Source: an optimization exercise on an open RTL-to-GDS flow (aim: small area and a short achievable clock period). Production flows keep margins and buffers that such runs may drop.
RTL that was checked went through simulation tests only; none was proved equivalent to the original.
Some runs may be left out. An edit can pass the tests and still lose a function that they never use.
No functional check of the RTL was part of runs 2 to 9.
No activity file was given, so power comes from the tool's default toggle rates.

`design/flow/run.sh`:
```
#!/bin/bash
# synth_recipe.tcl (not shown) runs the flow's synth.tcl, then flattens the netlist and writes it again
# the make line also repeats each setting of config.mk as NAME=value (left out here)
make -C /OpenROAD-flow-scripts/flow DESIGN_CONFIG=/design/flow/config.mk WORK_HOME=/design/flow/orfs CLKGATE_MAP_FILE= SYNTH_SCRIPT=/design/flow/synth_recipe.tcl finish
```
`design/flow/config.mk`:
```
export PLATFORM = sky130hd
export DESIGN_NAME = alu_top
export DESIGN_NICKNAME = alu_top
export VERILOG_FILES = /design/flow/design.v
export SDC_FILE = /design/flow/constraint.sdc
export NUM_CORES = 4
export LEC_CHECK = 0
export CAP_MARGIN = 20
export CORE_MARGIN = 2
export CORE_UTILIZATION = 40
export SLEW_MARGIN = 20
```
`design/flow/constraint.sdc`:
```
create_clock -name core_clock -period 4.0 [get_ports {clk}]
set_input_delay 0.8000 -clock core_clock [delete_from_list [all_inputs] [get_ports {clk}]]
set_output_delay 0.8000 -clock core_clock [all_outputs]
set_load 0.01 [all_outputs]
```
`design/flow/design.v`:
```
module alu (
        input logic [11:0] a_in,
        input logic [11:0] b_in,
        input logic carry_in,
        input logic [2:0] func_code,
        output logic [11:0] a_out,
        output logic carry_out,
        output logic equ_out,
        output logic overflow_out
    );
    wire [12:0] add_res, sub_res;
    wire add_overflow, sub_overflow;
    wire [11:0] rot_l, rot_r;
    assign equ_out = (a_in == b_in);
    assign add_res = {1'b0, a_in} + {1'b0, b_in} + carry_in;
    assign sub_res = {1'b0, a_in} - {1'b0, b_in} - carry_in;
    assign add_overflow = (a_in[11] & b_in[11] & ~add_res[11]) | 
                         (~a_in[11] & ~b_in[11] & add_res[11]);
    assign sub_overflow = (a_in[11] & ~b_in[11] & ~sub_res[11]) | 
                         (~a_in[11] & b_in[11] & sub_res[11]);
    assign rot_l = (a_in << b_in[3:0]) | (a_in >> (12 - b_in[3:0]));
    assign rot_r = (a_in >> b_in[3:0]) | (a_in << (12 - b_in[3:0]));
    always @(*) begin
        a_out = 12'd0;
        carry_out = 1'b0;
        overflow_out = 1'b0;
        case (func_code) 
            6'd0 : begin
                a_out = add_res[11:0];
                carry_out = add_res[12];
                overflow_out = add_overflow;
            end
            6'd1 : begin 
                a_out = sub_res[11:0];
                carry_out = sub_res[12];
                overflow_out = sub_overflow;
            end
            6'd2 : begin
                a_out = rot_l;
            end
            6'd3 : begin
                a_out = rot_r;
            end
            6'd4 : begin
                a_out = a_in ^ b_in;
            end
            6'd5 : begin 
                a_out = a_in & b_in;
            end
            6'd6 : begin 
                a_out = a_in | b_in;
            end
            6'd7 : begin 
                a_out = ~a_in;
            end
        endcase
    end
endmodule
module alu_top (
        input  logic        clk,
        input  logic [11:0] a_in,
        input  logic [11:0] b_in,
        input  logic        carry_in,
        input  logic [2:0]  func_code,
        output logic [11:0] a_out,
        output logic        carry_out,
        output logic        equ_out,
        output logic        overflow_out
    );
    logic [11:0] a_q, b_q;
    logic        carry_q;
    logic [2:0]  func_q;
    wire  [11:0] res;
    wire         res_carry, res_equ, res_overflow;
    always_ff @(posedge clk) begin
        a_q     <= a_in;
        b_q     <= b_in;
        carry_q <= carry_in;
        func_q  <= func_code;
    end
    alu core_alu (
        .a_in(a_q),
        .b_in(b_q),
        .carry_in(carry_q),
        .func_code(func_q),
        .a_out(res),
        .carry_out(res_carry),
        .equ_out(res_equ),
        .overflow_out(res_overflow)
    );
    always_ff @(posedge clk) begin
        a_out        <= res;
        carry_out    <= res_carry;
        equ_out      <= res_equ;
        overflow_out <= res_overflow;
    end
endmodule
```
==> run_1/pins.png <==
Pins as bars across the die edge, other pins in gray.
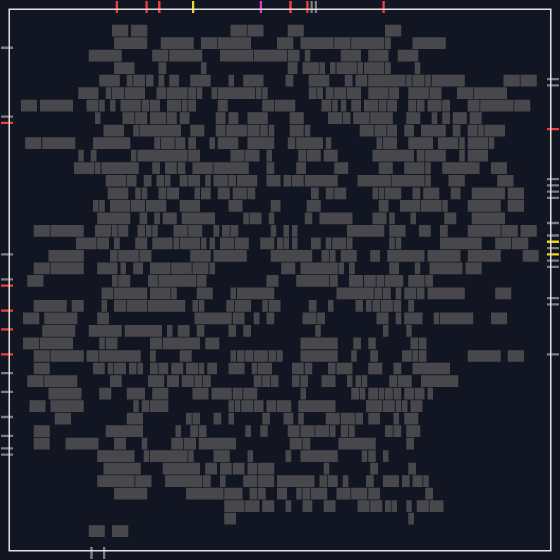
magenta -> equ_out  # pins 1, direction output, edge north
yellow -> func_code  # pins 3, direction input, edge 2 east, 1 north
red -> b_in  # pins 12, direction input, edge 6 north, 5 west, 1 east
die extent in y: 117 µm
Die X: 117 µm
Port Buffers: 43

==> run_1/wire_density.png <==
23 x 23 tiles, from dark blue (low) to red (high), scaled to the fullest tile. Values are wire area over tile area, all layers added.
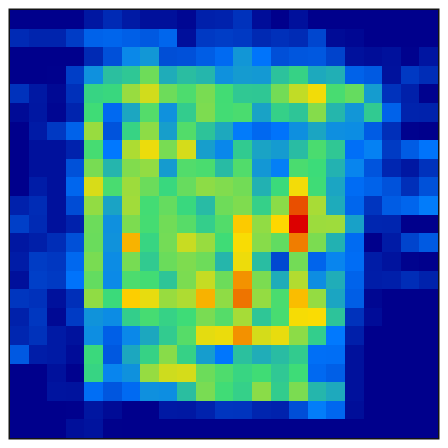
densest ninth of the die = center
mean over tiles = 0.22
nearly empty tiles = 19%
emptiest ninth of the die = south-east
fullest tile = 0.79

==> summary.md, run 1 <==
| Metric | Value |
|---|---|
| Post-synthesis adder-cell area fraction | 13.5% |
| Endpoints failing setup | 0 |
| Io pins | 44 |
| Synth Area in Compound Gates | approximately a quarter |
| Routed wire per std cell | between 20 and 25 µm |
| Total Routing Usage GR | between 20% and 30% |
| ANT nets after route | 0 |
| Mux share of post-synthesis cell area | around a fifth |
| Crit. End Element | flip-flop |
| Initial antenna violation count | 0 |
| Hold Buf Count CTS | 0 |
| RSZ-0062 raised after global routing | false |
| Number of synthesized register bits | 43 |
| Yosys warns | 2 |
| Clock transition at path regs | approximately 0.060 ns |
| Area leader, netlist | dfxtp_1 |
| Die area | between 10000 and 15000 µm² |
| Skew-Pair Late Insertion Delay | roughly 0.30 ns |
| Largest net degree at the start of global routing | 64 |
| Post-CTS Setup Bufs | 0 |
| Max clock buf depth | 2 |
| Vias per cell | 6.19 |
| Simple-Gate Fraction of Synth Area | 12.6% |
| EDFF count, synth | 0 |
| Cell row count | 41 |
| Setup CP Type | flip-flop to flip-flop |
| Area fraction of the dominant cell type after synthesis | about 17% |
| Post-CTS sizing | 0 |
| Most common cell after layout, fill and taps aside | nand2_1 |
| DRT Wirelength | about 18000 µm |
| P&R area growth vs syn | 15.3% |
| Worst slack, placed | ~0.47 ns |
| # DRC | 0 |
| Final Critical Period | roughly 3.6 ns |
| Clk root buf | clkbuf_16 |
| Drt pass-1 iters | 5 |
| Clock Sinks | between 40 and 50 |
| Clk_skew | 0.00597 ns |
| Max Fclk | about 280 MHz |
| Final net count | 725 |
| Setup ws final | a little over 0.4 ns |
| Seq/Total Area, Yosys | about 17% |
| Outcome | finished clean |
| Pwr Density | a little under 300 nW/µm² |
| VDD IR-drop max | 0.234 mV |
| Least-Margin Pin Slew | 0.886 ns |
| Ant. Diodes | 0 |
| Post-Syn Instances | around 620 |
| Reg-to-Reg Start | a_q[0]$_DFF_P_ |
| Most used flip-flop cell after synthesis | dfxtp_1 |
| Final Hold Vio Count | 0 |
| Worst Setup SP | a_q[0]$_DFF_P_ |
| Critical Path RT | roughly 4.2 ns |
| Area of the core | about 13000 µm² |
| Lkg Pwr | between 2 and 2.5 nW |
| Synth top area cells | dfxtp_1, mux4_2, ha_1 |
| Worst-path fanout max | 4 |
| Fin crit share | ~90% |
| Syn nets | roughly 700 |
| Most frequent cells in the layout | nand2_1, inv_1, ha_1 |
| Number of global-route vias before repair | 4727 |
| Routed vias | slightly above 5000 |
| Startpoint types | flip-flop |
| Mean area per synthesized cell | 8.33 µm² |
| Htree depth | 2 |
| Cell Area, Synth | 5140 µm² |
| Slew headroom | approximately two fifths |
| Share of cells above drive strength 1 | between 10% and 20% |
| Gpl congestion | 0.963 |
| XOR/XNOR Fraction of Synth Area | under 10% |
| Initial Util | about two fifths |
| CTS tree | done |
| First-pass GRT wire length | 27600 µm |
| Max cap viols | 0 |
| TritonCTS buffer count | 5 |
| Count of final max-slew check failures | 0 |
| Count of different cell masters after synthesis | 64 |
| CP arrival | 3.82 ns |
| Initial drt markers | 599 |
| HP Class | flip-flop to flip-flop |
| Ys async rst share | 0% |
| Total grt overflow | 0 |
| Setup TNS | 0 ns |
| HP Start | b_q[0]$_DFF_P_ |
| Post-DP HPWL | between 10000 and 15000 µm |
| Largest family of logic cells by synthesized area | compound AO/OA/AOI/OAI gates |
==> run_1/registers.png <==
Other sequential cells in the stronger gray, the rest of the logic in the fainter gray.
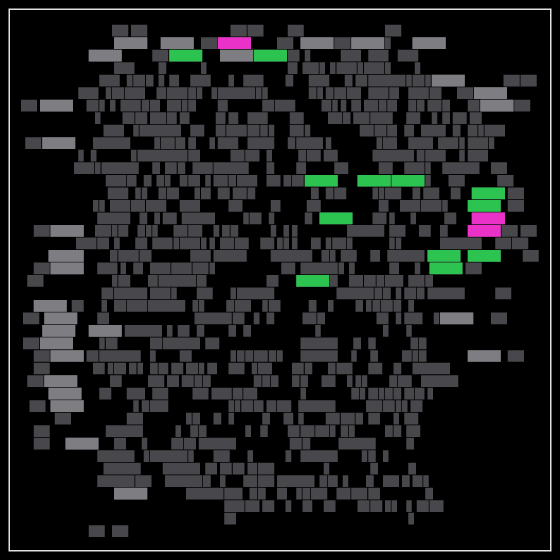
magenta -> func_q  # placed flops 3
green -> a_out  # placed flops 12

==> run_1/clock_map.png <==
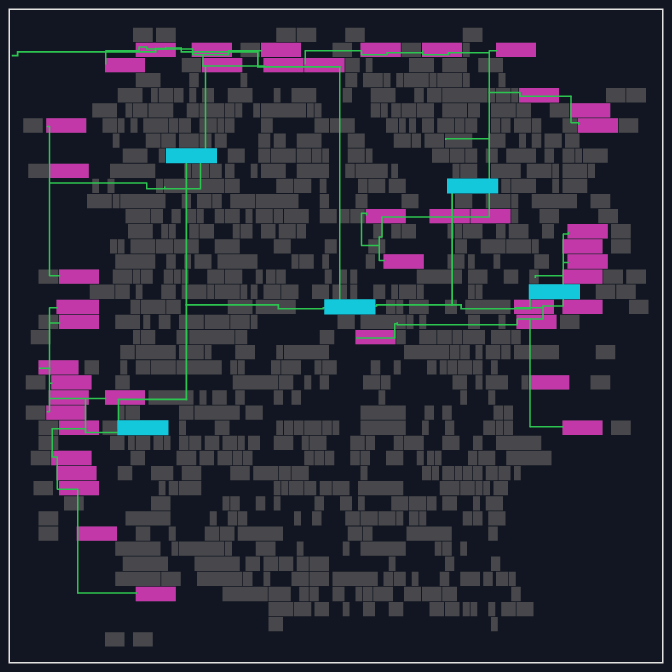
magenta -> flip-flops  # count 43
cyan -> cells driving clock nets  # count 5
green -> clock wires  # length 730 µm
flops lie = widely spread
routed clock nets = 6

run 1: cell usage after synthesis (10+ instances only):
cell	number
nand2_1	51
o21ai_0	43
o211ai_1	14
ha_1	49
dfxtp_1	43
a21oi_1	45
nor2_1	43
xor2_1	10
mux4_2	33
mux2i_1	20
inv_1	49
xnor2_1	12
a31oi_1	10
nor3_1	14
a211oi_1	10
buf_2	11
clkbuf_1	28
run 1: power by group:
group | switching [mW] | internal (mW)
registers | 0.0345 | 0.467
clock network | 0.178 | 0.311
logic | 0.430 | 0.341
total | 0.643 | 1.12
run 1: registers in the layout (all words and copies together), names as in the netlist:
register and flops:
a_q 12, func_q 3, carry_q 1, b_q 12, equ_out 1, overflow_out 1, carry_out 1, a_out 12
run 1: critical path, stage by stage (launching register included):
cell	delay [ns]
dfxtp_1	0.33
inv_1	0.12
fa_1	0.61
inv_1	0.06
ha_1	0.17
or2_4	0.25
fa_1	0.38
or2_2	0.31
a31o_2	0.28
a41oi_2	0.30
o21bai_1	0.15
a221oi_2	0.27
xor2_1	0.17
o2bb2ai_1	0.12
run 1: cell families (layout without fill, tap and decap cells):
logic type | count (synthesis) | in the layout
xor gates and xnor gates | 22 | 22
DFF | 43 | 43
buffers and inverters | 100 | 127
AOI/OAI and AO/OA | 197 | 197
adders and majority gates | 53 | 53
and+or+nand+nor | 143 | 143
muxes | 59 | 59
run 1: cell type report:
cell class | count | area [µm²]
Sequential cell | 43 | 862
Fill cell | 1220 | 6650
Timing Repair Buffer | 65 | 596
Clock buffer | 6 | 139
Tap cell | 172 | 215
Clock inverter | 2 | 35.0
Multi-Input combinational cell | 474 | 3870
Inverter | 54 | 203
run 1: worst paths after layout:
| path | endpoint | slack (ns) | cells after the start |
|---|---|---|---|
| setup reg to reg | carry_out$_DFF_P_ | 0.41 | 13 |
| hold / removal | a_out[0]$_DFF_P_ | 0.78 | 3 |
| setup / recovery | carry_out$_DFF_P_ | 0.41 | 13 |
| hold reg to reg | a_out[0]$_DFF_P_ | 0.78 | 3 |
run 1: through the flow:
stage	total power [mW]	hold slack, ns	area [µm²]	std cells	util, %
after CTS	1.76	0.769	5920	816	47.1
final	1.76	0.777	5920	816	47.1
after global routing	1.85	0.813	5920	816	47.1
after global placement	1.26	0.734	5750	808	45.7
after floorplan	1.02	0.639	5140	617	-
after detailed placement	1.26	0.756	5750	808	45.7
run 1: layer usage:
layer | up-vias | wire [µm] | GRT usage, %
met5 | - | 0 | 0
met4 | 0 | 760 | 11.0
met3 | 42 | 1850 | 5.06
met2 | 303 | 7820 | 38.3
met1 | 2376 | 7360 | 35.8
li1 | 2334 | - | -
==> run_1/layout.png <==
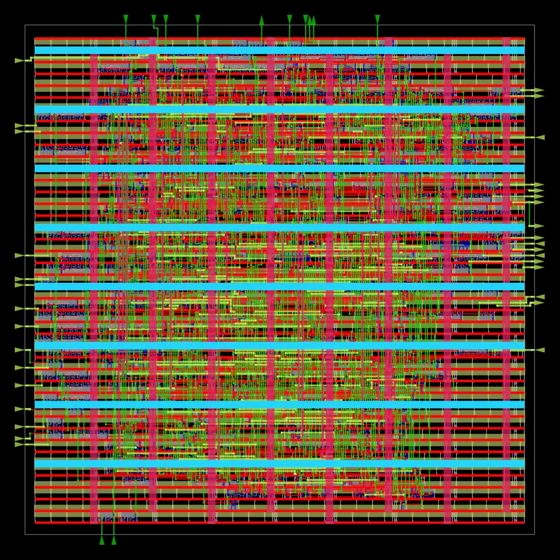

==> run 1 -> run 2 <==
==> design/flow/design.v (replaced) <==
module alu (
        input logic [11:0] a_in,
        input logic [11:0] b_in,
        input logic carry_in,
        input logic [2:0] func_code,
        output logic [11:0] a_out,
        output logic carry_out,
        output logic equ_out,
        output logic overflow_out
    );
    wire sub = (func_code == 6'd1);
    wire arith = (func_code[2:1] == 2'b00);
    wire [11:0] bx = b_in ^ {12{sub}};
    wire [12:0] sum = {1'b0, a_in} + {1'b0, bx} + {12'd0, carry_in ^ sub};
    wire [3:0] n = b_in[3:0];
    logic [3:0] m;
    always_comb begin
        if (func_code[0] && n != 4'd0 && n <= 4'd11) m = 4'd12 - n;
        else if (!func_code[0] && n <= 4'd11) m = n;
        else m = 4'd0;
    end
    wire rot_zero = n[3] & n[2] & (n[1] | n[0]);
    wire [23:0] dbl = {a_in, a_in} << m;
    wire [11:0] rot = rot_zero ? 12'd0 : dbl[23:12];
    assign equ_out = (a_in == b_in);
    always_comb begin
        case (func_code)
            6'd0, 6'd1: a_out = sum[11:0];
            6'd2, 6'd3: a_out = rot;
            6'd4: a_out = a_in ^ b_in;
            6'd5: a_out = a_in & b_in;
            6'd6: a_out = a_in | b_in;
            default: a_out = ~a_in;
        endcase
    end
    assign carry_out = arith & (sum[12] ^ sub);
    assign overflow_out = arith & (a_in[11] == bx[11]) & (sum[11] != a_in[11]);
endmodule
module alu_top (
        input  logic        clk,
        input  logic [11:0] a_in,
        input  logic [11:0] b_in,
        input  logic        carry_in,
        input  logic [2:0]  func_code,
        output logic [11:0] a_out,
        output logic        carry_out,
        output logic        equ_out,
        output logic        overflow_out
    );
    logic [11:0] a_q, b_q;
    logic        carry_q;
    logic [2:0]  func_q;
    wire  [11:0] res;
    wire         res_carry, res_equ, res_overflow;
    always_ff @(posedge clk) begin
        a_q     <= a_in;
        b_q     <= b_in;
        carry_q <= carry_in;
        func_q  <= func_code;
    end
    alu core_alu (
        .a_in(a_q),
        .b_in(b_q),
        .carry_in(carry_q),
        .func_code(func_q),
        .a_out(res),
        .carry_out(res_carry),
        .equ_out(res_equ),
        .overflow_out(res_overflow)
    );
    always_ff @(posedge clk) begin
        a_out        <= res;
        carry_out    <= res_carry;
        equ_out      <= res_equ;
        overflow_out <= res_overflow;
    end
endmodule
==> run_2/layout.png <==
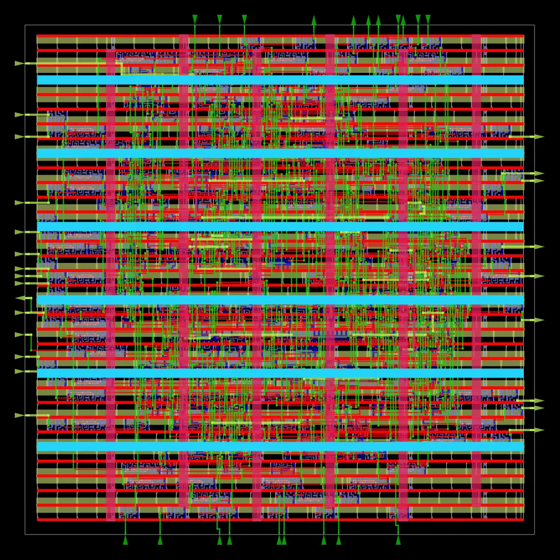
cell row count: 33
DRT Wirelength: 8330 µm
die extent in y: 94.5 µm

==> run_2/wire_density.png <==
19 x 19 tiles, from dark blue (low) to red (high), scaled to the fullest tile. Values are wire area over tile area, all layers added.
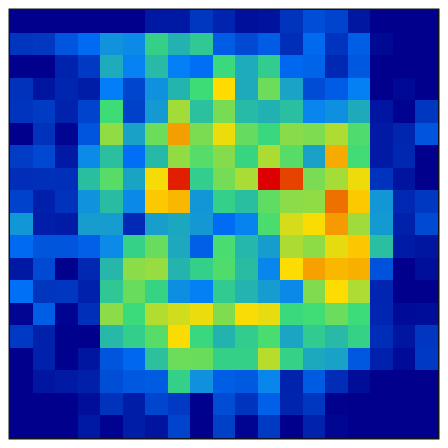
nearly empty tiles = 17%
emptiest ninth of the die = south-west
mean over tiles = 0.14
densest ninth of the die = center
routed vias: 2801
Total Routing Usage GR: 19.9%
Routed wire per std cell: 16.4 µm

==> run_2/registers.png <==
Other sequential cells in the stronger gray, the rest of the logic in the fainter gray.
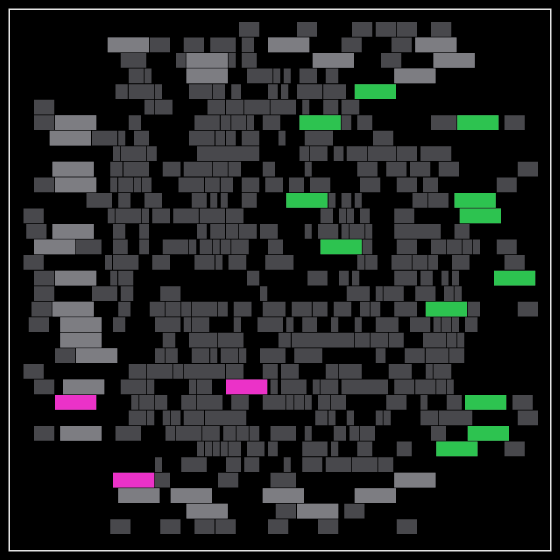
magenta -> func_q  # placed flops 3
green -> a_out  # placed flops 12
not colored = 28
utilization after layout: 48.3%
Seq area share: 22.0%
register cell area after layout: 861 µm²

==> run 2 against run 1 <==
Against the previous run:
- still clean
- final cell count is 38% lower
- sequential cell count did not move
- total power down 24%
- count of clock-buffer cells in the layout unchanged
- wire length decreased by 53%
- critical path depth fell by 1
- critical endpoint is now a_out[9]$_DFF_P_
- largest cell class unchanged
- largest power group is now sequential cells
- highest routed layer unchanged
==> summary.md, run 2 <==
| Metric | Value |
|---|---|
| Number of global-route vias before repair | 2667 (-44%) |
| Ant. Diodes | 0 (unchanged) |
| Slowest-stage cell, CP | a221oi_1 |
| Ys async rst share | 0% (unchanged) |
| WHS | 0.605 ns (-0.172 ns) |
| Most frequent cells in the layout | dfxtp_1, clkdlybuf4s50_1, ha_1 |
| Mean area per synthesized cell | 9.08 µm² (+9.0%) |
| # DRC | 0 (unchanged) |
| Io pins | 44 (unchanged) |
| Met1 usage | 27.7% (-8.1 points) |
| CTS tree | done |
| Lkg Pwr | 1.70 nW (-29%) |
| Vias per cell | 5.50 (-11%) |
| Clock transition at path regs | 0.09 ns (+0.03 ns) |
| Multi-input gate area | 2190 µm² (-44%) |
| Final Hold Vio Count | 0 (unchanged) |
| Initial Util | 40.5% (-0.39 points) |
| Outcome | finished clean |
| Largest net degree at the start of global routing | 30 (-53%) |
| Count of different cell masters after synthesis | 60 (-6.3%) |
| Final net count | 470 (-35%) |
| Setup CP Type | flip-flop to flip-flop |
| Drt pass-1 iters | 5 (unchanged) |
| Post-DP HPWL | 6390 µm (-50%) |
| Post-Syn Instances | 361 (-41%) |
| Yosys warns | 2 (unchanged) |
| Setup TNS | 0 ns (unchanged) |
| Total placed cells including tap cells | 501 (-38%) |
| RSZ-0062 raised after global routing | false |
| Most used flip-flop cell after synthesis | dfxtp_1 |
| Fin crit share | 78.0% (-12 points) |
| Setup ws final | 0.879 ns (+0.466 ns) |
| Post-CTS Setup Bufs | 0 (unchanged) |
| Count of final max-slew check failures | 0 (unchanged) |
| Post-synth top cells | dfxtp_1, ha_1, inv_1, nand2_1, mux2i_1 |
| Crit. End Element | flip-flop |
| P&R area growth vs syn | 19.4% |
| Least-Margin Pin Slew | 0.786 ns (-0.100 ns) |
| Worst slack, placed | 0.942 ns (+0.470 ns) |
| Area fraction of the dominant cell type after synthesis | 26.3% (+9.5 points) |
| Non-Filler Instances | 509 (-38%) |
| First-pass GRT wire length | 13600 µm (-51%) |
| Max Fclk | 320 MHz (+15%) |
| Initial drt markers | 123 (-79%) |
| VDD IR-drop max | 0.151 mV (-35%) |
| Endpoints failing setup | 0 (unchanged) |
| Clk root buf | clkbuf_8 |
| Filler cell count | 806 (-34%) |
| Seq/Total Area, Yosys | 26.3% (+9.5 points) |
| Area leader, netlist | dfxtp_1 |
| PnR Total Power | 1.34 mW (-24%) |
| Post-route cell area | 3910 µm² (-34%) |
| Slew headroom | 47.5% (+7.0 points) |
| Syn nets | 428 (-39%) |
| CP Cell Sequence | inv_1 -> nor3_2 -> buf_4 -> xnor2_1 -> ha_1 -> a21o_1 -> o21ai_0 -> a311o_1 -> nor2b_1 -> xnor2_1 -> a221oi_1 -> a22oi_2 |
| Clk_skew | 0.00863 ns (+0.00267 ns) |
| Critical Path RT | 4.17 ns (-0.06 ns) |
| Busiest grt layer | met2 |
| TritonCTS buffer count | 5 (unchanged) |
| Area of the core | 8090 µm² (-36%) |
| Count leader, synth | dfxtp_1 |
| Max clock buf depth | 2 (unchanged) |
| Placed cell area | 3780 µm² (-34%) |
| HP Class | flip-flop to flip-flop |
| Cell Area, Synth | 3280 µm² (-36%) |
| Met3 usage | 2.87% (-2.2 points) |
-- run 2: changes by cell type after synthesis, sizes merged, moves of 7 or more --
cell | previous run | this run
clkbuf | 28 | 6
o21ai | 44 | 15
o211ai | 14 | 6
nor2b | 3 | 13
ha | 49 | 36
inv | 51 | 31
mux4 | 33 | 0
nor2 | 43 | 14
nor3 | 14 | 6
nand2 | 51 | 26
xnor2 | 12 | 19
a21oi | 45 | 17
buf | 18 | 9
-- run 2: path summary, 6_finish.rpt --
check / startpoint / to / slack, ns / depth (start not counted)
worst max register to register: func_q[0]$_DFF_P_ / a_out[9]$_DFF_P_ / 0.88 / 12
worst min-delay path: a_q[8]$_DFF_P_ / a_out[8]$_DFF_P_ / 0.60 / 1
worst min register to register: a_q[8]$_DFF_P_ / a_out[8]$_DFF_P_ / 0.60 / 1
worst max-delay path: func_q[0]$_DFF_P_ / a_out[9]$_DFF_P_ / 0.88 / 12
-- run 2: cell type report --
cell class | instances | share of cell area [%]
inverters | 31 | 2.97
clock buffers | 6 | 1.85
well taps | 105 | 3.36
repair buffers | 50 | 12.3
clock inverters | 2 | 1.54
flip-flops and latches | 43 | 22.0
multi-input cells | 272 | 55.9
-- run 2: power by group --
part           internal [mW]  switching (mW)  leakage (nW)
clock network          0.250           0.153        0.0654
registers              0.466          0.0298         0.362
logic                  0.219           0.219          1.27
total                  0.935           0.402          1.70
-- run 2: critical path: cells and delay by family (launching register included) --
kind | cells | cell delay (ns)
XOR/XNOR | 2 | 0.27
buffers and inverters | 2 | 0.39
AND/OR/NAND/NOR | 2 | 0.57
adder cells (fa/ha/maj) | 1 | 0.26
flip-flops | 1 | 0.33
AO/OA/AOI/OAI | 5 | 1.18
-- run 2: cell families after synthesis --
kind of cell | Yosys count | synth area share [%]
compound gates | 98 | 21.0
simple gates | 75 | 11.6
buf+inv | 46 | 6.95
flops | 43 | 26.3
mux | 38 | 13.1
fa+ha+maj | 38 | 15.0
xor+xnor | 23 | 6.15
-- run 2: per-layer routing --
metal  wire length, µm  up-vias
met5                 0        -
met4                54        0
met3               318        4
met2              3960       68
met1              3990     1350
li1                  -     1379
==> run_2/clock_map.png <==
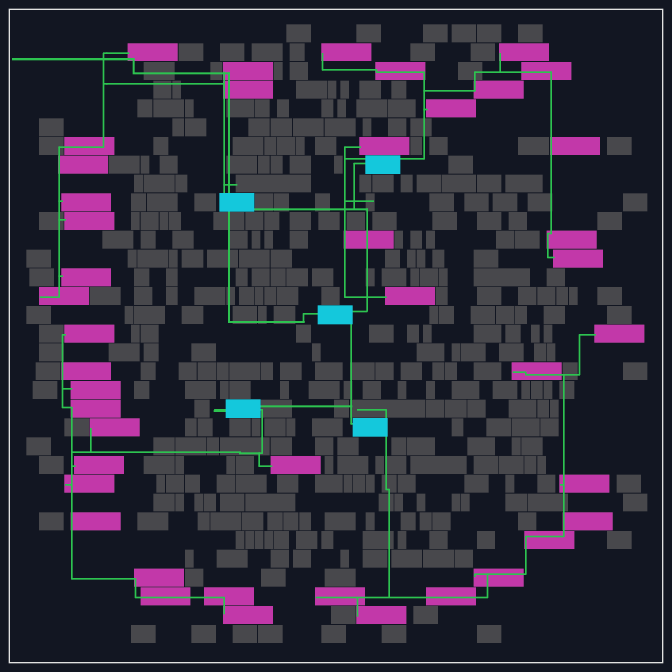

==> run 2 -> run 3 <==
--- a/design/flow/config.mk
+++ b/design/flow/config.mk
@@ -8,4 +8,5 @@
 export CAP_MARGIN = 20
 export CORE_MARGIN = 2
 export CORE_UTILIZATION = 40
+export SETUP_SLACK_MARGIN = 2.4
 export SLEW_MARGIN = 20
==> run_3/clock_map.png <==
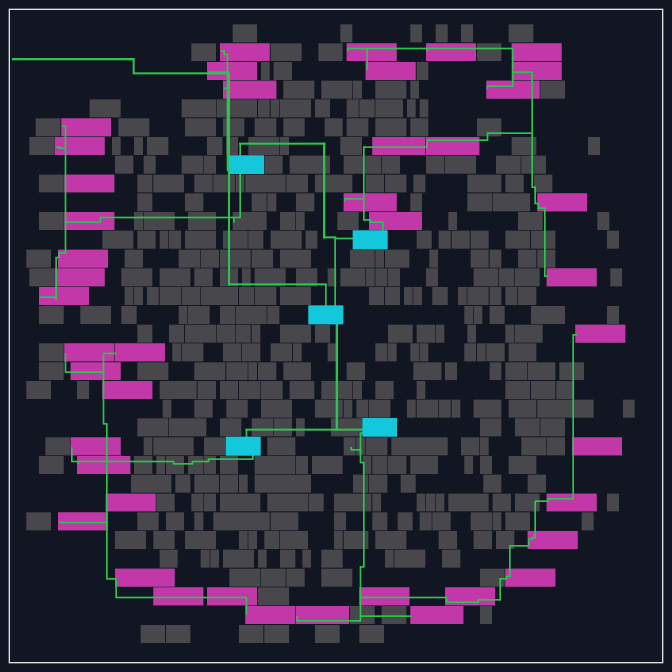
magenta -> flip-flops  # count 43
green -> clock wires  # length 611 µm
cyan -> cells driving clock nets  # count 5
routed clock nets = 6
Clk network pwr share: 22.4%
Clock group: 0.285 mW
Skew-Pair Late Insertion Delay: 0.30 ns

==> run_3/pins.png <==
Pins as bars across the die edge, other pins in gray.
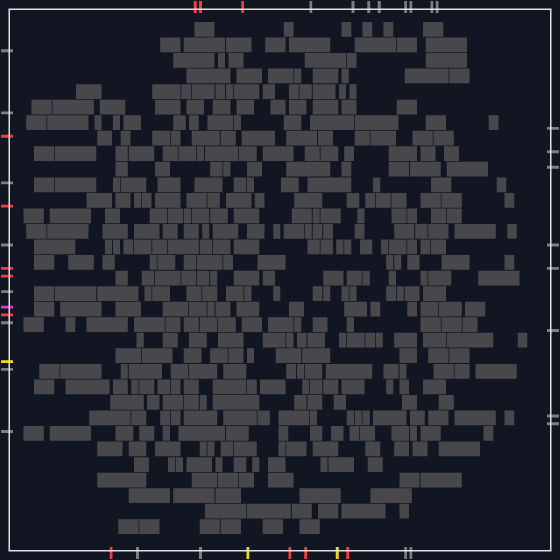
red -> b_in  # pins 12, direction input, edge 5 west, 4 south, 3 north
yellow -> func_code  # pins 3, direction input, edge 2 south, 1 west
magenta -> equ_out  # pins 1, direction output, edge west
all pins by edge = 15 west, 11 north, 10 south, 8 east
Die X: 94.5 µm

==> run_3/wire_density.png <==
19 x 19 tiles, from dark blue (low) to red (high), scaled to the fullest tile. Values are wire area over tile area, all layers added.
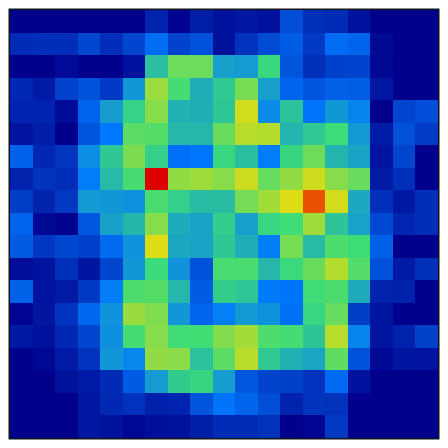
densest ninth of the die = center
tiles over half the peak = 18%
nearly empty tiles = 16%
fullest tile = 0.62
mean over tiles = 0.15

==> run 3 against run 2 <==
Against the previous run:
- wire length grew 5.5%
- count of clock-buffer cells in the layout unchanged
- via count rose by 2.9%
- setup slack better by 0.31 ns
- worst hold slack better by 0.0035 ns
- critical endpoint is now a_out[10]$_DFF_P_
- sequential share of layout area fell by 0.85 points
- synthesized cell count unchanged
- core utilization is 2.8 points higher
- clock power down 29%
- clock skew grew 0.0018 ns
- design area up 5.8%
==> summary.md, run 3 <==
| Metric | Value |
|---|---|
| Fin crit share | 70.2% (-7.8 points) |
| Sequential power share | 39.3% (+2.2 points) |
| Worst-path fanout max | 3 |
| Post-DP HPWL | 6410 µm (+0.26%) |
| Endpoints failing setup | 0 (unchanged) |
| Cell row count | 33 (unchanged) |
| Count leader, synth | dfxtp_1 |
| Initial antenna violation count | 0 |
| Hold Buf Count CTS | 0 |
| Area of the core | 8090 µm² (unchanged) |
| Seq/Total Area, Yosys | 26.3% (unchanged) |
| Clk root buf | clkbuf_8 |
| # DRC | 0 (unchanged) |
| Number of synthesized register bits | 43 |
| CTS tree | done |
| Ant. Diodes | 0 (unchanged) |
| HP Class | flip-flop to flip-flop |
| Largest regs | a_out: 12 flops, a_q: 12 flops, b_q: 12 flops |
| Die area | between 8000 and 9000 µm² |
| Setup CP Type | flip-flop to flip-flop |
| Most frequent cells in the layout | ha_1, dfxtp_1, clkdlybuf4s50_1 |
| EDFF count, synth | 0 |
| Ys async rst share | 0% (unchanged) |
| Count of different cell masters after synthesis | 60 (unchanged) |
| Synth top area cells | dfxtp_1, ha_1, mux2i_1 |
| Initial Util | 40.5% (unchanged) |
| Utilization after layout | 51.2% (+2.8 points) |
| ANT nets after route | 0 |
| RSZ-0062 raised after global routing | true |
| Io pins | 44 (unchanged) |
| Pint | 0.843 mW (-9.8%) |
| PnR Total Power | 1.27 mW (-5.1%) |
| VDD IR-drop max | 0.135 mV (-11%) |
| Clock Sinks | 43 |
| Area leader, netlist | dfxtp_1 |
| Placed cell area | 3810 µm² (+0.86%) |
| Count of final max-slew check failures | 0 (unchanged) |
| Total grt overflow | 0 |
| Number of global-route vias before repair | 2795 (+4.8%) |
| TritonCTS buffer count | 5 (unchanged) |
| P&R area growth vs syn | 26.3% |
| Routed vias | 2883 (+2.9%) |
| Comb pwr share | 38.3% (+5.5 points) |
| Startpoint types | flip-flop |
| Max clock buf depth | 2 (unchanged) |
| WHS | 0.608 ns (+0.00349 ns) |
| Yosys warns | 2 (unchanged) |
| Most used flip-flop cell after synthesis | dfxtp_1 |
| Htree depth | 2 |
| Cell Area, Synth | 3280 µm² (unchanged) |
| CP arrival | slightly below 3 ns |
| Critical Path RT | 4.16 ns (about the same) |
| Outcome | finished clean |
| Least-Margin Pin Slew | 0.643 ns (-0.143 ns) |
| Pwr Density | 307 nW/µm² |
| Slew headroom | 57.0% (+9.5 points) |
| Initial drt markers | 179 (+46%) |
| Crit. End Element | flip-flop |
| Area fraction of the dominant cell type after synthesis | 26.3% (unchanged) |
| First-pass GRT wire length | 14400 µm (+5.7%) |
| Vias per cell | 5.44 (-1.2%) |
| Gpl congestion | around 0.9 |
| Max cap viols | 0 |
| Max Fclk | 356 MHz (+11%) |
| Clk_skew | 0.0104 ns (+0.00176 ns) |
| Drt pass-1 iters | 5 (unchanged) |
| Total Routing Usage GR | 20.9% (+0.99 points) |
| Post-synth top cells | dfxtp_1, ha_1, inv_1, nand2_1, mux2i_1 |
| Final Hold Vio Count | 0 (unchanged) |
| Switching part of the total | 33.6% (+3.5 points) |
| Final Critical Period | 2.81 ns |
| Post-route cell area | 4140 µm² (+5.8%) |
| NetSw | 0.426 mW (+5.9%) |
| Final net count | 492 (+4.7%) |
| Syn nets | 428 (unchanged) |
| DRT Wirelength | 8780 µm (+5.5%) |
| Share of cells above drive strength 1 | 26.6% |
| Routed wire per std cell | 16.6 µm (+1.3%) |
| Post-Syn Instances | 361 (unchanged) |
| Setup TNS | 0 ns (unchanged) |
| Clock transition at path regs | 0.09 ns (about the same) |
| Port Buffers | 43 |
| Largest net degree at the start of global routing | 30 (unchanged) |
| Lkg Pwr | 1.84 nW (+8.3%) |
| Mean area per synthesized cell | 9.08 µm² (unchanged) |
==> run 3: cell counts after synthesis <==
Identical to the previous run, type by type.
==> run 3: power groups by stage <==
stage | clock, mW | combinational [mW] | sequential, mW
3_3_place_gp | 0 | 0.439 | 0.507
5_1_grt | 0.311 | 0.533 | 0.504
3_5_place_dp | 0 | 0.441 | 0.508
6_report | 0.285 | 0.486 | 0.498
2_1_floorplan | 0 | 0.303 | 0.507
4_1_cts | 0.298 | 0.465 | 0.498
==> run 3: metrics by stage <==
| step | setup slack, ns | std cells |
|---|---|---|
| floorplan | 1.06 | 361 |
| global placement | 0.715 | 500 |
| detailed placement | 0.687 | 500 |
| CTS | 1.21 | 528 |
| global route | 1.00 | 530 |
| finish | 1.19 | 530 |
==> run 3: worst paths after layout <==
path | end | slack, ns | from | depth (start not counted)
worst max-delay path | a_out[10]$_DFF_P_ | 1.19 | func_q[1]$_DFF_P_ | 14
worst min-delay path | a_out[1]$_DFF_P_ | 0.61 | a_q[1]$_DFF_P_ | 1
worst max register to register | a_out[10]$_DFF_P_ | 1.19 | func_q[1]$_DFF_P_ | 14
worst min register to register | a_out[1]$_DFF_P_ | 0.61 | a_q[1]$_DFF_P_ | 1
==> run 3: per-layer routing <==
metal,wire length (µm),part of all wire (%),track usage [%]
met1,4120,47,28.7
met2,4140,47,34.2
met3,404,4.6,2.87
met4,117,1.3,5.92
met5,0,0,0
==> run 3: cell type report <==
type | count | area, µm²
clock inverters | 1 | 5.00
repair buffers | 72 | 596
multi-input cells | 272 | 2330
well taps | 105 | 131
flip-flops and latches | 43 | 876
fillers | 767 | 3950
clock buffers | 6 | 82.6
inverters | 31 | 121
==> run 3: critical path, stage by stage (launching register included) <==
cell and delay (ns):
dfxtp_2 0.34, nor3_4 0.26, buf_6 0.14, xor2_2 0.14, fa_2 0.22, inv_2 0.04
fa_2 0.34, nor2b_2 0.14, o211ai_1 0.14, a31oi_1 0.23, a31oi_1 0.14, buf_4 0.17
xnor2_2 0.13, a21oi_2 0.14, a32oi_1 0.10
==> run 3: cell families (layout without fill, tap and decap cells) <==
family / after synthesis / after routing / synth area share, %
DFF: 43 / 43 / 26.3
AOI/OAI and AO/OA: 98 / 98 / 21.0
muxes: 38 / 38 / 13.1
adders and majority gates: 38 / 38 / 15.0
buffers and inverters: 46 / 110 / 6.95
and+or+nand+nor: 75 / 75 / 11.6
xor gates and xnor gates: 23 / 23 / 6.15
==> run 3: what timing repair did <==
action,4_1_cts,5_1_grt
pin swaps,30,30
cloned,0,0
resized for setup,82,15
setup buffers,21,2
setup endpoints to repair,29,16
==> run_3/layout.png <==
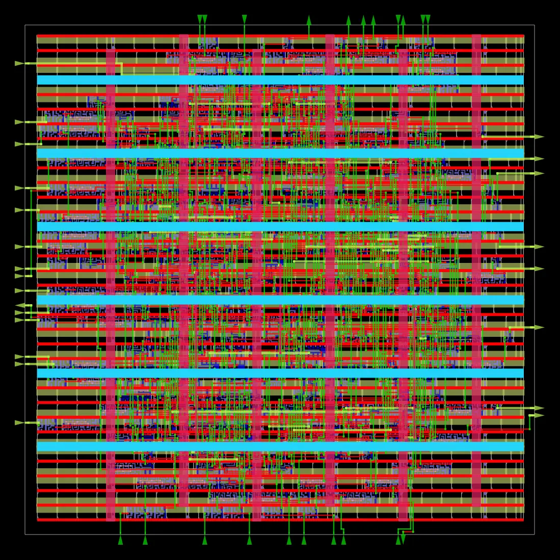

==> run 3 -> run 4 <==
--- a/design/flow/design.v
+++ b/design/flow/design.v
@@ -8,32 +8,64 @@
         output logic equ_out,
         output logic overflow_out
     );
-    wire sub = (func_code == 6'd1);
+    wire sub   = (func_code == 6'd1);
     wire arith = (func_code[2:1] == 2'b00);
     wire [11:0] bx = b_in ^ {12{sub}};
-    wire [12:0] sum = {1'b0, a_in} + {1'b0, bx} + {12'd0, carry_in ^ sub};
+    wire [11:0] g  = a_in & bx;
+    wire [11:0] p  = a_in ^ bx;
+    wire        c0 = carry_in ^ sub;
+    logic [11:0] gl [0:4];
+    logic [11:0] pl [0:4];
+    always_comb begin
+        gl[0] = g;
+        pl[0] = p;
+        gl[0][0] = g[0] | (p[0] & c0);
+        for (int l = 0; l < 4; l++) begin
+            for (int i = 0; i < 12; i++) begin
+                if ((i >> l) & 1) begin
+                    int j;
+                    j = ((i >> l) << l) - 1;
+                    gl[l+1][i] = gl[l][i] | (pl[l][i] & gl[l][j]);
+                    pl[l+1][i] = pl[l][i] & pl[l][j];
+                end else begin
+                    gl[l+1][i] = gl[l][i];
+                    pl[l+1][i] = pl[l][i];
+                end
+            end
+        end
+    end
+    wire [12:0] carry = {gl[4], c0};    
+    wire [11:0] sum = p ^ carry[11:0];
     wire [3:0] n = b_in[3:0];
     logic [3:0] m;
     always_comb begin
-        if (func_code[0] && n != 4'd0 && n <= 4'd11) m = 4'd12 - n;
-        else if (!func_code[0] && n <= 4'd11) m = n;
-        else m = 4'd0;
+        if (n >= 4'd12) m = 4'd0;
+        else if (func_code[0] && n != 4'd0) m = 4'd12 - n;
+        else m = n;
     end
     wire rot_zero = n[3] & n[2] & (n[1] | n[0]);
-    wire [23:0] dbl = {a_in, a_in} << m;
-    wire [11:0] rot = rot_zero ? 12'd0 : dbl[23:12];
+    wire [3:0] s1 = 4'b0001 << m[1:0];
+    wire [2:0] s2 = rot_zero ? 3'b000 : (3'b001 << m[3:2]);
+    logic [11:0] y, rot;
+    always_comb begin
+        for (int i = 0; i < 12; i++) begin
+            y[i] = (s1[0] & a_in[i]) | (s1[1] & a_in[(i + 11) % 12]) |
+                   (s1[2] & a_in[(i + 10) % 12]) | (s1[3] & a_in[(i + 9) % 12]);
+            rot[i] = (s2[0] & y[i]) | (s2[1] & y[(i + 8) % 12]) | (s2[2] & y[(i + 4) % 12]);
+        end
+    end
     assign equ_out = (a_in == b_in);
     always_comb begin
         case (func_code)
-            6'd0, 6'd1: a_out = sum[11:0];
+            6'd0, 6'd1: a_out = sum;
             6'd2, 6'd3: a_out = rot;
-            6'd4: a_out = a_in ^ b_in;
-            6'd5: a_out = a_in & b_in;
-            6'd6: a_out = a_in | b_in;
+            6'd4: a_out = p;
+            6'd5: a_out = g;
+            6'd6: a_out = p | g;
             default: a_out = ~a_in;
         endcase
     end
-    assign carry_out = arith & (sum[12] ^ sub);
+    assign carry_out = arith & (carry[12] ^ sub);
     assign overflow_out = arith & (a_in[11] == bx[11]) & (sum[11] != a_in[11]);
 endmodule
 module alu_top (
==> design/flow/flow/run.sh (new file) <==
#!/bin/bash
# Own layout flow: the standard ORFS flow (standard.sh), unchanged synthesis,
# with the port buffers inserted as plain buffers (BUF_CELL) instead of the
# delay cells that buffer_ports picks by default. Each step's output goes to
# a log file in the work folder; ORFS's own logs stay under orfs/logs.
set -euo pipefail
BUF_CELL=${BUF_CELL:-sky130_fd_sc_hd__buf_1}
bash standard.sh synth > synth.log 2>&1
bash standard.sh "BUFFER_PORTS_ARGS=-buffer_cell $BUF_CELL" finish > layout.log 2>&1
==> design/flow/standard.sh (new file) <==
#!/bin/bash
# synth_recipe.tcl (not shown) runs the flow's synth.tcl, then flattens the netlist and writes it again
# the make line also repeats each setting of config.mk as NAME=value (left out here)
make -C /OpenROAD-flow-scripts/flow DESIGN_CONFIG=/design/flow/config.mk WORK_HOME=/design/flow/orfs CLKGATE_MAP_FILE= SYNTH_SCRIPT=/design/flow/synth_recipe.tcl "${@:-finish}"
--- a/design/flow/config.mk
+++ b/design/flow/config.mk
@@ -8,5 +8,5 @@
 export CAP_MARGIN = 20
 export CORE_MARGIN = 2
 export CORE_UTILIZATION = 40
-export SETUP_SLACK_MARGIN = 2.4
+export SETUP_SLACK_MARGIN = 2.5
 export SLEW_MARGIN = 20
removed: design/flow/run.sh
==> run_4/layout.png <==
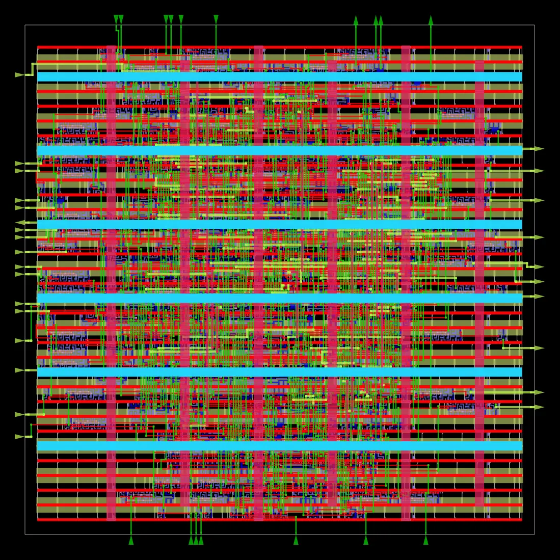
post-route cell area: 4470 µm²
Non-Filler Instances: 542
DRT Wirelength: 10100 µm
Die X: 93.9 µm
die area: 8810 µm²

==> run_4/wire_density.png <==
19 x 19 tiles, from dark blue (low) to red (high), scaled to the fullest tile. Values are wire area over tile area, all layers added.
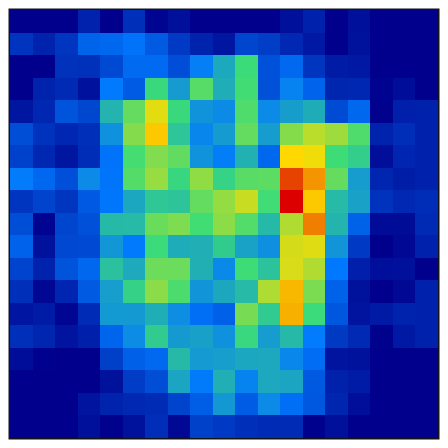
nearly empty tiles = 18%
mean over tiles = 0.19
tiles over half the peak = 15%
densest ninth of the die = center
fullest tile = 0.82
Routed wire per std cell: 18.6 µm
routed vias: 3116

==> run_4/clock_map.png <==
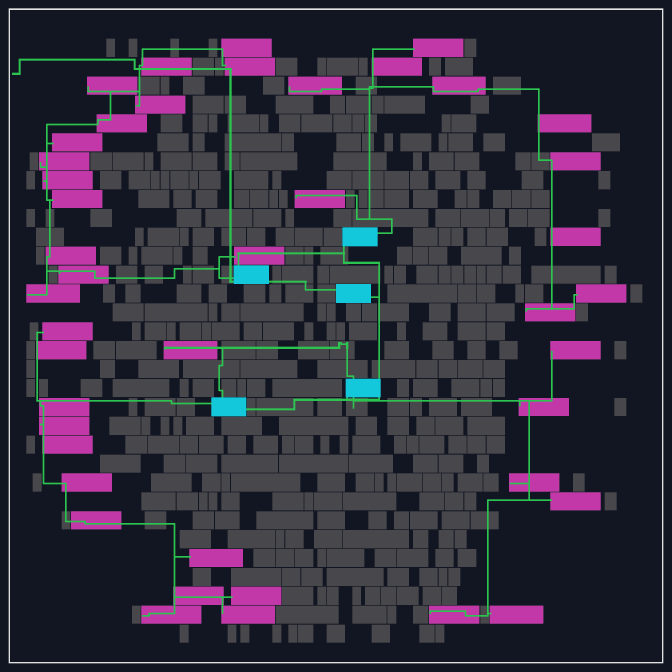
cyan -> cells driving clock nets  # count 5
magenta -> flip-flops  # count 43
green -> clock wires  # length 657 µm
routed clock nets = 6
flops lie = widely spread

==> run 4 against run 3 <==
Against the previous run:
- still clean on timing, DRC and antenna
- via count grew 8.1%
- area after synthesis shrank 1.5%
- clock power grew 31%
- clock skew shrank 0.0019 ns
==> summary.md, run 4 <==
| Metric | Value |
|---|---|
| Crit. End Element | flip-flop |
| Total Routing Usage GR | 23.3% (+2.4 points) |
| Mean area per synthesized cell | 8.97 µm² (-1.2%) |
| Least-Margin Pin Slew | 1.01 ns (+0.371 ns) |
| CP arrival | 3.38 ns (+0.41 ns) |
| Clock Sinks | 43 (unchanged) |
| Gpl congestion | 0.908 (+1.1%) |
| Largest regs | a_out: 12 flops, a_q: 12 flops, b_q: 12 flops |
| Metal2 WL | 4620 µm (+12%) |
| ANT nets after route | 0 (unchanged) |
| Worst slack, placed | 0.623 ns (-0.0635 ns) |
| # DRC | 0 (unchanged) |
| Area of the core | 7770 µm² (-4.0%) |
| Drt pass-1 iters | 5 (unchanged) |
| Count of final max-slew check failures | 0 (unchanged) |
| Seq/Total Area, Yosys | 26.7% (+0.39 points) |
| Multi-input gate area | 2580 µm² (+11%) |
| Cell row count | 32 (-3.0%) |
| P&R area growth vs syn | 38.5% |
| Share of cells above drive strength 1 | 34.5% (+8.0 points) |
| RSZ-0062 raised after global routing | true |
| M1 wire length | 4340 µm (+5.3%) |
| Slew headroom | 31.9% (-25 points) |
| Number of global-route vias before repair | 3036 (+8.6%) |
| VDD IR-drop max | 0.169 mV (+25%) |
| Most frequent cells in the layout | dfxtp_1, inv_1, buf_4 |
| EDFF count, synth | 0 (unchanged) |
| Setup CP Type | flip-flop to flip-flop |
| Cell Area, Synth | 3230 µm² (-1.5%) |
| Clock transition at path regs | 0.09 ns (about the same) |
| Post-DP HPWL | 7010 µm (+9.4%) |
| TritonCTS buffer count | 5 (unchanged) |
| Setup TNS | 0 ns (unchanged) |
| Final net count | 498 (+1.2%) |
| Clk root buf | clkbuf_8 |
| Max Fclk | 317 MHz (-11%) |
| Met3 routed WL | 781 µm (+93%) |
| Initial drt markers | 210 (+17%) |
| Largest net degree at the start of global routing | 26 (-13%) |
| Ys async rst share | 0% (unchanged) |
| Filler cell count | 670 (-13%) |
| Utilization after layout | 57.6% (+6.4 points) |
| Initial Util | 41.6% (+1.1 points) |
| WHS | 0.580 ns (-0.0284 ns) |
| Outcome | finished clean |
| Startpoint types | flip-flop |
| HP Start | b_in[2] |
| Max clock buf depth | 2 (unchanged) |
| Worst Setup SP | func_q[2]$_DFF_P_ |
| Count leader, synth | dfxtp_1 |
| Worst-path fanout max | 4 (+1) |
| Area fraction of the dominant cell type after synthesis | 26.7% (+0.39 points) |
| Final Hold Vio Count | 0 (unchanged) |
| Count of different cell masters after synthesis | 62 (+3.3%) |
[run 4: cell types whose count changed after synthesis, sizes merged, moves of 7 or more]
cell   change
nor2b      -7
xor2       +8
nand3     +13
o21ai      -8
nand2     -12
mux2      -11
ha        -11
[run 4: logic make-up (layout without fill, tap and decap cells)]
family,after synthesis,count (layout),synth area share (%)
AOI/OAI and AO/OA,90,90,21.2
and+or+nand+nor,88,88,13.9
muxes,28,28,10.0
buffers and inverters,50,130,7.05
adders and majority gates,30,30,12.8
xor gates and xnor gates,31,31,8.41
DFF,43,43,26.7
[run 4: worst paths after layout]
check	depth (start not counted)	endpoint	slack (ns)
max	17	a_out[9]$_DFF_P_	0.84
min	1	b_q[2]$_DFF_P_	0.58
max reg2reg	17	a_out[9]$_DFF_P_	0.84
min reg2reg	1	a_out[9]$_DFF_P_	0.60
[run 4: worst max-delay path: stages, from the launching register on]
cell      delay, ns
dfxtp_2        0.37
clkinv_4       0.06
nand2_4        0.06
nor2_4         0.04
buf_12         0.13
xor2_4         0.15
fa_2           0.37
fa_2           0.39
a21oi_2        0.16
nand4b_1       0.19
a21boi_2       0.09
o21ai_2        0.15
nor2b_4        0.16
fa_2           0.20
xnor2_1        0.12
a21o_1         0.16
inv_2          0.04
a221oi_2       0.23
[run 4: report_power, final]
part | total (mW) | internal (mW) | switching [mW] | leakage (nW)
clock network | 0.374 | 0.206 | 0.169 | 0.0618
logic | 0.574 | 0.272 | 0.302 | 1.51
registers | 0.502 | 0.468 | 0.0334 | 0.363
total | 1.45 | 0.947 | 0.504 | 1.93
[run 4: routing by layer]
layer  up-vias  GRT usage (%)
li1       1454              -
met1      1444           30.2
met2       191           37.6
met3        27           5.38
met4         0           8.70
met5         -              0
[run 4: final cells by class]
cell class,count,area share (%)
multi-input cells,267,57.6
flip-flops and latches,43,19.6
repair buffers,88,14.1
inverters,34,3.16
well taps,102,2.85
clock buffers,6,1.85
clock inverters,2,0.867
[run 4: repair_timing]
| action | 4_1_cts | 5_1_grt |
|---|---|---|
| resized for setup | 73 | 40 |
| pin swaps | 26 | 26 |
| hold endpoints to repair | 0 | 0 |
| buffers inserted | 28 | 10 |
| setup endpoints to repair | 29 | 29 |
==> run_4/pins.png <==
Pins as bars across the die edge, other pins in gray.
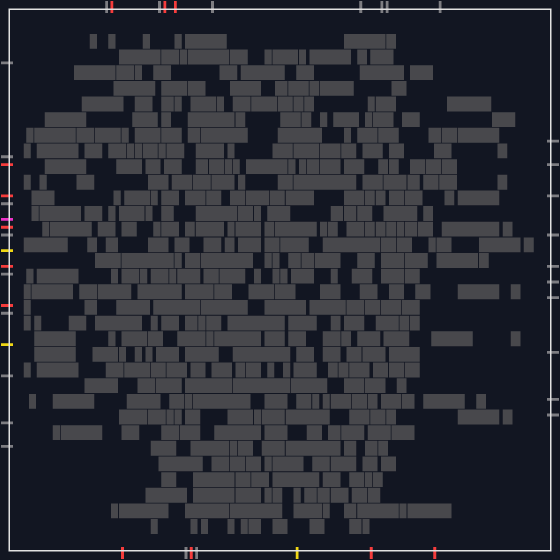

## Run 5: files that changed since run 4, shown whole
==> design/flow/design.v <==
module alu_prep (
        input  logic [11:0] b_in,
        input  logic        carry_in,
        input  logic [2:0]  func_code,
        output logic [11:0] bx,
        output logic        cx
    );
    wire sub   = (func_code == 6'd1);
    wire arith = (func_code[2:1] == 2'b00);
    assign bx = b_in ^ {12{sub}};
    assign cx = arith & (carry_in ^ sub);
endmodule
module alu_dec (
        input  logic [2:0] func_code,
        input  logic [3:0] n,
        output logic       sub,
        output logic       arith,
        output logic       sel_p,
        output logic       sel_g,
        output logic       sel_n,
        output logic [3:0] s1,
        output logic [2:0] s2
    );
    assign sub   = (func_code == 6'd1);
    assign arith = (func_code[2:1] == 2'b00);
    assign sel_p = arith | (func_code == 6'd4) | (func_code == 6'd6);
    assign sel_g = (func_code == 6'd5) | (func_code == 6'd6);
    assign sel_n = (func_code == 6'd7);
    wire rot = (func_code[2:1] == 2'b01);
    logic [3:0] m;
    always_comb begin
        if (n >= 4'd12) m = 4'd0;
        else if (func_code[0] && n != 4'd0) m = 4'd12 - n;
        else m = n;
    end
    wire rot_zero = n[3] & n[2] & (n[1] | n[0]);
    assign s1 = 4'b0001 << m[1:0];
    assign s2 = (rot && !rot_zero) ? (3'b001 << m[3:2]) : 3'b000;
endmodule
module alu_pg (
        input  logic a,
        input  logic b,
        input  logic arith,
        output logic p,
        output logic g,
        output logic gk
    );
    assign p  = a ^ b;
    assign g  = a & b;
    assign gk = g & arith;
endmodule
module alu_carry (
        input  logic [11:0] g,
        input  logic [11:0] p,
        input  logic        c0,
        output logic [12:0] carry
    );
    wire [12:0] gl [0:4];
    wire [12:0] pl [0:4];
    assign gl[0] = {g, c0};
    assign pl[0] = {p, 1'b0};
    genvar l, i;
    generate
        for (l = 0; l < 4; l++) begin : lvl
            for (i = 0; i < 13; i++) begin : pos
                if (i >= (1 << l)) begin : merge
                    assign gl[l+1][i] = gl[l][i] | (pl[l][i] & gl[l][i - (1 << l)]);
                    assign pl[l+1][i] = pl[l][i] & pl[l][i - (1 << l)];
                end else begin : pass
                    assign gl[l+1][i] = gl[l][i];
                    assign pl[l+1][i] = pl[l][i];
                end
            end
        end
    endgenerate
    assign carry = gl[4];
endmodule
module alu_mux4 (
        input  logic [3:0] d,
        input  logic [3:0] s,
        output logic       y
    );
    assign y = |(d & s);
endmodule
module alu_out (
        input  logic       p,
        input  logic       g,
        input  logic       a,
        input  logic       carry,
        input  logic       sel_p,
        input  logic       sel_g,
        input  logic       sel_n,
        input  logic [2:0] y,
        input  logic [2:0] s2,
        output logic       r
    );
    wire q = (p & sel_p) | (g & sel_g) | (~a & sel_n) | (|(y & s2));
    assign r = q ^ carry;
endmodule
module alu_equ (
        input  logic [11:0] p,
        input  logic        sub,
        output logic        equ
    );
    assign equ = sub ? (&p) : ~(|p);
endmodule
module alu (
        input logic [11:0] a_in,
        input logic [11:0] bx,
        input logic cx,
        input logic [2:0] func_code,
        output logic [11:0] a_out,
        output logic carry_out,
        output logic equ_out,
        output logic overflow_out
    );
    wire sub, arith, sel_p, sel_g, sel_n;
    wire [3:0] s1;
    wire [2:0] s2;
    alu_dec dec (
        .func_code(func_code), .n(bx[3:0]), .sub(sub), .arith(arith),
        .sel_p(sel_p), .sel_g(sel_g), .sel_n(sel_n), .s1(s1), .s2(s2)
    );
    wire [11:0] p, g, gk, y;
    wire [12:0] carry;
    genvar i;
    generate
        for (i = 0; i < 12; i++) begin : bit_pg
            alu_pg pg (.a(a_in[i]), .b(bx[i]), .arith(arith), .p(p[i]), .g(g[i]), .gk(gk[i]));
            alu_mux4 m1 (
                .d({a_in[(i + 9) % 12], a_in[(i + 10) % 12], a_in[(i + 11) % 12], a_in[i]}),
                .s(s1), .y(y[i])
            );
        end
    endgenerate
    alu_carry adder (.g(gk), .p(p), .c0(cx), .carry(carry));
    generate
        for (i = 0; i < 12; i++) begin : bit_out
            alu_out o (
                .p(p[i]), .g(g[i]), .a(a_in[i]), .carry(carry[i]),
                .sel_p(sel_p), .sel_g(sel_g), .sel_n(sel_n),
                .y({y[(i + 4) % 12], y[(i + 8) % 12], y[i]}), .s2(s2), .r(a_out[i])
            );
        end
    endgenerate
    alu_equ equ (.p(p), .sub(sub), .equ(equ_out));
    assign carry_out = carry[12] ^ sub;
    assign overflow_out = arith & ~p[11] & (carry[11] ^ a_in[11]);
endmodule
module alu_top (
        input  logic        clk,
        input  logic [11:0] a_in,
        input  logic [11:0] b_in,
        input  logic        carry_in,
        input  logic [2:0]  func_code,
        output logic [11:0] a_out,
        output logic        carry_out,
        output logic        equ_out,
        output logic        overflow_out
    );
    logic [11:0] a_q, b_q;
    logic        carry_q;
    logic [2:0]  func_q;
    wire  [11:0] bx;
    wire         cx;
    wire  [11:0] res;
    wire         res_carry, res_equ, res_overflow;
    alu_prep core_prep (
        .b_in(b_in),
        .carry_in(carry_in),
        .func_code(func_code),
        .bx(bx),
        .cx(cx)
    );
    always_ff @(posedge clk) begin
        a_q     <= a_in;
        b_q     <= bx;
        carry_q <= cx;
        func_q  <= func_code;
    end
    alu core_alu (
        .a_in(a_q),
        .bx(b_q),
        .cx(carry_q),
        .func_code(func_q),
        .a_out(res),
        .carry_out(res_carry),
        .equ_out(res_equ),
        .overflow_out(res_overflow)
    );
    always_ff @(posedge clk) begin
        a_out        <= res;
        carry_out    <= res_carry;
        equ_out      <= res_equ;
        overflow_out <= res_overflow;
    end
endmodule
==> design/flow/config.mk <==
export PLATFORM = sky130hd
export DESIGN_NAME = alu_top
export DESIGN_NICKNAME = alu_top
export VERILOG_FILES = /design/flow/design.v
export SDC_FILE = /design/flow/constraint.sdc
export NUM_CORES = 4
export LEC_CHECK = 0
export CAP_MARGIN = 20
export CORE_MARGIN = 2
export CORE_UTILIZATION = 40
export SETUP_SLACK_MARGIN = 2.4
export SLEW_MARGIN = 20
export SYNTH_HIERARCHICAL = 1
==> run_5/pins.png <==
Pins as bars across the die edge, other pins in gray.
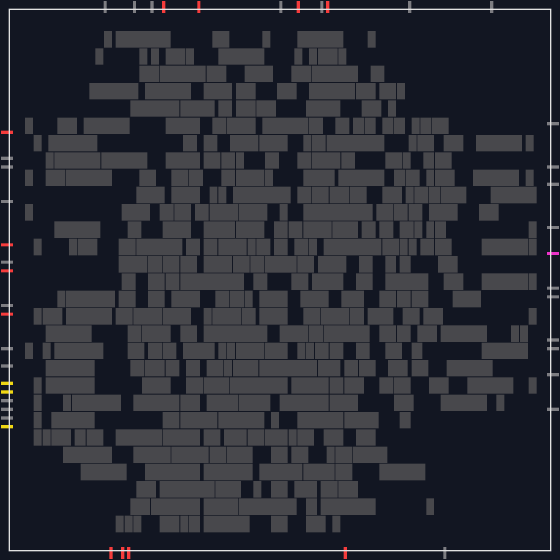
magenta -> equ_out  # pins 1, direction output, edge east
red -> b_in  # pins 12, direction input, edge 4 south, 4 west, 4 north
yellow -> func_code  # pins 3, direction input, edge west
Die X: 84.8 µm
die extent in y: 84.8 µm

==> run_5/wire_density.png <==
17 x 17 tiles, from dark blue (low) to red (high), scaled to the fullest tile. Values are wire area over tile area, all layers added.
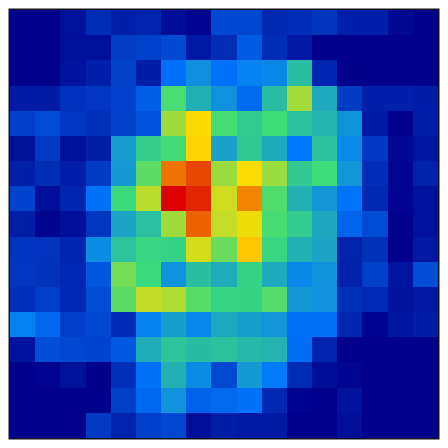
emptiest ninth of the die = south-east
tiles over half the peak = 12%
fullest tile = 0.89
densest ninth of the die = center
DRT Wirelength: 8280 µm
Routed wire per std cell: 18.7 µm

==> run_5/clock_map.png <==
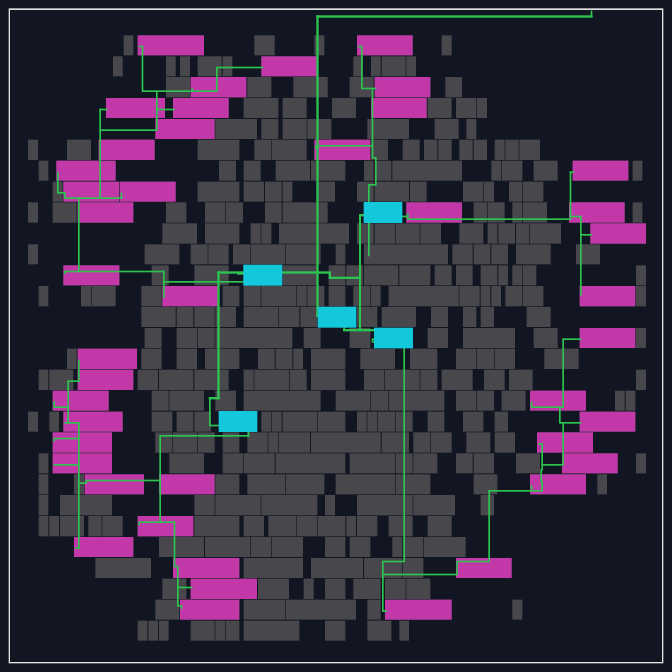
cyan -> cells driving clock nets  # count 5
magenta -> flip-flops  # count 43
green -> clock wires  # length 537 µm
routed clock nets = 6
flops lie = widely spread
Clk network pwr share: 23.7%
clk_skew: 0.00499 ns

==> run 5 against run 4 <==
Against the previous run:
- still clean
- worst hold slack got worse by 0.051 ns
- setup slack improved by 0.85 ns
- sequential power increased by 5.0%
- non-clock buffer count decreased by 12
- count of clock-buffer cells in the layout decreased by 1
- core utilization increased by 1.0 points
- design area decreased by 17%
- clock power decreased by 11%
- combinational power decreased by 5.4%
- global-route usage decreased by 1.5 points
- area after synthesis decreased by 19%
==> summary.md, run 5 <==
| Metric | Value |
|---|---|
| Max clock buf depth | 2 (unchanged) |
| Initial Util | 41.2% (-0.41 points) |
| Post-DP HPWL | 5170 µm (-26%) |
| Area fraction of the dominant cell type after synthesis | 32.9% (+6.3 points) |
| Crit. End Element | flip-flop |
| ANT nets after route | 0 (unchanged) |
| Worst Setup SP | b_q[0]$_DFF_P_ |
| Clk root buf | clkbuf_8 |
| Routed vias | 2693 (-14%) |
| VDD IR-drop max | 0.194 mV (+15%) |
| Final Hold Vio Count | 0 (unchanged) |
| Cell Area, Synth | 2610 µm² (-19%) |
| Drt pass-1 iters | 7 (+2) |
| Setup TNS | 0 ns (unchanged) |
| Largest net degree at the start of global routing | 14 (-46%) |
| Initial drt markers | 277 (+32%) |
| Worst-path fanout max | 6 (+2) |
| Largest regs | a_out: 12 flops, a_q: 12 flops, b_q: 12 flops |
| Count of final max-slew check failures | 0 (unchanged) |
| Clock Sinks | 43 (unchanged) |
| Total Routing Usage GR | 21.7% (-1.5 points) |
| Final net count | 408 (-18%) |
| Reg2reg setup slack | 1.69 ns (+0.85 ns) |
| TritonCTS buffer count | 5 (unchanged) |
| Outcome | finished clean |
| Clock transition at path regs | 0.08 ns (about the same) |
| Seq/Total Area, Yosys | 32.9% (+6.3 points) |
| EDFF count, synth | 0 (unchanged) |
| Startpoint types | flip-flop |
| Most frequent cells in the layout | buf_1, a22oi_2, dfxtp_1 |
| Mean area per synthesized cell | 9.11 µm² (+1.5%) |
| Reg2reg end | a_out[2]$_DFF_P_ |
| Number of global-route vias before repair | 2465 (-19%) |
| Ys async rst share | 0% (unchanged) |
| Post-route cell area | 3720 µm² (-17%) |
| Slew headroom | 52.2% (+20 points) |
| Cell row count | 29 (-9.4%) |
| Max Fclk | 433 MHz (+37%) |
| RSZ-0062 raised after global routing | true |
| Setup CP Type | flip-flop to flip-flop |
| Count of different cell masters after synthesis | 45 (-27%) |
| Worst r2r path cells | 12 (-5) |
| Setup crit end | a_out[2]$_DFF_P_ |
| Share of cells above drive strength 1 | 39.1% (+4.5 points) |
| Area of the core | 6350 µm² (-18%) |
| CP arrival | 2.50 ns (-0.88 ns) |
-- run 5: cell types whose count changed in the layout (fill, tap and decap cells not counted), moves of 12 or more --
cell | previous run | this run
a22oi_2 | 0 | 30
inv_1 | 29 | 2
mux2i_1 | 23 | 0
ha_1 | 22 | 2
xor2_1 | 7 | 26
a22oi_1 | 3 | 19
buf_1 | 28 | 42
buf_6 | 17 | 3
nor2_1 | 16 | 3
and2_1 | 1 | 13
nand2_1 | 12 | 24
xnor2_1 | 14 | 2
-- run 5: area by class of cell --
type	count	area (µm²)
fill	538	2630
multi-input combinational	236	2090
sequential	43	888
clock buffer	5	68.8
inverter	4	15.0
tap	77	96.3
clock inverter	2	37.5
timing repair buffer	76	524
-- run 5: per-layer routing --
layer | track usage (%) | vias up | part of all wire, %
met4 | 9.09 | 0 | 4.4
li1 | - | 1242 | -
met5 | 0 | - | 0
met3 | 3.02 | 39 | 8.2
met1 | 30.8 | 1255 | 42
met2 | 33.4 | 157 | 45
-- run 5: cell families (layout without fill, tap and decap cells) --
| kind of cell | count (synthesis) | after routing | synth area share [%] |
|---|---|---|---|
| AOI/OAI and AO/OA | 83 | 83 | 25.8 |
| buffers and inverters | 9 | 87 | 2.11 |
| xor gates and xnor gates | 28 | 28 | 9.38 |
| adders and majority gates | 13 | 13 | 6.22 |
| DFF | 43 | 43 | 32.9 |
| and+or+nand+nor | 111 | 112 | 23.6 |
-- run 5: how the worst min path moves through the flow --
| stage | cells past startpoint | from | end |
|---|---|---|---|
| after global placement | 1 | carry_q$_DFF_P_ | a_out[0]$_DFF_P_ |
| after floorplan | 2 | carry_q$_DFF_P_ | a_out[0]$_DFF_P_ |
| after CTS | 1 | carry_q$_DFF_P_ | a_out[0]$_DFF_P_ |
| final | 1 | carry_q$_DFF_P_ | a_out[0]$_DFF_P_ |
| after global routing | 1 | carry_q$_DFF_P_ | a_out[0]$_DFF_P_ |
| after detailed placement | 1 | carry_q$_DFF_P_ | a_out[0]$_DFF_P_ |
-- run 5: stage by stage --
stage | power (mW) | cells | hold slack, ns | utilization (%) | setup slack (ns)
2_1_floorplan | 0.800 | 287 | 0.501 | - | 2.02
3_3_place_gp | 0.910 | 403 | 0.498 | 46.2 | 1.68
3_5_place_dp | 0.910 | 403 | 0.504 | 46.2 | 1.68
4_1_cts | 1.34 | 432 | 0.512 | 55.3 | 1.80
5_1_grt | 1.47 | 443 | 0.539 | 58.6 | 1.62
6_report | 1.40 | 443 | 0.529 | 58.6 | 1.69
-- run 5: modules after synthesis (local to each module, per instance) --
module,area [µm²],cells inside
alu_top,861,43
alu_dec,272,42
alu,30.0,3
alu_equ,60.1,11
alu_out,45.0,6
alu_prep,149,16
alu_mux4,18.8,3
alu_pg,18.8,2
alu_carry,251,40
-- run 5: repair_timing --
action                                  in CTS  in global routing
cloned                                       2                  1
endpoints found under the setup margin      27                 16
setup buffers                               20                 10
gates resized for setup                     60                 26
pin swaps                                   45                 27
-- run 5: critical path, stage by stage, from the launching register on --
cell      delay [ns]
dfxtp_2         0.35
inv_2           0.06
ha_4            0.24
nor2b_4         0.11
a21boi_4        0.21
buf_6           0.13
nor3_4          0.05
buf_16          0.17
a22oi_2         0.17
nand2_2         0.11
a22oi_2         0.22
nand4_1         0.19
xor2_1          0.19
-- run 5: report_power, final --
group | switching (mW) | internal [mW]
Combinational | 0.296 | 0.247
Sequential | 0.0424 | 0.485
Clock | 0.151 | 0.183
Total | 0.489 | 0.914
==> run_5/layout.png <==
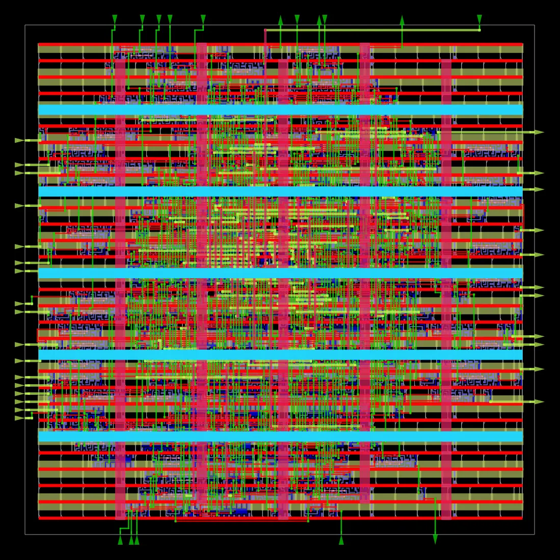

==> run 5 -> run 6 <==
--- a/design/flow/config.mk
+++ b/design/flow/config.mk
@@ -8,6 +8,5 @@
 export CAP_MARGIN = 20
 export CORE_MARGIN = 2
 export CORE_UTILIZATION = 40
-export SETUP_SLACK_MARGIN = 2.4
 export SLEW_MARGIN = 20
 export SYNTH_HIERARCHICAL = 1
==> run_6/layout.png <==
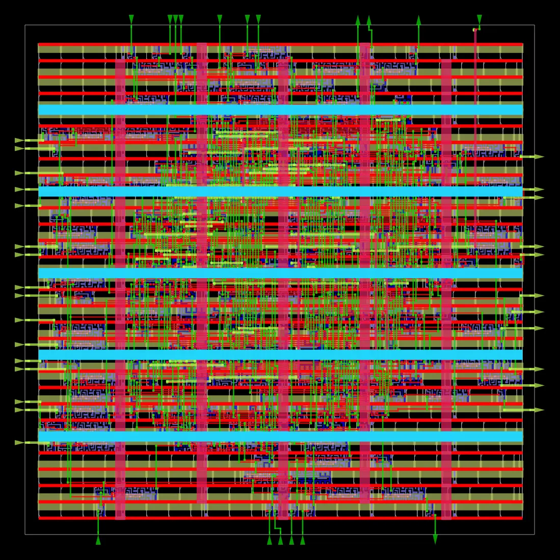
Non-Filler Instances: 415
io pins: 44
cell row count: 29
post-route cell area: 2980 µm²

==> run_6/registers.png <==
Other sequential cells in the stronger gray, the rest of the logic in the fainter gray.
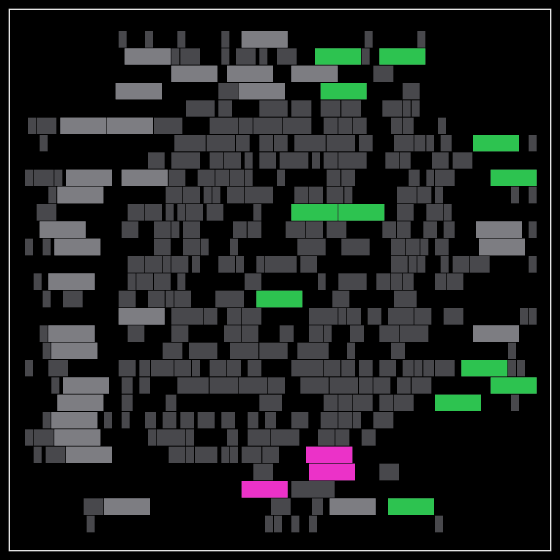
green -> a_out  # placed flops 12
magenta -> func_q  # placed flops 3

==> run 6 against run 5 <==
Against the previous run:
- via count down 10%
- maximum frequency is 15% lower
- register-to-register slack got worse by 0.41 ns
- wire length fell by 17%
- core utilization shrank 12 points
- sequential cell count stayed put
- count of clock-buffer cells in the layout grew 3
- total power shrank 14%
- critical endpoint is now a_out[11]$_DFF_P_
==> summary.md, run 6 <==
| Metric | Value |
|---|---|
| Outcome | finished clean |
| Post-Syn Instances | between 200 and 300 |
| Synth top area cells | dfxtp_1, a22oi_1, xor2_1 |
| Fin crit share | just under 70% |
| Clk_skew | 0.00449 ns (-0.000495 ns) |
| Ant. Diodes | 0 |
| Area leader, netlist | dfxtp_1 |
| CTS tree | done |
| HP Class | flip-flop to flip-flop |
| Total grt overflow | 0 |
| Port Buffers | 43 |
| PnR Total Power | 1.20 mW (-14%) |
| Initial drt markers | 240 (-13%) |
| Setup CP Type | flip-flop to flip-flop |
| Area of the core | 6350 µm² (unchanged) |
| Lkg Pwr | 1.24 nW |
| Placed cell area | 2880 µm² |
| DRT Wirelength | 6900 µm (-17%) |
| P&R area growth vs syn | 13.8% |
| Sequential power share | 43.4% (+5.9 points) |
| Total Routing Usage GR | 19.8% (-2.0 points) |
| Number of global-route vias before repair | 2178 (-12%) |
| Startpoint types | flip-flop |
| Most frequent cells in the layout | dfxtp_1, buf_1, a22oi_1 |
| Least-Margin Pin Slew | just under 0.9 ns |
| CP arrival | 2.96 ns (+0.46 ns) |
| Final Hold Vio Count | 0 (unchanged) |
| Hold Buf Count CTS | 0 |
| Slew headroom | 40.6% (-12 points) |
| Clock transition at path regs | 0.08 ns (about the same) |
| Area fraction of the dominant cell type after synthesis | 32.9% (unchanged) |
| Clk network pwr share | 25.7% (+2.0 points) |
| Mean area per synthesized cell | 9.11 µm² (unchanged) |
| Post-CTS sizing | 0 (-100%) |
| Count of final max-slew check failures | 0 (unchanged) |
| Ys async rst share | 0% (unchanged) |
| Largest regs | a_out: 12 flops, a_q: 12 flops, b_q: 12 flops |
| VDD IR-drop max | 0.189 mV (-2.6%) |
| Worst-path fanout max | 12 (+6) |
| Share of cells above drive strength 1 | 10.7% (-28 points) |
| Cell Area, Synth | 2610 µm² (unchanged) |
| Largest net degree at the start of global routing | 15 (+1) |
| CP Cell Sequence | inv_1 -> ha_1 -> nand2b_1 -> o31a_2 -> a21oi_1 -> a22oi_1 -> nand2_1 -> a22oi_2 -> nand4_1 -> xor2_1 |
| Routed wire per std cell | 16.6 µm (-11%) |
| ANT nets after route | 0 (unchanged) |
| Number of synthesized register bits | 43 |
| Initial antenna violation count | 0 |
| Gpl congestion | around 0.9 |
| Endpoints failing setup | 0 |
| Seq/Total Area, Yosys | 32.9% (unchanged) |
| TritonCTS buffer count | 5 (unchanged) |
| Final Critical Period | 2.73 ns |
| Die extent in y | 84.8 µm (unchanged) |
| Critical Path RT | 4.23 ns |
| Most used flip-flop cell after synthesis | dfxtp_1 |
| Post-DP HPWL | 5250 µm (+1.6%) |
| Htree depth | 2 |
| Yosys warns | 9 |
| Max clock buf depth | 2 (unchanged) |
| CP max stage delay | 0.72 ns (+0.37 ns) |
| EDFF count, synth | 0 (unchanged) |
| Switching part of the total | 34.7% (-0.20 points) |
| Pwr Density | approximately 400 nW/µm² |
| Total placed cells including tap cells | 407 (+0.99%) |
| Count leader, synth | dfxtp_1 |
| Post-synth top cells | dfxtp_1, a22oi_1, nand2_1, xor2_1, nand4_1 |
| Clock Sinks | 43 (unchanged) |
| Die X | 84.8 µm (unchanged) |
| Post-CTS Setup Bufs | 0 (-100%) |
| Utilization after layout | 46.9% (-12 points) |
| Slowest-stage cell, CP | a21oi_1 |
| Crit. End Element | flip-flop |
| RSZ-0062 raised after global routing | false |
| Syn nets | approximately 330 |
| Initial Util | 41.2% (unchanged) |
| Skew-Pair Late Insertion Delay | ~0.30 ns |
| Clk root buf | clkbuf_8 |
| # DRC | 0 |
| Setup TNS | 0 ns (unchanged) |
| Pint | 0.785 mW (-14%) |
| Die area | slightly above 7000 µm² |
| Comb pwr share | 30.9% (-7.8 points) |
| First-pass GRT wire length | 11300 µm |
| Final net count | 379 (-7.1%) |
| Routed vias | 2415 (-10%) |
| Max Fclk | 367 MHz (-15%) |
| NetSw | 0.416 mW (-15%) |
| Max cap viols | 0 |
| Count of different cell masters after synthesis | 45 (unchanged) |
| Drt pass-1 iters | 5 (-2) |
| Filler cell count | 618 (+15%) |
| Vias per cell | just under 6 |
==> run_6/wire_density.png <==
17 x 17 tiles, from dark blue (low) to red (high), scaled to the fullest tile. Values are wire area over tile area, all layers added.
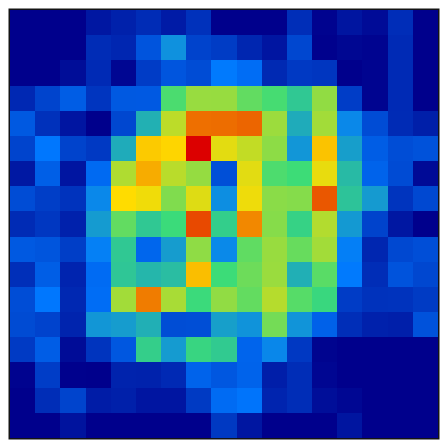
nearly empty tiles = 19%
densest ninth of the die = center
mean over tiles = 0.15

[run 6: cell counts after synthesis]
No cell type changed its count.
[run 6: kinds of logic after synthesis]
logic type	after synthesis	synth area share (%)
compound gates	83	25.8
xor+xnor	28	9.38
fa+ha+maj	13	6.22
buf+inv	9	2.11
flops	43	32.9
simple gates	111	23.6
[run 6: stage by stage]
stage | hold slack (ns) | setup WS (ns)
detailed placement | 0.461 | 1.32
floorplan | 0.506 | 0.952
finish | 0.461 | 1.27
global placement | 0.451 | 1.41
CTS | 0.473 | 1.31
global route | 0.486 | 1.03
[run 6: path summary, 6_finish.rpt]
path,start,endpoint,slack (ns),depth (start not counted)
hold / removal,carry_q$_DFF_P_,a_out[0]$_DFF_P_,0.46,1
setup reg to reg,b_q[0]$_DFF_P_,a_out[11]$_DFF_P_,1.27,10
hold reg to reg,carry_q$_DFF_P_,a_out[0]$_DFF_P_,0.46,1
setup / recovery,b_q[0]$_DFF_P_,a_out[11]$_DFF_P_,1.27,10
[run 6: layout make-up]
class                   instances  area, µm²  area share (%)
flip-flops and latches         43        861            28.9
inverters                       4       15.0           0.505
well taps                      77       96.3            3.24
repair buffers                 48        199            6.69
multi-input cells             235       1700            57.3
clock buffers                   8        100            3.36
[run 6: per-layer routing]
layer	vias up	track usage [%]	routed length [µm]
met4	0	5.92	127
met3	12	3.40	414
li1	1176	-	-
met2	104	30.5	3060
met1	1123	28.4	3300
met5	-	0	0
[run 6: modules after synthesis, one instance, submodules excluded]
module     cells  area, µm²
alu_out        6       45.0
alu_carry     40        251
alu_pg         2       18.8
alu_mux4       3       18.8
alu            3       30.0
alu_equ       11       60.1
alu_top       43        861
alu_prep      16        149
alu_dec       42        272
[run 6: power groups by stage]
| stage | Clock, mW | Sequential, mW | Combinational (mW) |
|---|---|---|---|
| global placement | 0 | 0.531 | 0.366 |
| CTS | 0.313 | 0.521 | 0.366 |
| floorplan | 0 | 0.534 | 0.244 |
| detailed placement | 0 | 0.532 | 0.365 |
| global route | 0.334 | 0.527 | 0.409 |
| finish | 0.308 | 0.521 | 0.372 |
[run 6: worst max-delay path, delay by kind of cell (launching register included)]
kind	cells	cell delay, ns
AO/OA/AOI/OAI	4	1.33
XOR/XNOR	1	0.16
adder cells (fa/ha/maj)	1	0.23
buffers and inverters	1	0.08
flip-flops	1	0.35
AND/OR/NAND/NOR	3	0.50
==> run_6/pins.png <==
Pins as bars across the die edge, other pins in gray.
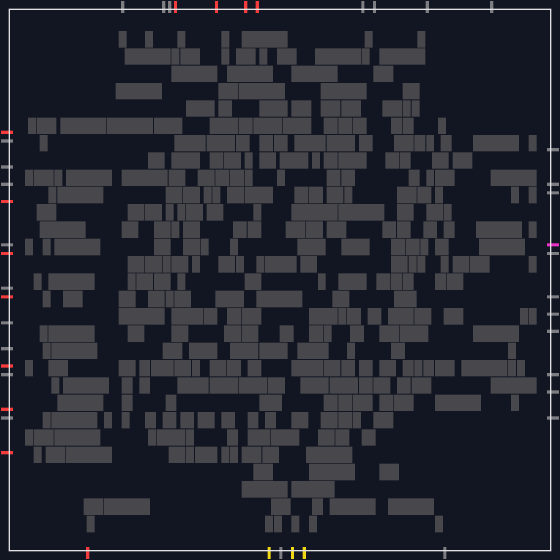

--- run 7 (changed files replaced; the others as in run 6) ---
==> design/flow/design.v <==
module alu_dec (
        input  logic [2:0] func_code,
        input  logic [3:0] n,
        output logic       sub,
        output logic       ya,
        output logic       ys,
        output logic [3:0] k,
        output logic [3:0] s1,
        output logic [2:0] s2
    );
    wire arith = (func_code[2:1] == 2'b00);
    assign sub = (func_code == 6'd1);
    assign ya  = (func_code == 6'd0);
    assign ys  = sub;
    always_comb begin
        case (func_code)
            6'd4: k = 4'b0110;
            6'd5: k = 4'b1000;
            6'd6:  k = 4'b1110;
            6'd7: k = 4'b0011;
            default: k = arith ? 4'b1100 : 4'b0000;
        endcase
    end
    wire rot = (func_code[2:1] == 2'b01);
    logic [3:0] m;
    always_comb begin
        if (n >= 4'd12) m = 4'd0;
        else if (func_code[0] && n != 4'd0) m = 4'd12 - n;
        else m = n;
    end
    wire rot_zero = n[3] & n[2] & (n[1] | n[0]);
    assign s1 = 4'b0001 << m[1:0];
    assign s2 = (rot && !rot_zero) ? (3'b001 << m[3:2]) : 3'b000;
endmodule
module alu_mux4 (
        input  logic [3:0] d,
        input  logic [3:0] s,
        output logic       y
    );
    assign y = |(d & s);
endmodule
module alu_bit (
        input  logic       a,
        input  logic       b,
        input  logic [3:0] k,
        input  logic [2:0] r,
        input  logic [2:0] s2,
        input  logic       ya,
        input  logic       ys,
        output logic       x,
        output logic       y,
        output logic       d
    );
    assign x = k[{a, b}] | (|(r & s2));
    assign y = (b & ya) | (~b & ys);
    assign d = a ^ b;
endmodule
module alu_pre (
        input  logic [11:0] a_in,
        input  logic [11:0] b_in,
        input  logic        carry_in,
        input  logic [2:0]  func_code,
        output logic [11:0] x,
        output logic [11:0] y,
        output logic        c,
        output logic        sub,
        output logic        equ
    );
    wire ya, ys;
    wire [3:0] k, s1;
    wire [2:0] s2;
    alu_dec dec (
        .func_code(func_code), .n(b_in[3:0]), .sub(sub), .ya(ya), .ys(ys),
        .k(k), .s1(s1), .s2(s2)
    );
    wire [11:0] r, d;
    genvar i;
    generate
        for (i = 0; i < 12; i++) begin : bits
            alu_mux4 m1 (
                .d({a_in[(i + 9) % 12], a_in[(i + 10) % 12], a_in[(i + 11) % 12], a_in[i]}),
                .s(s1), .y(r[i])
            );
        end
        for (i = 0; i < 12; i++) begin : outs
            alu_bit bo (
                .a(a_in[i]), .b(b_in[i]), .k(k),
                .r({r[(i + 4) % 12], r[(i + 8) % 12], r[i]}), .s2(s2),
                .ya(ya), .ys(ys), .x(x[i]), .y(y[i]), .d(d[i])
            );
        end
    endgenerate
    assign c = (carry_in & ya) | (~carry_in & ys);
    assign equ = ~(|d);
endmodule
module pfx_rc (input logic [12:0] g, input logic [12:0] p, output logic [12:0] c);
    assign c[0] = g[0];
    assign c[1] = g[1] | (p[1] & c[0]);
    assign c[2] = g[2] | (p[2] & c[1]);
    assign c[3] = g[3] | (p[3] & c[2]);
    assign c[4] = g[4] | (p[4] & c[3]);
    assign c[5] = g[5] | (p[5] & c[4]);
    assign c[6] = g[6] | (p[6] & c[5]);
    assign c[7] = g[7] | (p[7] & c[6]);
    assign c[8] = g[8] | (p[8] & c[7]);
    assign c[9] = g[9] | (p[9] & c[8]);
    assign c[10] = g[10] | (p[10] & c[9]);
    assign c[11] = g[11] | (p[11] & c[10]);
    assign c[12] = g[12] | (p[12] & c[11]);
endmodule
module alu_pg (
        input  logic a,
        input  logic b,
        output logic p,
        output logic g
    );
    assign p = a ^ b;
    assign g = a & b;
endmodule
module alu_post (
        input  logic [11:0] x,
        input  logic [11:0] y,
        input  logic        c,
        input  logic        sub,
        output logic [11:0] s,
        output logic        carry_out,
        output logic        overflow_out
    );
    wire [11:0] p, g;
    wire [12:0] cy;
    genvar i;
    generate
        for (i = 0; i < 12; i++) begin : bits
            alu_pg pg (.a(x[i]), .b(y[i]), .p(p[i]), .g(g[i]));
        end
    endgenerate
    pfx_rc carries (.g({g, c}), .p({p, 1'b0}), .c(cy));
    assign s = p ^ cy[11:0];
    assign carry_out = cy[12] ^ sub;
    assign overflow_out = ~p[11] & (cy[11] ^ x[11]);
endmodule
module alu_top (
        input  logic        clk,
        input  logic [11:0] a_in,
        input  logic [11:0] b_in,
        input  logic        carry_in,
        input  logic [2:0]  func_code,
        output logic [11:0] a_out,
        output logic        carry_out,
        output logic        equ_out,
        output logic        overflow_out
    );
    wire  [11:0] x_d, y_d;
    wire         c_d, sub_d, equ_d;
    logic [11:0] x_q, y_q;
    logic        c_q, sub_q, equ_q;
    alu_pre pre (
        .a_in(a_in), .b_in(b_in), .carry_in(carry_in), .func_code(func_code),
        .x(x_d), .y(y_d), .c(c_d), .sub(sub_d), .equ(equ_d)
    );
    always_ff @(posedge clk) begin
        x_q   <= x_d;
        y_q   <= y_d;
        c_q   <= c_d;
        sub_q <= sub_d;
        equ_q <= equ_d;
    end
    wire [11:0] res;
    wire        res_carry, res_overflow;
    alu_post post (
        .x(x_q), .y(y_q), .c(c_q), .sub(sub_q),
        .s(res), .carry_out(res_carry), .overflow_out(res_overflow)
    );
    always_ff @(posedge clk) begin
        a_out        <= res;
        carry_out    <= res_carry;
        equ_out      <= equ_q;
        overflow_out <= res_overflow;
    end
endmodule
==> run_7/pins.png <==
Pins as bars across the die edge, other pins in gray.
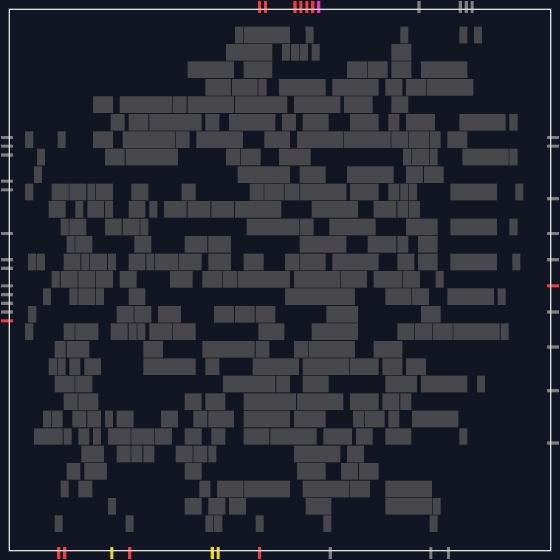
red -> b_in  # pins 12, direction input, edge 6 north, 4 south, 1 west, 1 east
yellow -> func_code  # pins 3, direction input, edge south
magenta -> equ_out  # pins 1, direction output, edge north
all pins by edge = 13 west, 11 north, 10 south, 10 east

==> run_7/wire_density.png <==
17 x 17 tiles, from dark blue (low) to red (high), scaled to the fullest tile. Values are wire area over tile area, all layers added.
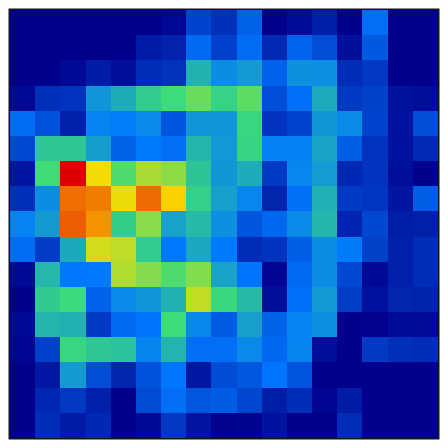
mean over tiles = 0.13
fullest tile = 0.61
emptiest ninth of the die = south-east
nearly empty tiles = 19%
tiles over half the peak = 8.0%
routed vias: 2146
Routed wire per std cell: 15.3 µm

==> run_7/layout.png <==
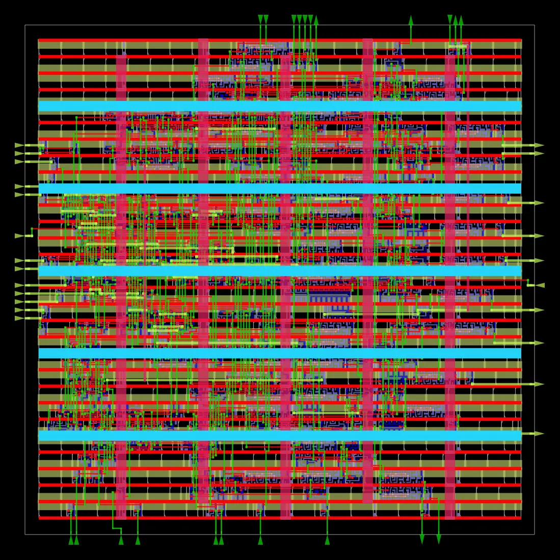
Die X: 84.1 µm
die extent in y: 84.1 µm
utilization after layout: 47.4%
Non-Filler Instances: 374
DRT Wirelength: 5710 µm

==> run 7 against run 6 <==
Against the previous run:
- core utilization is 0.50 points higher
- clock power increased by 8.8%
- critical endpoint is now x_q[1]$_DFF_P_
- count of clock-buffer cells in the layout shrank 3
- area after synthesis decreased by 1.8%
- final cell count fell by 9.9%
- via count shrank 11%
- critical path depth unchanged
- sequential share of layout area shrank 0.65 points
- total power shrank 2.8%
- maximum frequency down 7.6%
- sequential power down 4%
- still clean
- largest power group unchanged
- highest routed layer unchanged
- die area fell by 1.7%
==> summary.md, run 7 <==
| Metric | Value |
|---|---|
| Clock Sinks | 42 (-2.3%) |
| Least-Margin Pin Slew | 0.900 ns (+0.00968 ns) |
| Max cap viols | 0 (unchanged) |
| Setup CP Type | input port to flip-flop |
| Worst r2r path cells | 6 (-4) |
| Clk root buf | clkbuf_8 |
| Lkg Pwr | 1.30 nW (+5.3%) |
| Clk network pwr share | 28.7% (+3.0 points) |
| RSZ-0062 raised after global routing | false |
| Final Hold Vio Count | 0 (unchanged) |
| Slew headroom | 40.0% (-0.65 points) |
| TritonCTS buffer count | 5 (unchanged) |
| HP Class | flip-flop to flip-flop |
| Cell row count | 29 (unchanged) |
| CP arrival | 3.18 ns (+0.22 ns) |
| First-pass GRT wire length | 9140 µm (-19%) |
| Max clock buf depth | 2 (unchanged) |
| PnR Total Power | 1.17 mW (-2.8%) |
| Share of cells above drive strength 1 | 14.8% (+4.2 points) |
| Switching part of the total | 30.1% (-4.6 points) |
| P&R area growth vs syn | 15.8% |
| Htree depth | 2 (unchanged) |
| Ant. Diodes | 0 (unchanged) |
| Reg-to-Reg Start | x_q[0]$_DFF_P_ |
| Sequential power share | 43.0% (-0.4 points) |
| Hold Buf Count CTS | 0 (unchanged) |
| Fin crit share | 73.8% (+5.6 points) |
| Hold path cells | 0 (-1) |
| Area of the core | 6280 µm² (-1.1%) |
| Reg2reg setup slack | 1.99 ns (+0.72 ns) |
| Startpoint types | input port |
| Io pins | 44 (unchanged) |
| Final net count | 338 (-11%) |
| Critical path depth | 10 (unchanged) |
| Pint | 0.817 mW (+4.1%) |
| Critical Path RT | 4.23 ns (about the same) |
| Initial antenna violation count | 0 (unchanged) |
| Port Buffers | 43 (unchanged) |
| Total Routing Usage GR | 16.2% (-3.6 points) |
| VDD IR-drop max | 0.196 mV (+3.7%) |
| Buf+Inv Stages, Crit Path | 2 (+1) |
| Post-DP HPWL | 4360 µm (-17%) |
| Crit. End Element | flip-flop |
| Vias per cell | 5.74 (-1.4%) |
| Cell family with most CP delay | compound AO/OA/AOI/OAI gates |
| Drt pass-1 iters | 7 (+2) |
| Most frequent cells in the layout | buf_1, dfxtp_1, xor2_1 |
| Number of global-route vias before repair | 1852 (-15%) |
| Pwr Density | 393 nW/µm² (-2.7%) |
| ANT nets after route | 0 (unchanged) |
| Largest net degree at the start of global routing | 17 (+2) |
| Initial Util | 40.9% (-0.26 points) |
| Setup TNS | 0 ns (unchanged) |
| Yosys warns | 8 (-1) |
| Cell Area, Synth | 2570 µm² (-1.8%) |
| Worst-path fanout max | 12 (unchanged) |
| Post-Syn Instances | 244 (-15%) |
| Outcome | finished clean |
| Gpl congestion | 0.928 (+1.5%) |
| HP Start | equ_q$_DFF_P_ |
| NetSw | 0.351 mW (-16%) |
| Post-CTS Setup Bufs | 0 (unchanged) |
| Comb pwr share | 28.3% (-2.6 points) |
| Clock transition at path regs | 0.09 ns (about the same) |
| Filler cell count | 597 (-3.4%) |
| Syn nets | 286 (-13%) |
| Initial drt markers | 220 (-8.3%) |
| CP Cell Sequence | buf_1 -> inv_1 -> ha_1 -> nor2b_1 -> o21ai_0 -> a21oi_1 -> a22oi_1 -> nand2_1 -> a222oi_1 -> nand2b_1 |
| Max Fclk | 339 MHz (-7.6%) |
| Largest regs | a_out: 12 flops, x_q: 12 flops, y_q: 12 flops |
| WHS Endpoint | equ_out$_DFF_P_ |
| Reg2reg end | a_out[10]$_DFF_P_ |
| Count of final max-slew check failures | 0 (unchanged) |
| Endpoints failing setup | 0 (unchanged) |
| Clk_skew | 0.0108 ns (+0.00631 ns) |
| Post-CTS sizing | 0 (unchanged) |
| Mean area per synthesized cell | 10.5 µm² (+16%) |
| CTS tree | done |
| # DRC | 0 (unchanged) |
| Skew-Pair Late Insertion Delay | 0.29 ns (about the same) |
| Die area | 7080 µm² (-1.7%) |
| Slowest-stage cell, CP | a21oi_1 |
| CP max stage delay | 0.72 ns (about the same) |
| Total grt overflow | 0 (unchanged) |
| Final Critical Period | 2.95 ns (+0.224 ns) |
[run 7: cell types whose count changed in the layout (fill, tap and decap cells not counted), moves of 13 or more]
cell	before	now
a22oi_1	37	24
nand4_1	16	0
and2_1	15	1
mux2_2	0	13
nand2_1	36	14
[run 7: through the flow]
step                cells  hold slack (ns)  setup slack, ns  util (%)  cell area, µm²
CTS                   374            0.339            0.965      47.2            2960
finish                374            0.334             1.05      47.4            2970
detailed placement    366            0.317            0.660      45.3            2850
floorplan             244            0.310             1.38         -            2570
global placement      366            0.309            0.636      45.3            2850
global route          374            0.341            0.801      47.4            2970
[run 7: worst max path at each step]
stage / from / to / slack (ns)
floorplan: b_in[0] / x_q[0]$_DFF_P_ / 1.38
global placement: b_in[0] / x_q[8]$_DFF_P_ / 0.64
detailed placement: b_in[0] / x_q[9]$_DFF_P_ / 0.66
CTS: b_in[0] / x_q[9]$_DFF_P_ / 0.97
global route: b_in[0] / x_q[8]$_DFF_P_ / 0.80
finish: b_in[0] / x_q[1]$_DFF_P_ / 1.05
[run 7: final cells by class]
class	instances	area (µm²)	area share, %
multi-input cells	192	1690	56.8
flip-flops and latches	42	841	28.3
repair buffers	49	206	6.94
well taps	77	96.3	3.24
clock buffers	5	68.8	2.31
clock inverters	3	48.8	1.64
inverters	6	22.5	0.758
[run 7: metal layers]
metal | share of wire [%] | global-route usage, % | up-vias
met3 | 6.6 | 3.07 | 4
met1 | 45 | 22.5 | 990
met5 | 0 | 0 | -
met2 | 47 | 25.1 | 88
met4 | 1.4 | 6.30 | 0
li1 | - | - | 1064
[run 7: worst register-to-register path, stage by stage, from the launching register on]
cell	delay [ns]
dfxtp_1	0.31
ha_1	0.33
a211oi_1	0.33
o21ai_1	0.19
a211o_2	0.36
a31o_1	0.23
xor2_1	0.15
[run 7: power by group through the flow]
stage	logic, mW	clock network (mW)	registers (mW)
after floorplan	0.206	0	0.532
final	0.331	0.335	0.502
after global routing	0.368	0.364	0.509
after detailed placement	0.327	0	0.513
after global placement	0.325	0	0.513
after CTS	0.329	0.349	0.503
==> run_7/port_nets.png <==
Bar = 20 µm.
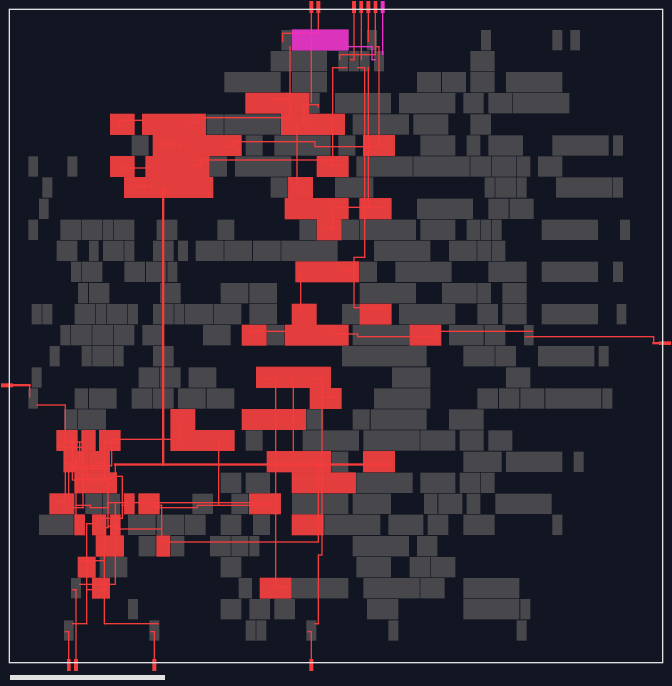

==> run 7 -> run 8 <==
--- a/design/flow/design.v
+++ b/design/flow/design.v
@@ -93,20 +93,107 @@
     assign c = (carry_in & ya) | (~carry_in & ys);
     assign equ = ~(|d);
 endmodule
-module pfx_rc (input logic [12:0] g, input logic [12:0] p, output logic [12:0] c);
-    assign c[0] = g[0];
-    assign c[1] = g[1] | (p[1] & c[0]);
-    assign c[2] = g[2] | (p[2] & c[1]);
-    assign c[3] = g[3] | (p[3] & c[2]);
-    assign c[4] = g[4] | (p[4] & c[3]);
-    assign c[5] = g[5] | (p[5] & c[4]);
-    assign c[6] = g[6] | (p[6] & c[5]);
-    assign c[7] = g[7] | (p[7] & c[6]);
-    assign c[8] = g[8] | (p[8] & c[7]);
-    assign c[9] = g[9] | (p[9] & c[8]);
-    assign c[10] = g[10] | (p[10] & c[9]);
-    assign c[11] = g[11] | (p[11] & c[10]);
-    assign c[12] = g[12] | (p[12] & c[11]);
+module pfx_ks (input logic [12:0] g, input logic [12:0] p, output logic [12:0] c);
+    wire g0_0 = g[0]; wire p0_0 = p[0];
+    wire g1_0 = g[1]; wire p1_0 = p[1];
+    wire g2_0 = g[2]; wire p2_0 = p[2];
+    wire g3_0 = g[3]; wire p3_0 = p[3];
+    wire g4_0 = g[4]; wire p4_0 = p[4];
+    wire g5_0 = g[5]; wire p5_0 = p[5];
+    wire g6_0 = g[6]; wire p6_0 = p[6];
+    wire g7_0 = g[7]; wire p7_0 = p[7];
+    wire g8_0 = g[8]; wire p8_0 = p[8];
+    wire g9_0 = g[9]; wire p9_0 = p[9];
+    wire g10_0 = g[10]; wire p10_0 = p[10];
+    wire g11_0 = g[11]; wire p11_0 = p[11];
+    wire g12_0 = g[12]; wire p12_0 = p[12];
+    wire g1_1 = g1_0 | (p1_0 & g0_0);
+    wire p1_1 = p1_0 & p0_0;
+    wire g2_1 = g2_0 | (p2_0 & g1_1);
+    wire p2_1 = p2_0 & p1_1;
+    wire g3_1 = g3_0 | (p3_0 & g2_1);
+    wire p3_1 = p3_0 & p2_1;
+    wire g4_1 = g4_0 | (p4_0 & g3_1);
+    wire p4_1 = p4_0 & p3_1;
+    wire g5_1 = g5_0 | (p5_0 & g4_1);
+    wire p5_1 = p5_0 & p4_1;
+    wire g6_1 = g6_0 | (p6_0 & g5_1);
+    wire p6_1 = p6_0 & p5_1;
+    wire g7_1 = g7_0 | (p7_0 & g6_1);
+    wire p7_1 = p7_0 & p6_1;
+    wire g8_1 = g8_0 | (p8_0 & g7_1);
+    wire p8_1 = p8_0 & p7_1;
+    wire g9_1 = g9_0 | (p9_0 & g8_1);
+    wire p9_1 = p9_0 & p8_1;
+    wire g10_1 = g10_0 | (p10_0 & g9_1);
+    wire p10_1 = p10_0 & p9_1;
+    wire g11_1 = g11_0 | (p11_0 & g10_1);
+    wire p11_1 = p11_0 & p10_1;
+    wire g12_1 = g12_0 | (p12_0 & g11_1);
+    wire p12_1 = p12_0 & p11_1;
+    wire g2_2 = g2_1 | (p2_1 & g0_0);
+    wire p2_2 = p2_1 & p0_0;
+    wire g3_2 = g3_1 | (p3_1 & g1_1);
+    wire p3_2 = p3_1 & p1_1;
+    wire g4_2 = g4_1 | (p4_1 & g2_2);
+    wire p4_2 = p4_1 & p2_2;
+    wire g5_2 = g5_1 | (p5_1 & g3_2);
+    wire p5_2 = p5_1 & p3_2;
+    wire g6_2 = g6_1 | (p6_1 & g4_2);
+    wire p6_2 = p6_1 & p4_2;
+    wire g7_2 = g7_1 | (p7_1 & g5_2);
+    wire p7_2 = p7_1 & p5_2;
+    wire g8_2 = g8_1 | (p8_1 & g6_2);
+    wire p8_2 = p8_1 & p6_2;
+    wire g9_2 = g9_1 | (p9_1 & g7_2);
+    wire p9_2 = p9_1 & p7_2;
+    wire g10_2 = g10_1 | (p10_1 & g8_2);
+    wire p10_2 = p10_1 & p8_2;
+    wire g11_2 = g11_1 | (p11_1 & g9_2);
+    wire p11_2 = p11_1 & p9_2;
+    wire g12_2 = g12_1 | (p12_1 & g10_2);
+    wire p12_2 = p12_1 & p10_2;
+    wire g4_3 = g4_2 | (p4_2 & g0_0);
+    wire p4_3 = p4_2 & p0_0;
+    wire g5_3 = g5_2 | (p5_2 & g1_1);
+    wire p5_3 = p5_2 & p1_1;
+    wire g6_3 = g6_2 | (p6_2 & g2_2);
+    wire p6_3 = p6_2 & p2_2;
+    wire g7_3 = g7_2 | (p7_2 & g3_2);
+    wire p7_3 = p7_2 & p3_2;
+    wire g8_3 = g8_2 | (p8_2 & g4_3);
+    wire p8_3 = p8_2 & p4_3;
+    wire g9_3 = g9_2 | (p9_2 & g5_3);
+    wire p9_3 = p9_2 & p5_3;
+    wire g10_3 = g10_2 | (p10_2 & g6_3);
+    wire p10_3 = p10_2 & p6_3;
+    wire g11_3 = g11_2 | (p11_2 & g7_3);
+    wire p11_3 = p11_2 & p7_3;
+    wire g12_3 = g12_2 | (p12_2 & g8_3);
+    wire p12_3 = p12_2 & p8_3;
+    wire g8_4 = g8_3 | (p8_3 & g0_0);
+    wire p8_4 = p8_3 & p0_0;
+    wire g9_4 = g9_3 | (p9_3 & g1_1);
+    wire p9_4 = p9_3 & p1_1;
+    wire g10_4 = g10_3 | (p10_3 & g2_2);
+    wire p10_4 = p10_3 & p2_2;
+    wire g11_4 = g11_3 | (p11_3 & g3_2);
+    wire p11_4 = p11_3 & p3_2;
+    wire g12_4 = g12_3 | (p12_3 & g4_3);
+    wire p12_4 = p12_3 & p4_3;
+    assign c[0] = g0_0;
+    assign c[1] = g1_1;
+    assign c[2] = g2_2;
+    assign c[3] = g3_2;
+    assign c[4] = g4_3;
+    assign c[5] = g5_3;
+    assign c[6] = g6_3;
+    assign c[7] = g7_3;
+    assign c[8] = g8_4;
+    assign c[9] = g9_4;
+    assign c[10] = g10_4;
+    assign c[11] = g11_4;
+    assign c[12] = g12_4;
 endmodule
 module alu_pg (
         input  logic a,
@@ -134,7 +221,7 @@
             alu_pg pg (.a(x[i]), .b(y[i]), .p(p[i]), .g(g[i]));
         end
     endgenerate
-    pfx_rc carries (.g({g, c}), .p({p, 1'b0}), .c(cy));
+    pfx_ks carries (.g({g, c}), .p({p, 1'b0}), .c(cy));
     assign s = p ^ cy[11:0];
     assign carry_out = cy[12] ^ sub;
     assign overflow_out = ~p[11] & (cy[11] ^ x[11]);
==> run_8/port_nets.png <==
Bar = 20 µm.
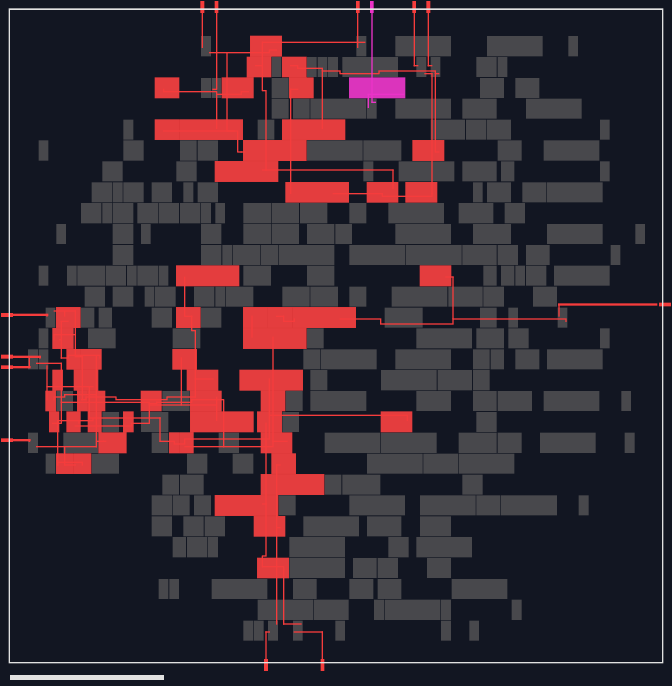
magenta -> equ_out  # direction output, edge north, end cells 1, buffers 1, wire 18.5 µm
red -> b_in  # direction input, edge 5 north, 4 west, 2 south, 1 east, end cells 55, buffers 12, wire 634 µm

==> run_8/pins.png <==
Pins as bars across the die edge, other pins in gray.
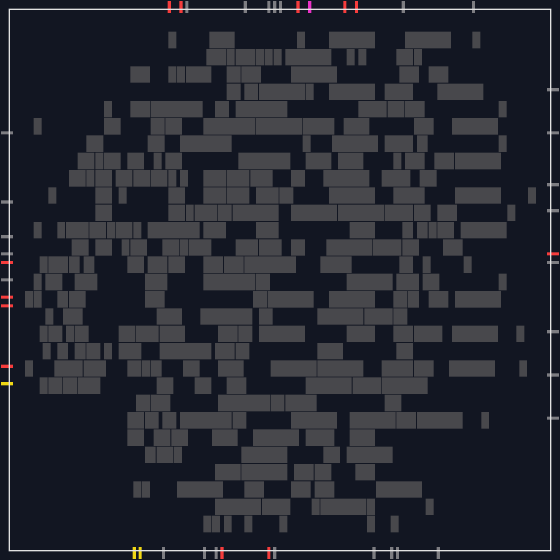
red -> b_in  # pins 12, direction input, edge 5 north, 4 west, 2 south, 1 east
yellow -> func_code  # pins 3, direction input, edge 2 south, 1 west
magenta -> equ_out  # pins 1, direction output, edge north
die extent in y: 85.0 µm
Die X: 85.0 µm

==> run_8/wire_density.png <==
17 x 17 tiles, from dark blue (low) to red (high), scaled to the fullest tile. Values are wire area over tile area, all layers added.
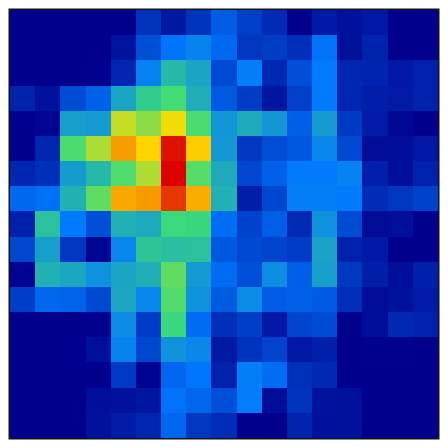
nearly empty tiles = 22%
emptiest ninth of the die = south-east
tiles over half the peak = 7.6%
mean over tiles = 0.14
densest ninth of the die = center
fullest tile = 0.77

==> run 8 against run 7 <==
Against the previous run:
- highest routed layer unchanged
- critical endpoint is now x_q[11]$_DFF_P_
- worst hold slack improved by 0.0021 ns
- total power down 7.2%
- via count shrank 0.37%
- core utilization decreased by 1.7 points
- critical path depth is the same
- sequential cell count unchanged
- still clean
- sequential power hardly changed
- clock skew fell by 0.0083 ns
- area after synthesis up 2.1%
==> summary.md, run 8 <==
| Metric | Value |
|---|---|
| P&R area growth vs syn | 10.6% |
| Metal2 WL | 2880 µm (+8.4%) |
| WHS Endpoint | equ_out$_DFF_P_ |
| Routed wire per std cell | 16.5 µm (+7.9%) |
| Cell Area, Synth | 2620 µm² (+2.1%) |
| Filler cell count | 607 (+1.7%) |
| Clock transition at path regs | 0.07 ns (-0.02 ns) |
| Met3 routed WL | 497 µm (+31%) |
| Hold path cells | 0 (unchanged) |
| Setup CP Type | input port to flip-flop |
| Most frequent cells in the layout | buf_1, dfxtp_1, xor2_1 |
| Drt pass-1 iters | 10 (+3) |
| Outcome | finished clean |
| TritonCTS buffer count | 5 (unchanged) |
| Vias per cell | 5.83 (+1.5%) |
| Final net count | 332 (-1.8%) |
| Count of final max-slew check failures | 0 (unchanged) |
| RSZ-0062 raised after global routing | false |
| Initial antenna violation count | 0 (unchanged) |
| Die area | 7220 µm² (+2.0%) |
| Mean area per synthesized cell | 10.5 µm² (-0.35%) |
| Total Routing Usage GR | 17.2% (+1.0 points) |
| Share of cells above drive strength 1 | 13.4% (-1.4 points) |
| Clock Sinks | 42 (unchanged) |
| Endpoints failing setup | 0 (unchanged) |
| Worst-path fanout max | 12 (unchanged) |
| Initial drt markers | 243 (+10%) |
| Yosys warns | 8 (unchanged) |
| Crit. End Element | flip-flop |
| Post-CTS Setup Bufs | 0 (unchanged) |
| Lkg Pwr | 1.27 nW (-2.3%) |
| Gpl congestion | 0.860 (-7.4%) |
| Switching part of the total | 31.2% (+1.2 points) |
| Number of global-route vias before repair | 1976 (+6.7%) |
| Fin crit share | 72.5% (-1.2 points) |
| First-pass GRT wire length | 9920 µm (+8.6%) |
| Max cap viols | 0 (unchanged) |
| Clk_skew | 0.00248 ns (-0.00833 ns) |
| M1 wire length | 2530 µm (-2.2%) |
| Post-CTS sizing | 0 (unchanged) |
| Post-Syn Instances | 250 (+2.5%) |
| Comb pwr share | 30.4% (+2.1 points) |
| Routed vias | 2138 (-0.37%) |
| Final Critical Period | 2.90 ns (-0.0497 ns) |
| Clk network pwr share | 23.1% (-5.6 points) |
| Htree depth | 2 (unchanged) |
| Largest net degree at the start of global routing | 17 (unchanged) |
| ANT nets after route | 0 (unchanged) |
| NetSw | 0.339 mW (-3.5%) |
| Final Hold Vio Count | 0 (unchanged) |
| Top routing layer in use | met4 |
| Total grt overflow | 0 (unchanged) |
| Most common cell after layout, fill and taps aside | buf_1 |
| HP Start | equ_q$_DFF_P_ |
| Clk root buf | clkbuf_8 |
| Io pins | 44 (unchanged) |
| Hold Buf Count CTS | 0 (unchanged) |
| Startpoint types | input port |
| Worst r2r path cells | 7 (+1) |
| CP arrival | 3.13 ns (-0.05 ns) |
| Sequential power share | 46.4% (+3.4 points) |
| Ant. Diodes | 0 (unchanged) |
| Area of the core | 6350 µm² (+1.2%) |
| Reg2reg setup slack | 1.83 ns (-0.16 ns) |
| PnR Total Power | 1.08 mW (-7.2%) |
| Post-DP HPWL | 4480 µm (+2.8%) |
| Initial Util | 41.3% (+0.38 points) |
| Pint | 0.745 mW (-8.7%) |
| Least-Margin Pin Slew | 0.919 ns (+0.0183 ns) |
| VDD IR-drop max | 0.197 mV (+0.70%) |
| Reg-to-Reg Start | x_q[0]$_DFF_P_ |
| # DRC | 0 (unchanged) |
| Setup TNS | 0 ns (unchanged) |
| CTS tree | done |
| Cell row count | 29 (unchanged) |
| Port Buffers | 43 (unchanged) |
| Syn nets | 292 (+2.1%) |
| Skew-Pair Late Insertion Delay | 0.28 ns (about the same) |
| DRT Wirelength | 6050 µm (+5.9%) |
| Reg2reg end | a_out[7]$_DFF_P_ |
| Critical Path RT | 4.23 ns (about the same) |
| Max Fclk | 345 MHz (+1.7%) |
| Slew headroom | 38.3% (-1.7 points) |
| Max clock buf depth | 2 (unchanged) |
| Largest regs | a_out: 12 flops, x_q: 12 flops, y_q: 12 flops |
| Pwr Density | 374 nW/µm² (-4.8%) |
| HP Class | flip-flop to flip-flop |
## run 8: through the flow
stage	instances	worst slack, ns	util, %	hold slack [ns]	instance area (µm²)
after floorplan	250	1.38	-	0.310	2620
after global routing	367	0.896	45.7	0.343	2900
after detailed placement	360	0.600	44.2	0.322	2810
final	367	1.10	45.7	0.336	2900
after CTS	367	0.890	45.4	0.339	2890
after global placement	360	0.638	44.2	0.311	2810
## run 8: worst max-delay path by stage
stage / depth (start not counted) / startpoint / to / slack (ns)
finish: 10 / b_in[1] / x_q[11]$_DFF_P_ / 1.10
global route: 10 / b_in[1] / x_q[1]$_DFF_P_ / 0.90
CTS: 10 / b_in[1] / x_q[10]$_DFF_P_ / 0.89
detailed placement: 10 / b_in[1] / x_q[10]$_DFF_P_ / 0.60
global placement: 8 / b_in[1] / x_q[10]$_DFF_P_ / 0.64
floorplan: 9 / b_in[0] / x_q[0]$_DFF_P_ / 1.38
## run 8: layout make-up
| class | instances | area, µm² | share of cell area [%] |
|---|---|---|---|
| Clock buffer | 7 | 76.3 | 2.63 |
| Sequential cell | 42 | 841 | 29.0 |
| Multi-Input combinational cell | 188 | 1670 | 57.4 |
| Inverter | 4 | 15.0 | 0.518 |
| Tap cell | 77 | 96.3 | 3.32 |
| Timing Repair Buffer | 49 | 206 | 7.12 |
## run 8: worst max-delay path, cell delays in order
cell and delay (ns):
buf_1 0.32, inv_1 0.09, ha_1 0.28, nor2b_1 0.14
o21ai_0 0.13, a21oi_1 0.73, a22oi_1 0.18, nand2_1 0.18
a222oi_1 0.14, nand2b_1 0.13
## run 8: per-layer routing
| metal | up-vias | GRT usage, % |
|---|---|---|
| li1 | 1038 | - |
| met1 | 972 | 22.4 |
| met2 | 117 | 28.3 |
| met3 | 11 | 3.21 |
| met4 | 0 | 6.93 |
| met5 | - | 0 |
## run 8: power by group through the flow
stage | Combinational, mW | Sequential, mW | Clock, mW
floorplan | 0.215 | 0.534 | 0
global placement | 0.325 | 0.513 | 0
detailed placement | 0.325 | 0.514 | 0
CTS | 0.327 | 0.505 | 0.261
global route | 0.367 | 0.511 | 0.284
finish | 0.330 | 0.504 | 0.251
==> run_8/layout.png <==
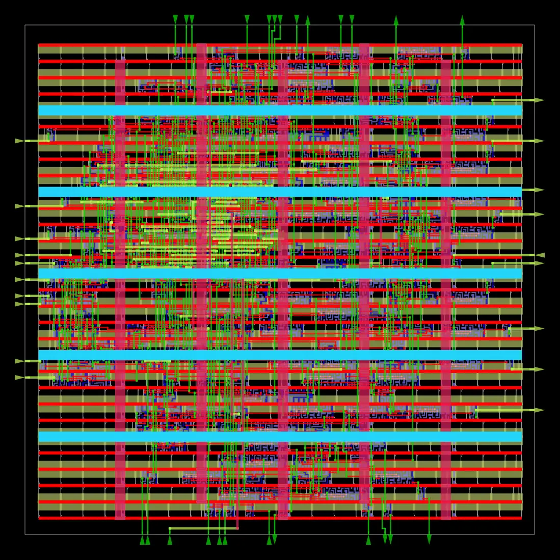

==> run 8 -> run 9 <==
--- a/design/flow/design.v
+++ b/design/flow/design.v
@@ -1,13 +1,41 @@
-module alu_dec (
-        input  logic [2:0] func_code,
-        input  logic [3:0] n,
-        output logic       sub,
-        output logic       ya,
-        output logic       ys,
-        output logic [3:0] k,
-        output logic [3:0] s1,
-        output logic [2:0] s2
-    );
+module alu_mux4 (
+        input  logic [3:0] d,
+        input  logic [3:0] s,
+        output logic       y
+    );
+    assign y = |(d & s);
+endmodule
+module alu_bit (
+        input  logic       a,
+        input  logic       b,
+        input  logic [3:0] k,
+        input  logic [2:0] r,
+        input  logic [2:0] s2,
+        input  logic       ya,
+        input  logic       ys,
+        output logic       x,
+        output logic       y,
+        output logic       d
+    );
+    assign x = k[{a, b}] | (|(r & s2));
+    assign y = (b & ya) | (~b & ys);
+    assign d = a ^ b;
+endmodule
+module alu_pre (
+        input  logic [11:0] a_in,
+        input  logic [11:0] b_in,
+        input  logic        carry_in,
+        input  logic [2:0]  func_code,
+        output logic [11:0] x,
+        output logic [11:0] y,
+        output logic        c,
+        output logic        sub,
+        output logic        equ
+    );
+    wire ya, ys;
+    logic [3:0] k, s1;
+    logic [2:0] s2;
+    wire [3:0] n = b_in[3:0];
     wire arith = (func_code[2:1] == 2'b00);
     assign sub = (func_code == 6'd1);
     assign ya  = (func_code == 6'd0);
@@ -21,58 +49,30 @@
             default: k = arith ? 4'b1100 : 4'b0000;
         endcase
     end
-    wire rot = (func_code[2:1] == 2'b01);
-    logic [3:0] m;
+    wire       rot = (func_code[2:1] == 2'b01);
+    wire       dir = func_code[0];
+    wire [1:0] q = n[3:2];
+    wire [1:0] nr = n[1:0];
+    wire       nz = |nr;
+    wire [1:0] r1 = {nr[1] ^ (dir & nr[0]), nr[0]};
+    logic [1:0] q1;
     always_comb begin
-        if (n >= 4'd12) m = 4'd0;
-        else if (func_code[0] && n != 4'd0) m = 4'd12 - n;
-        else m = n;
-    end
-    wire rot_zero = n[3] & n[2] & (n[1] | n[0]);
-    assign s1 = 4'b0001 << m[1:0];
-    assign s2 = (rot && !rot_zero) ? (3'b001 << m[3:2]) : 3'b000;
-endmodule
-module alu_mux4 (
-        input  logic [3:0] d,
-        input  logic [3:0] s,
-        output logic       y
-    );
-    assign y = |(d & s);
-endmodule
-module alu_bit (
-        input  logic       a,
-        input  logic       b,
-        input  logic [3:0] k,
-        input  logic [2:0] r,
-        input  logic [2:0] s2,
-        input  logic       ya,
-        input  logic       ys,
-        output logic       x,
-        output logic       y,
-        output logic       d
-    );
-    assign x = k[{a, b}] | (|(r & s2));
-    assign y = (b & ya) | (~b & ys);
-    assign d = a ^ b;
-endmodule
-module alu_pre (
-        input  logic [11:0] a_in,
-        input  logic [11:0] b_in,
-        input  logic        carry_in,
-        input  logic [2:0]  func_code,
-        output logic [11:0] x,
-        output logic [11:0] y,
-        output logic        c,
-        output logic        sub,
-        output logic        equ
-    );
-    wire ya, ys;
-    wire [3:0] k, s1;
-    wire [2:0] s2;
-    alu_dec dec (
-        .func_code(func_code), .n(b_in[3:0]), .sub(sub), .ya(ya), .ys(ys),
-        .k(k), .s1(s1), .s2(s2)
-    );
+        case ({dir, nz, q})
+            4'b0000, 4'b0100: q1 = 2'd0;
+            4'b0001, 4'b0101: q1 = 2'd1;
+            4'b0010, 4'b0110: q1 = 2'd2;
+            4'b1000: q1 = 2'd0;
+            4'b1001: q1 = 2'd2;
+            4'b1010: q1 = 2'd1;
+            4'b1100: q1 = 2'd2;
+            4'b1101: q1 = 2'd1;
+            4'b1110: q1 = 2'd0;
+            default: q1 = 2'd0;    
+        endcase
+    end
+    wire rot_zero = (q == 2'd3) & nz;
+    assign s1 = 4'b0001 << r1;
+    assign s2 = (rot && !rot_zero) ? (3'b001 << q1) : 3'b000;
     wire [11:0] r, d;
     genvar i;
     generate
--- a/design/flow/config.mk
+++ b/design/flow/config.mk
@@ -8,5 +8,6 @@
 export CAP_MARGIN = 20
 export CORE_MARGIN = 2
 export CORE_UTILIZATION = 40
+export SETUP_SLACK_MARGIN = 1.8
 export SLEW_MARGIN = 20
 export SYNTH_HIERARCHICAL = 1
==> run_9/layout.png <==
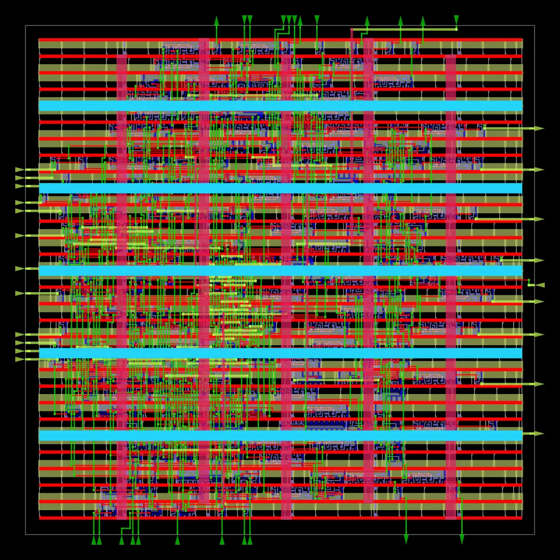
Non-Filler Instances: 357
utilization after layout: 46.5%
DRT Wirelength: 5840 µm
Die X: 84.0 µm

==> run_9/clock_map.png <==
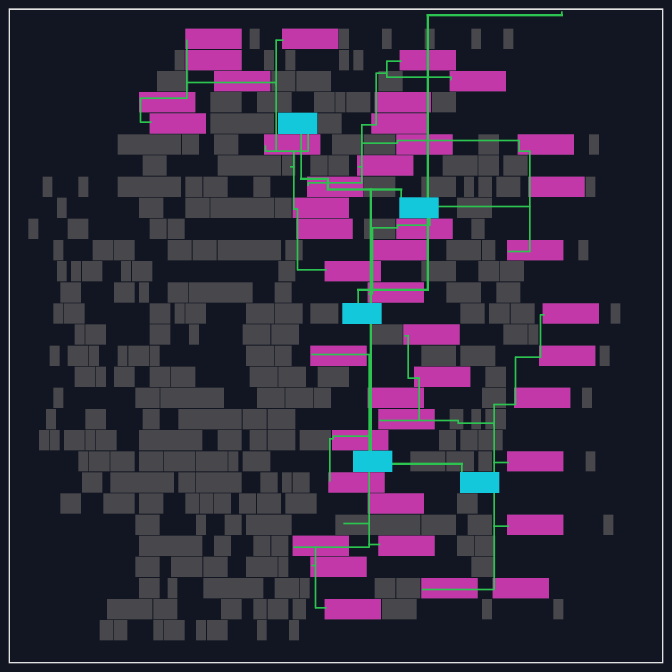
magenta -> flip-flops  # count 42
cyan -> cells driving clock nets  # count 5
green -> clock wires  # length 479 µm
routed clock nets = 6

==> run 9 against run 8 <==
Against the previous run:
- wire length decreased by 3.4%
- maximum frequency rose by 37%
- count of clock-buffer cells in the layout is 2 lower
- clock power grew 28%
- core utilization up 0.79 points
- critical path type unchanged
- global-route usage down 0.39 points
==> summary.md, run 9 <==
| Metric | Value |
|---|---|
| Post-DP HPWL | 4270 µm (-4.7%) |
| RSZ-0062 raised after global routing | true |
| Max clock buf depth | 2 (unchanged) |
| Routed wire per std cell | 16.4 µm (-0.65%) |
| Startpoint types | input port |
| Initial drt markers | 156 (-36%) |
| Vias per cell | 5.85 (+0.40%) |
| Largest regs | a_out: 12 flops, x_q: 12 flops, y_q: 12 flops |
| Crit. End Element | flip-flop |
| Setup TNS | 0 ns (unchanged) |
| Skew-Pair Late Insertion Delay | 0.29 ns (about the same) |
| Gpl congestion | 0.931 (+8.3%) |
| HP Start | equ_q$_DFF_P_ |
| PnR Total Power | 1.14 mW (+5.3%) |
| Max Fclk | 470 MHz (+37%) |
| Pwr Density | 391 nW/µm² (+4.7%) |
| Initial Util | 40.7% (-0.54 points) |
| Clk_skew | 0.00965 ns (+0.00717 ns) |
| Hold path cells | 0 (unchanged) |
| Worst Setup SP | b_in[3] |
| Clock transition at path regs | 0.07 ns (about the same) |
| Setup CP Type | input port to flip-flop |
| Outcome | finished clean |
| WHS Endpoint | equ_out$_DFF_P_ |
| ANT nets after route | 0 (unchanged) |
==> run_9/port_nets.png <==
Bar = 20 µm.
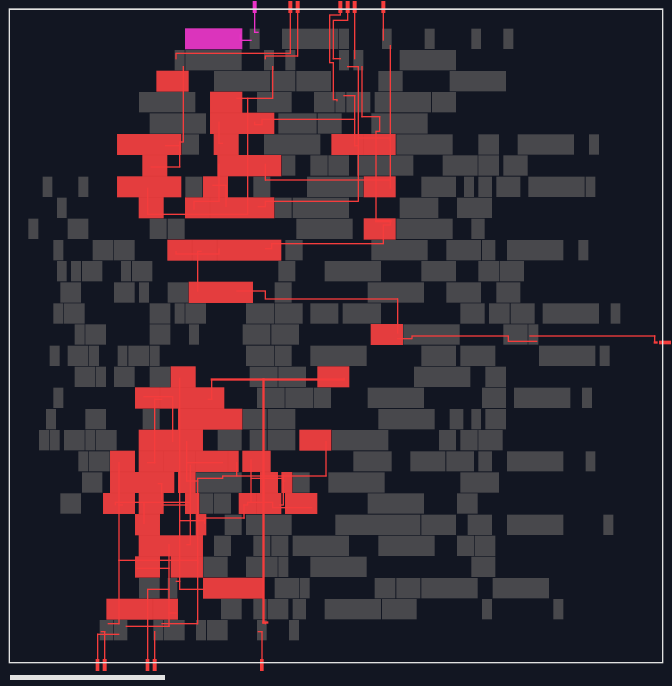
red -> b_in  # direction input, edge 6 north, 5 south, 1 east, end cells 52, buffers 12, wire 660 µm
magenta -> equ_out  # direction output, edge north, end cells 1, buffers 1, wire 5.10 µm

[run 9: changes by cell type in the layout (fill, tap and decap cells not counted), moves of 3 or more]
cell	delta
buf_1	-3
a21oi_1	-3
nor2b_2	+3
nor3_2	-3
[run 9: timing repair]
action	4_1_cts	5_1_grt
gates resized for setup	6	13
pin swaps	1	6
endpoints found under the setup margin	12	16
gates cloned	0	0
buffers inserted	1	1
[run 9: report_power, final]
group | leakage [nW] | internal, mW | switching (mW)
clock network | 0.0579 | 0.184 | 0.137
registers | 0.350 | 0.485 | 0.0179
logic | 0.847 | 0.136 | 0.183
[run 9: metrics by stage]
| stage | cell area, µm² | setup WS, ns |
|---|---|---|
| 6_report | 2920 | 1.87 |
| 3_5_place_dp | 2720 | 1.18 |
| 5_1_grt | 2920 | 1.78 |
| 4_1_cts | 2860 | 1.80 |
| 2_1_floorplan | 2560 | 1.85 |
| 3_3_place_gp | 2720 | 1.25 |
[run 9: critical path: stages]
cell and delay, ns:
buf_1 0.38, mux2_2 0.43, o31ai_4 0.43, a222oi_1 0.20, nand2b_1 0.12
[run 9: layer usage]
metal | global-route usage [%] | part of all wire, % | vias up
li1 | - | - | 1001
met1 | 22.9 | 43 | 972
met2 | 26.3 | 48 | 106
met3 | 3.36 | 7.3 | 9
met4 | 6.89 | 2.1 | 0
met5 | 0 | 0 | -
[run 9: cell type report]
type / count / area share [%]
Multi-Input combinational cell: 181 / 57.1
Sequential cell: 42 / 28.8
Timing Repair Buffer: 47 / 6.78
Tap cell: 77 / 3.30
Clock buffer: 5 / 2.36
Clock inverter: 3 / 1.37
Inverter: 2 / 0.257

==> notes/layouts.md <==
Pictures saved along the way, in no particular order.

Routed clock nets over the placement.
shot_01.png
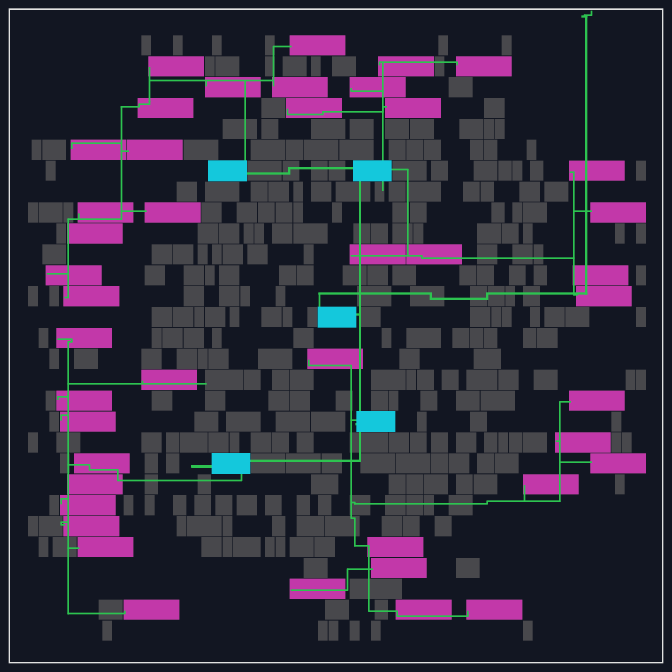
shot_02.png
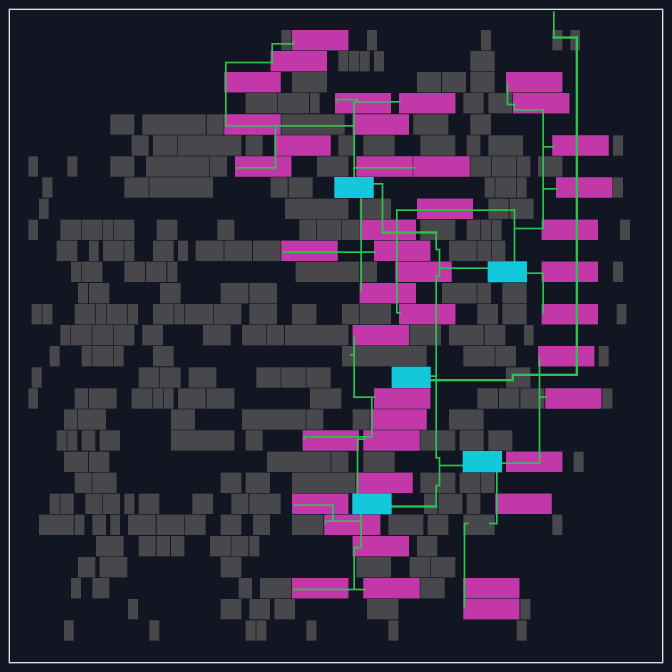
shot_03.png
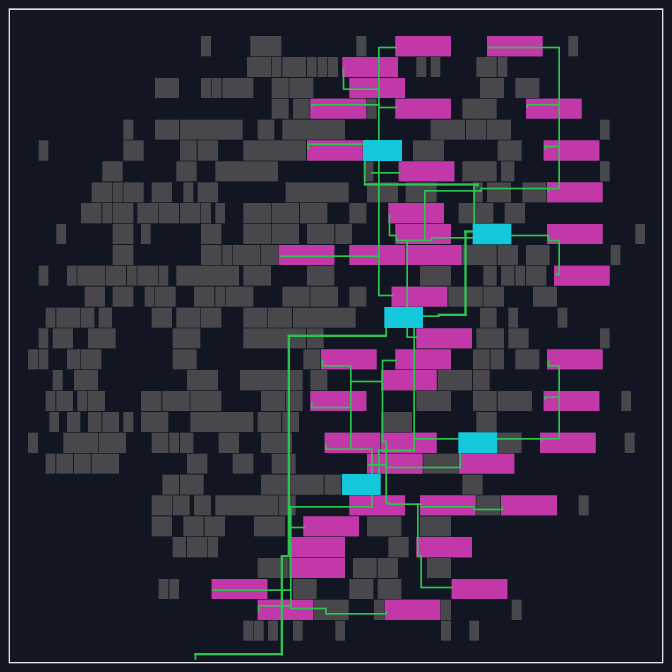
shot_01.png: run 6
shot_03.png: run 8
shot_02.png: run 7

[port drivers added, routing unchanged]
No port has a modelled driver above. Below, the same layouts with a new extraction and two added sets of constraints. Step 1 sets driving cells, clkbuf_16 on the clock port and buf_2 on the other inputs (assumed; they add their load-dependent delay and slew). Step 2, shift: input delay + t, output delay - t, t = (earliest + latest rising clock arrival at the registers) / 2. This alone moves slack from input paths to output paths. Slacks: ideal ports / drivers / drivers and shift; pairs: ideal ports / drivers.
run | t (ns) | slack for setup (ns) | worst slew at a driven data input, ns | cell pins on the clock port's net
run 1 | 0.336 | 0.412 / 0.412 / 0.412 | 0.03 | 1
run 2 | 0.326 | 0.879 / 0.879 / 0.879 | 0.03 | 1
run 3 | 0.327 | 1.192 / 1.192 / 1.192 | 0.03 | 1
run 4 | 0.330 | 0.843 / 0.843 / 0.843 | 0.04 | 1
run 5 | 0.322 | 1.688 / 1.688 / 1.688 | 0.03 | 1
run 6 | 0.327 | 1.273 / 1.273 / 1.273 | 0.03 | 1
run 7 | 0.314 | 1.049 / 1.051 / 0.737 | 0.03 | 1
run 8 | 0.310 | 1.099 / 1.104 / 0.793 | 0.03 | 1
run 9 | 0.313 | 1.874 / 1.879 / 1.566 | 0.04 | 1
After both steps setup and hold are still met in every run listed. The setup slack of run 7, which loses most, moves by +0.002 ns with the drivers and by -0.312 ns with both steps.
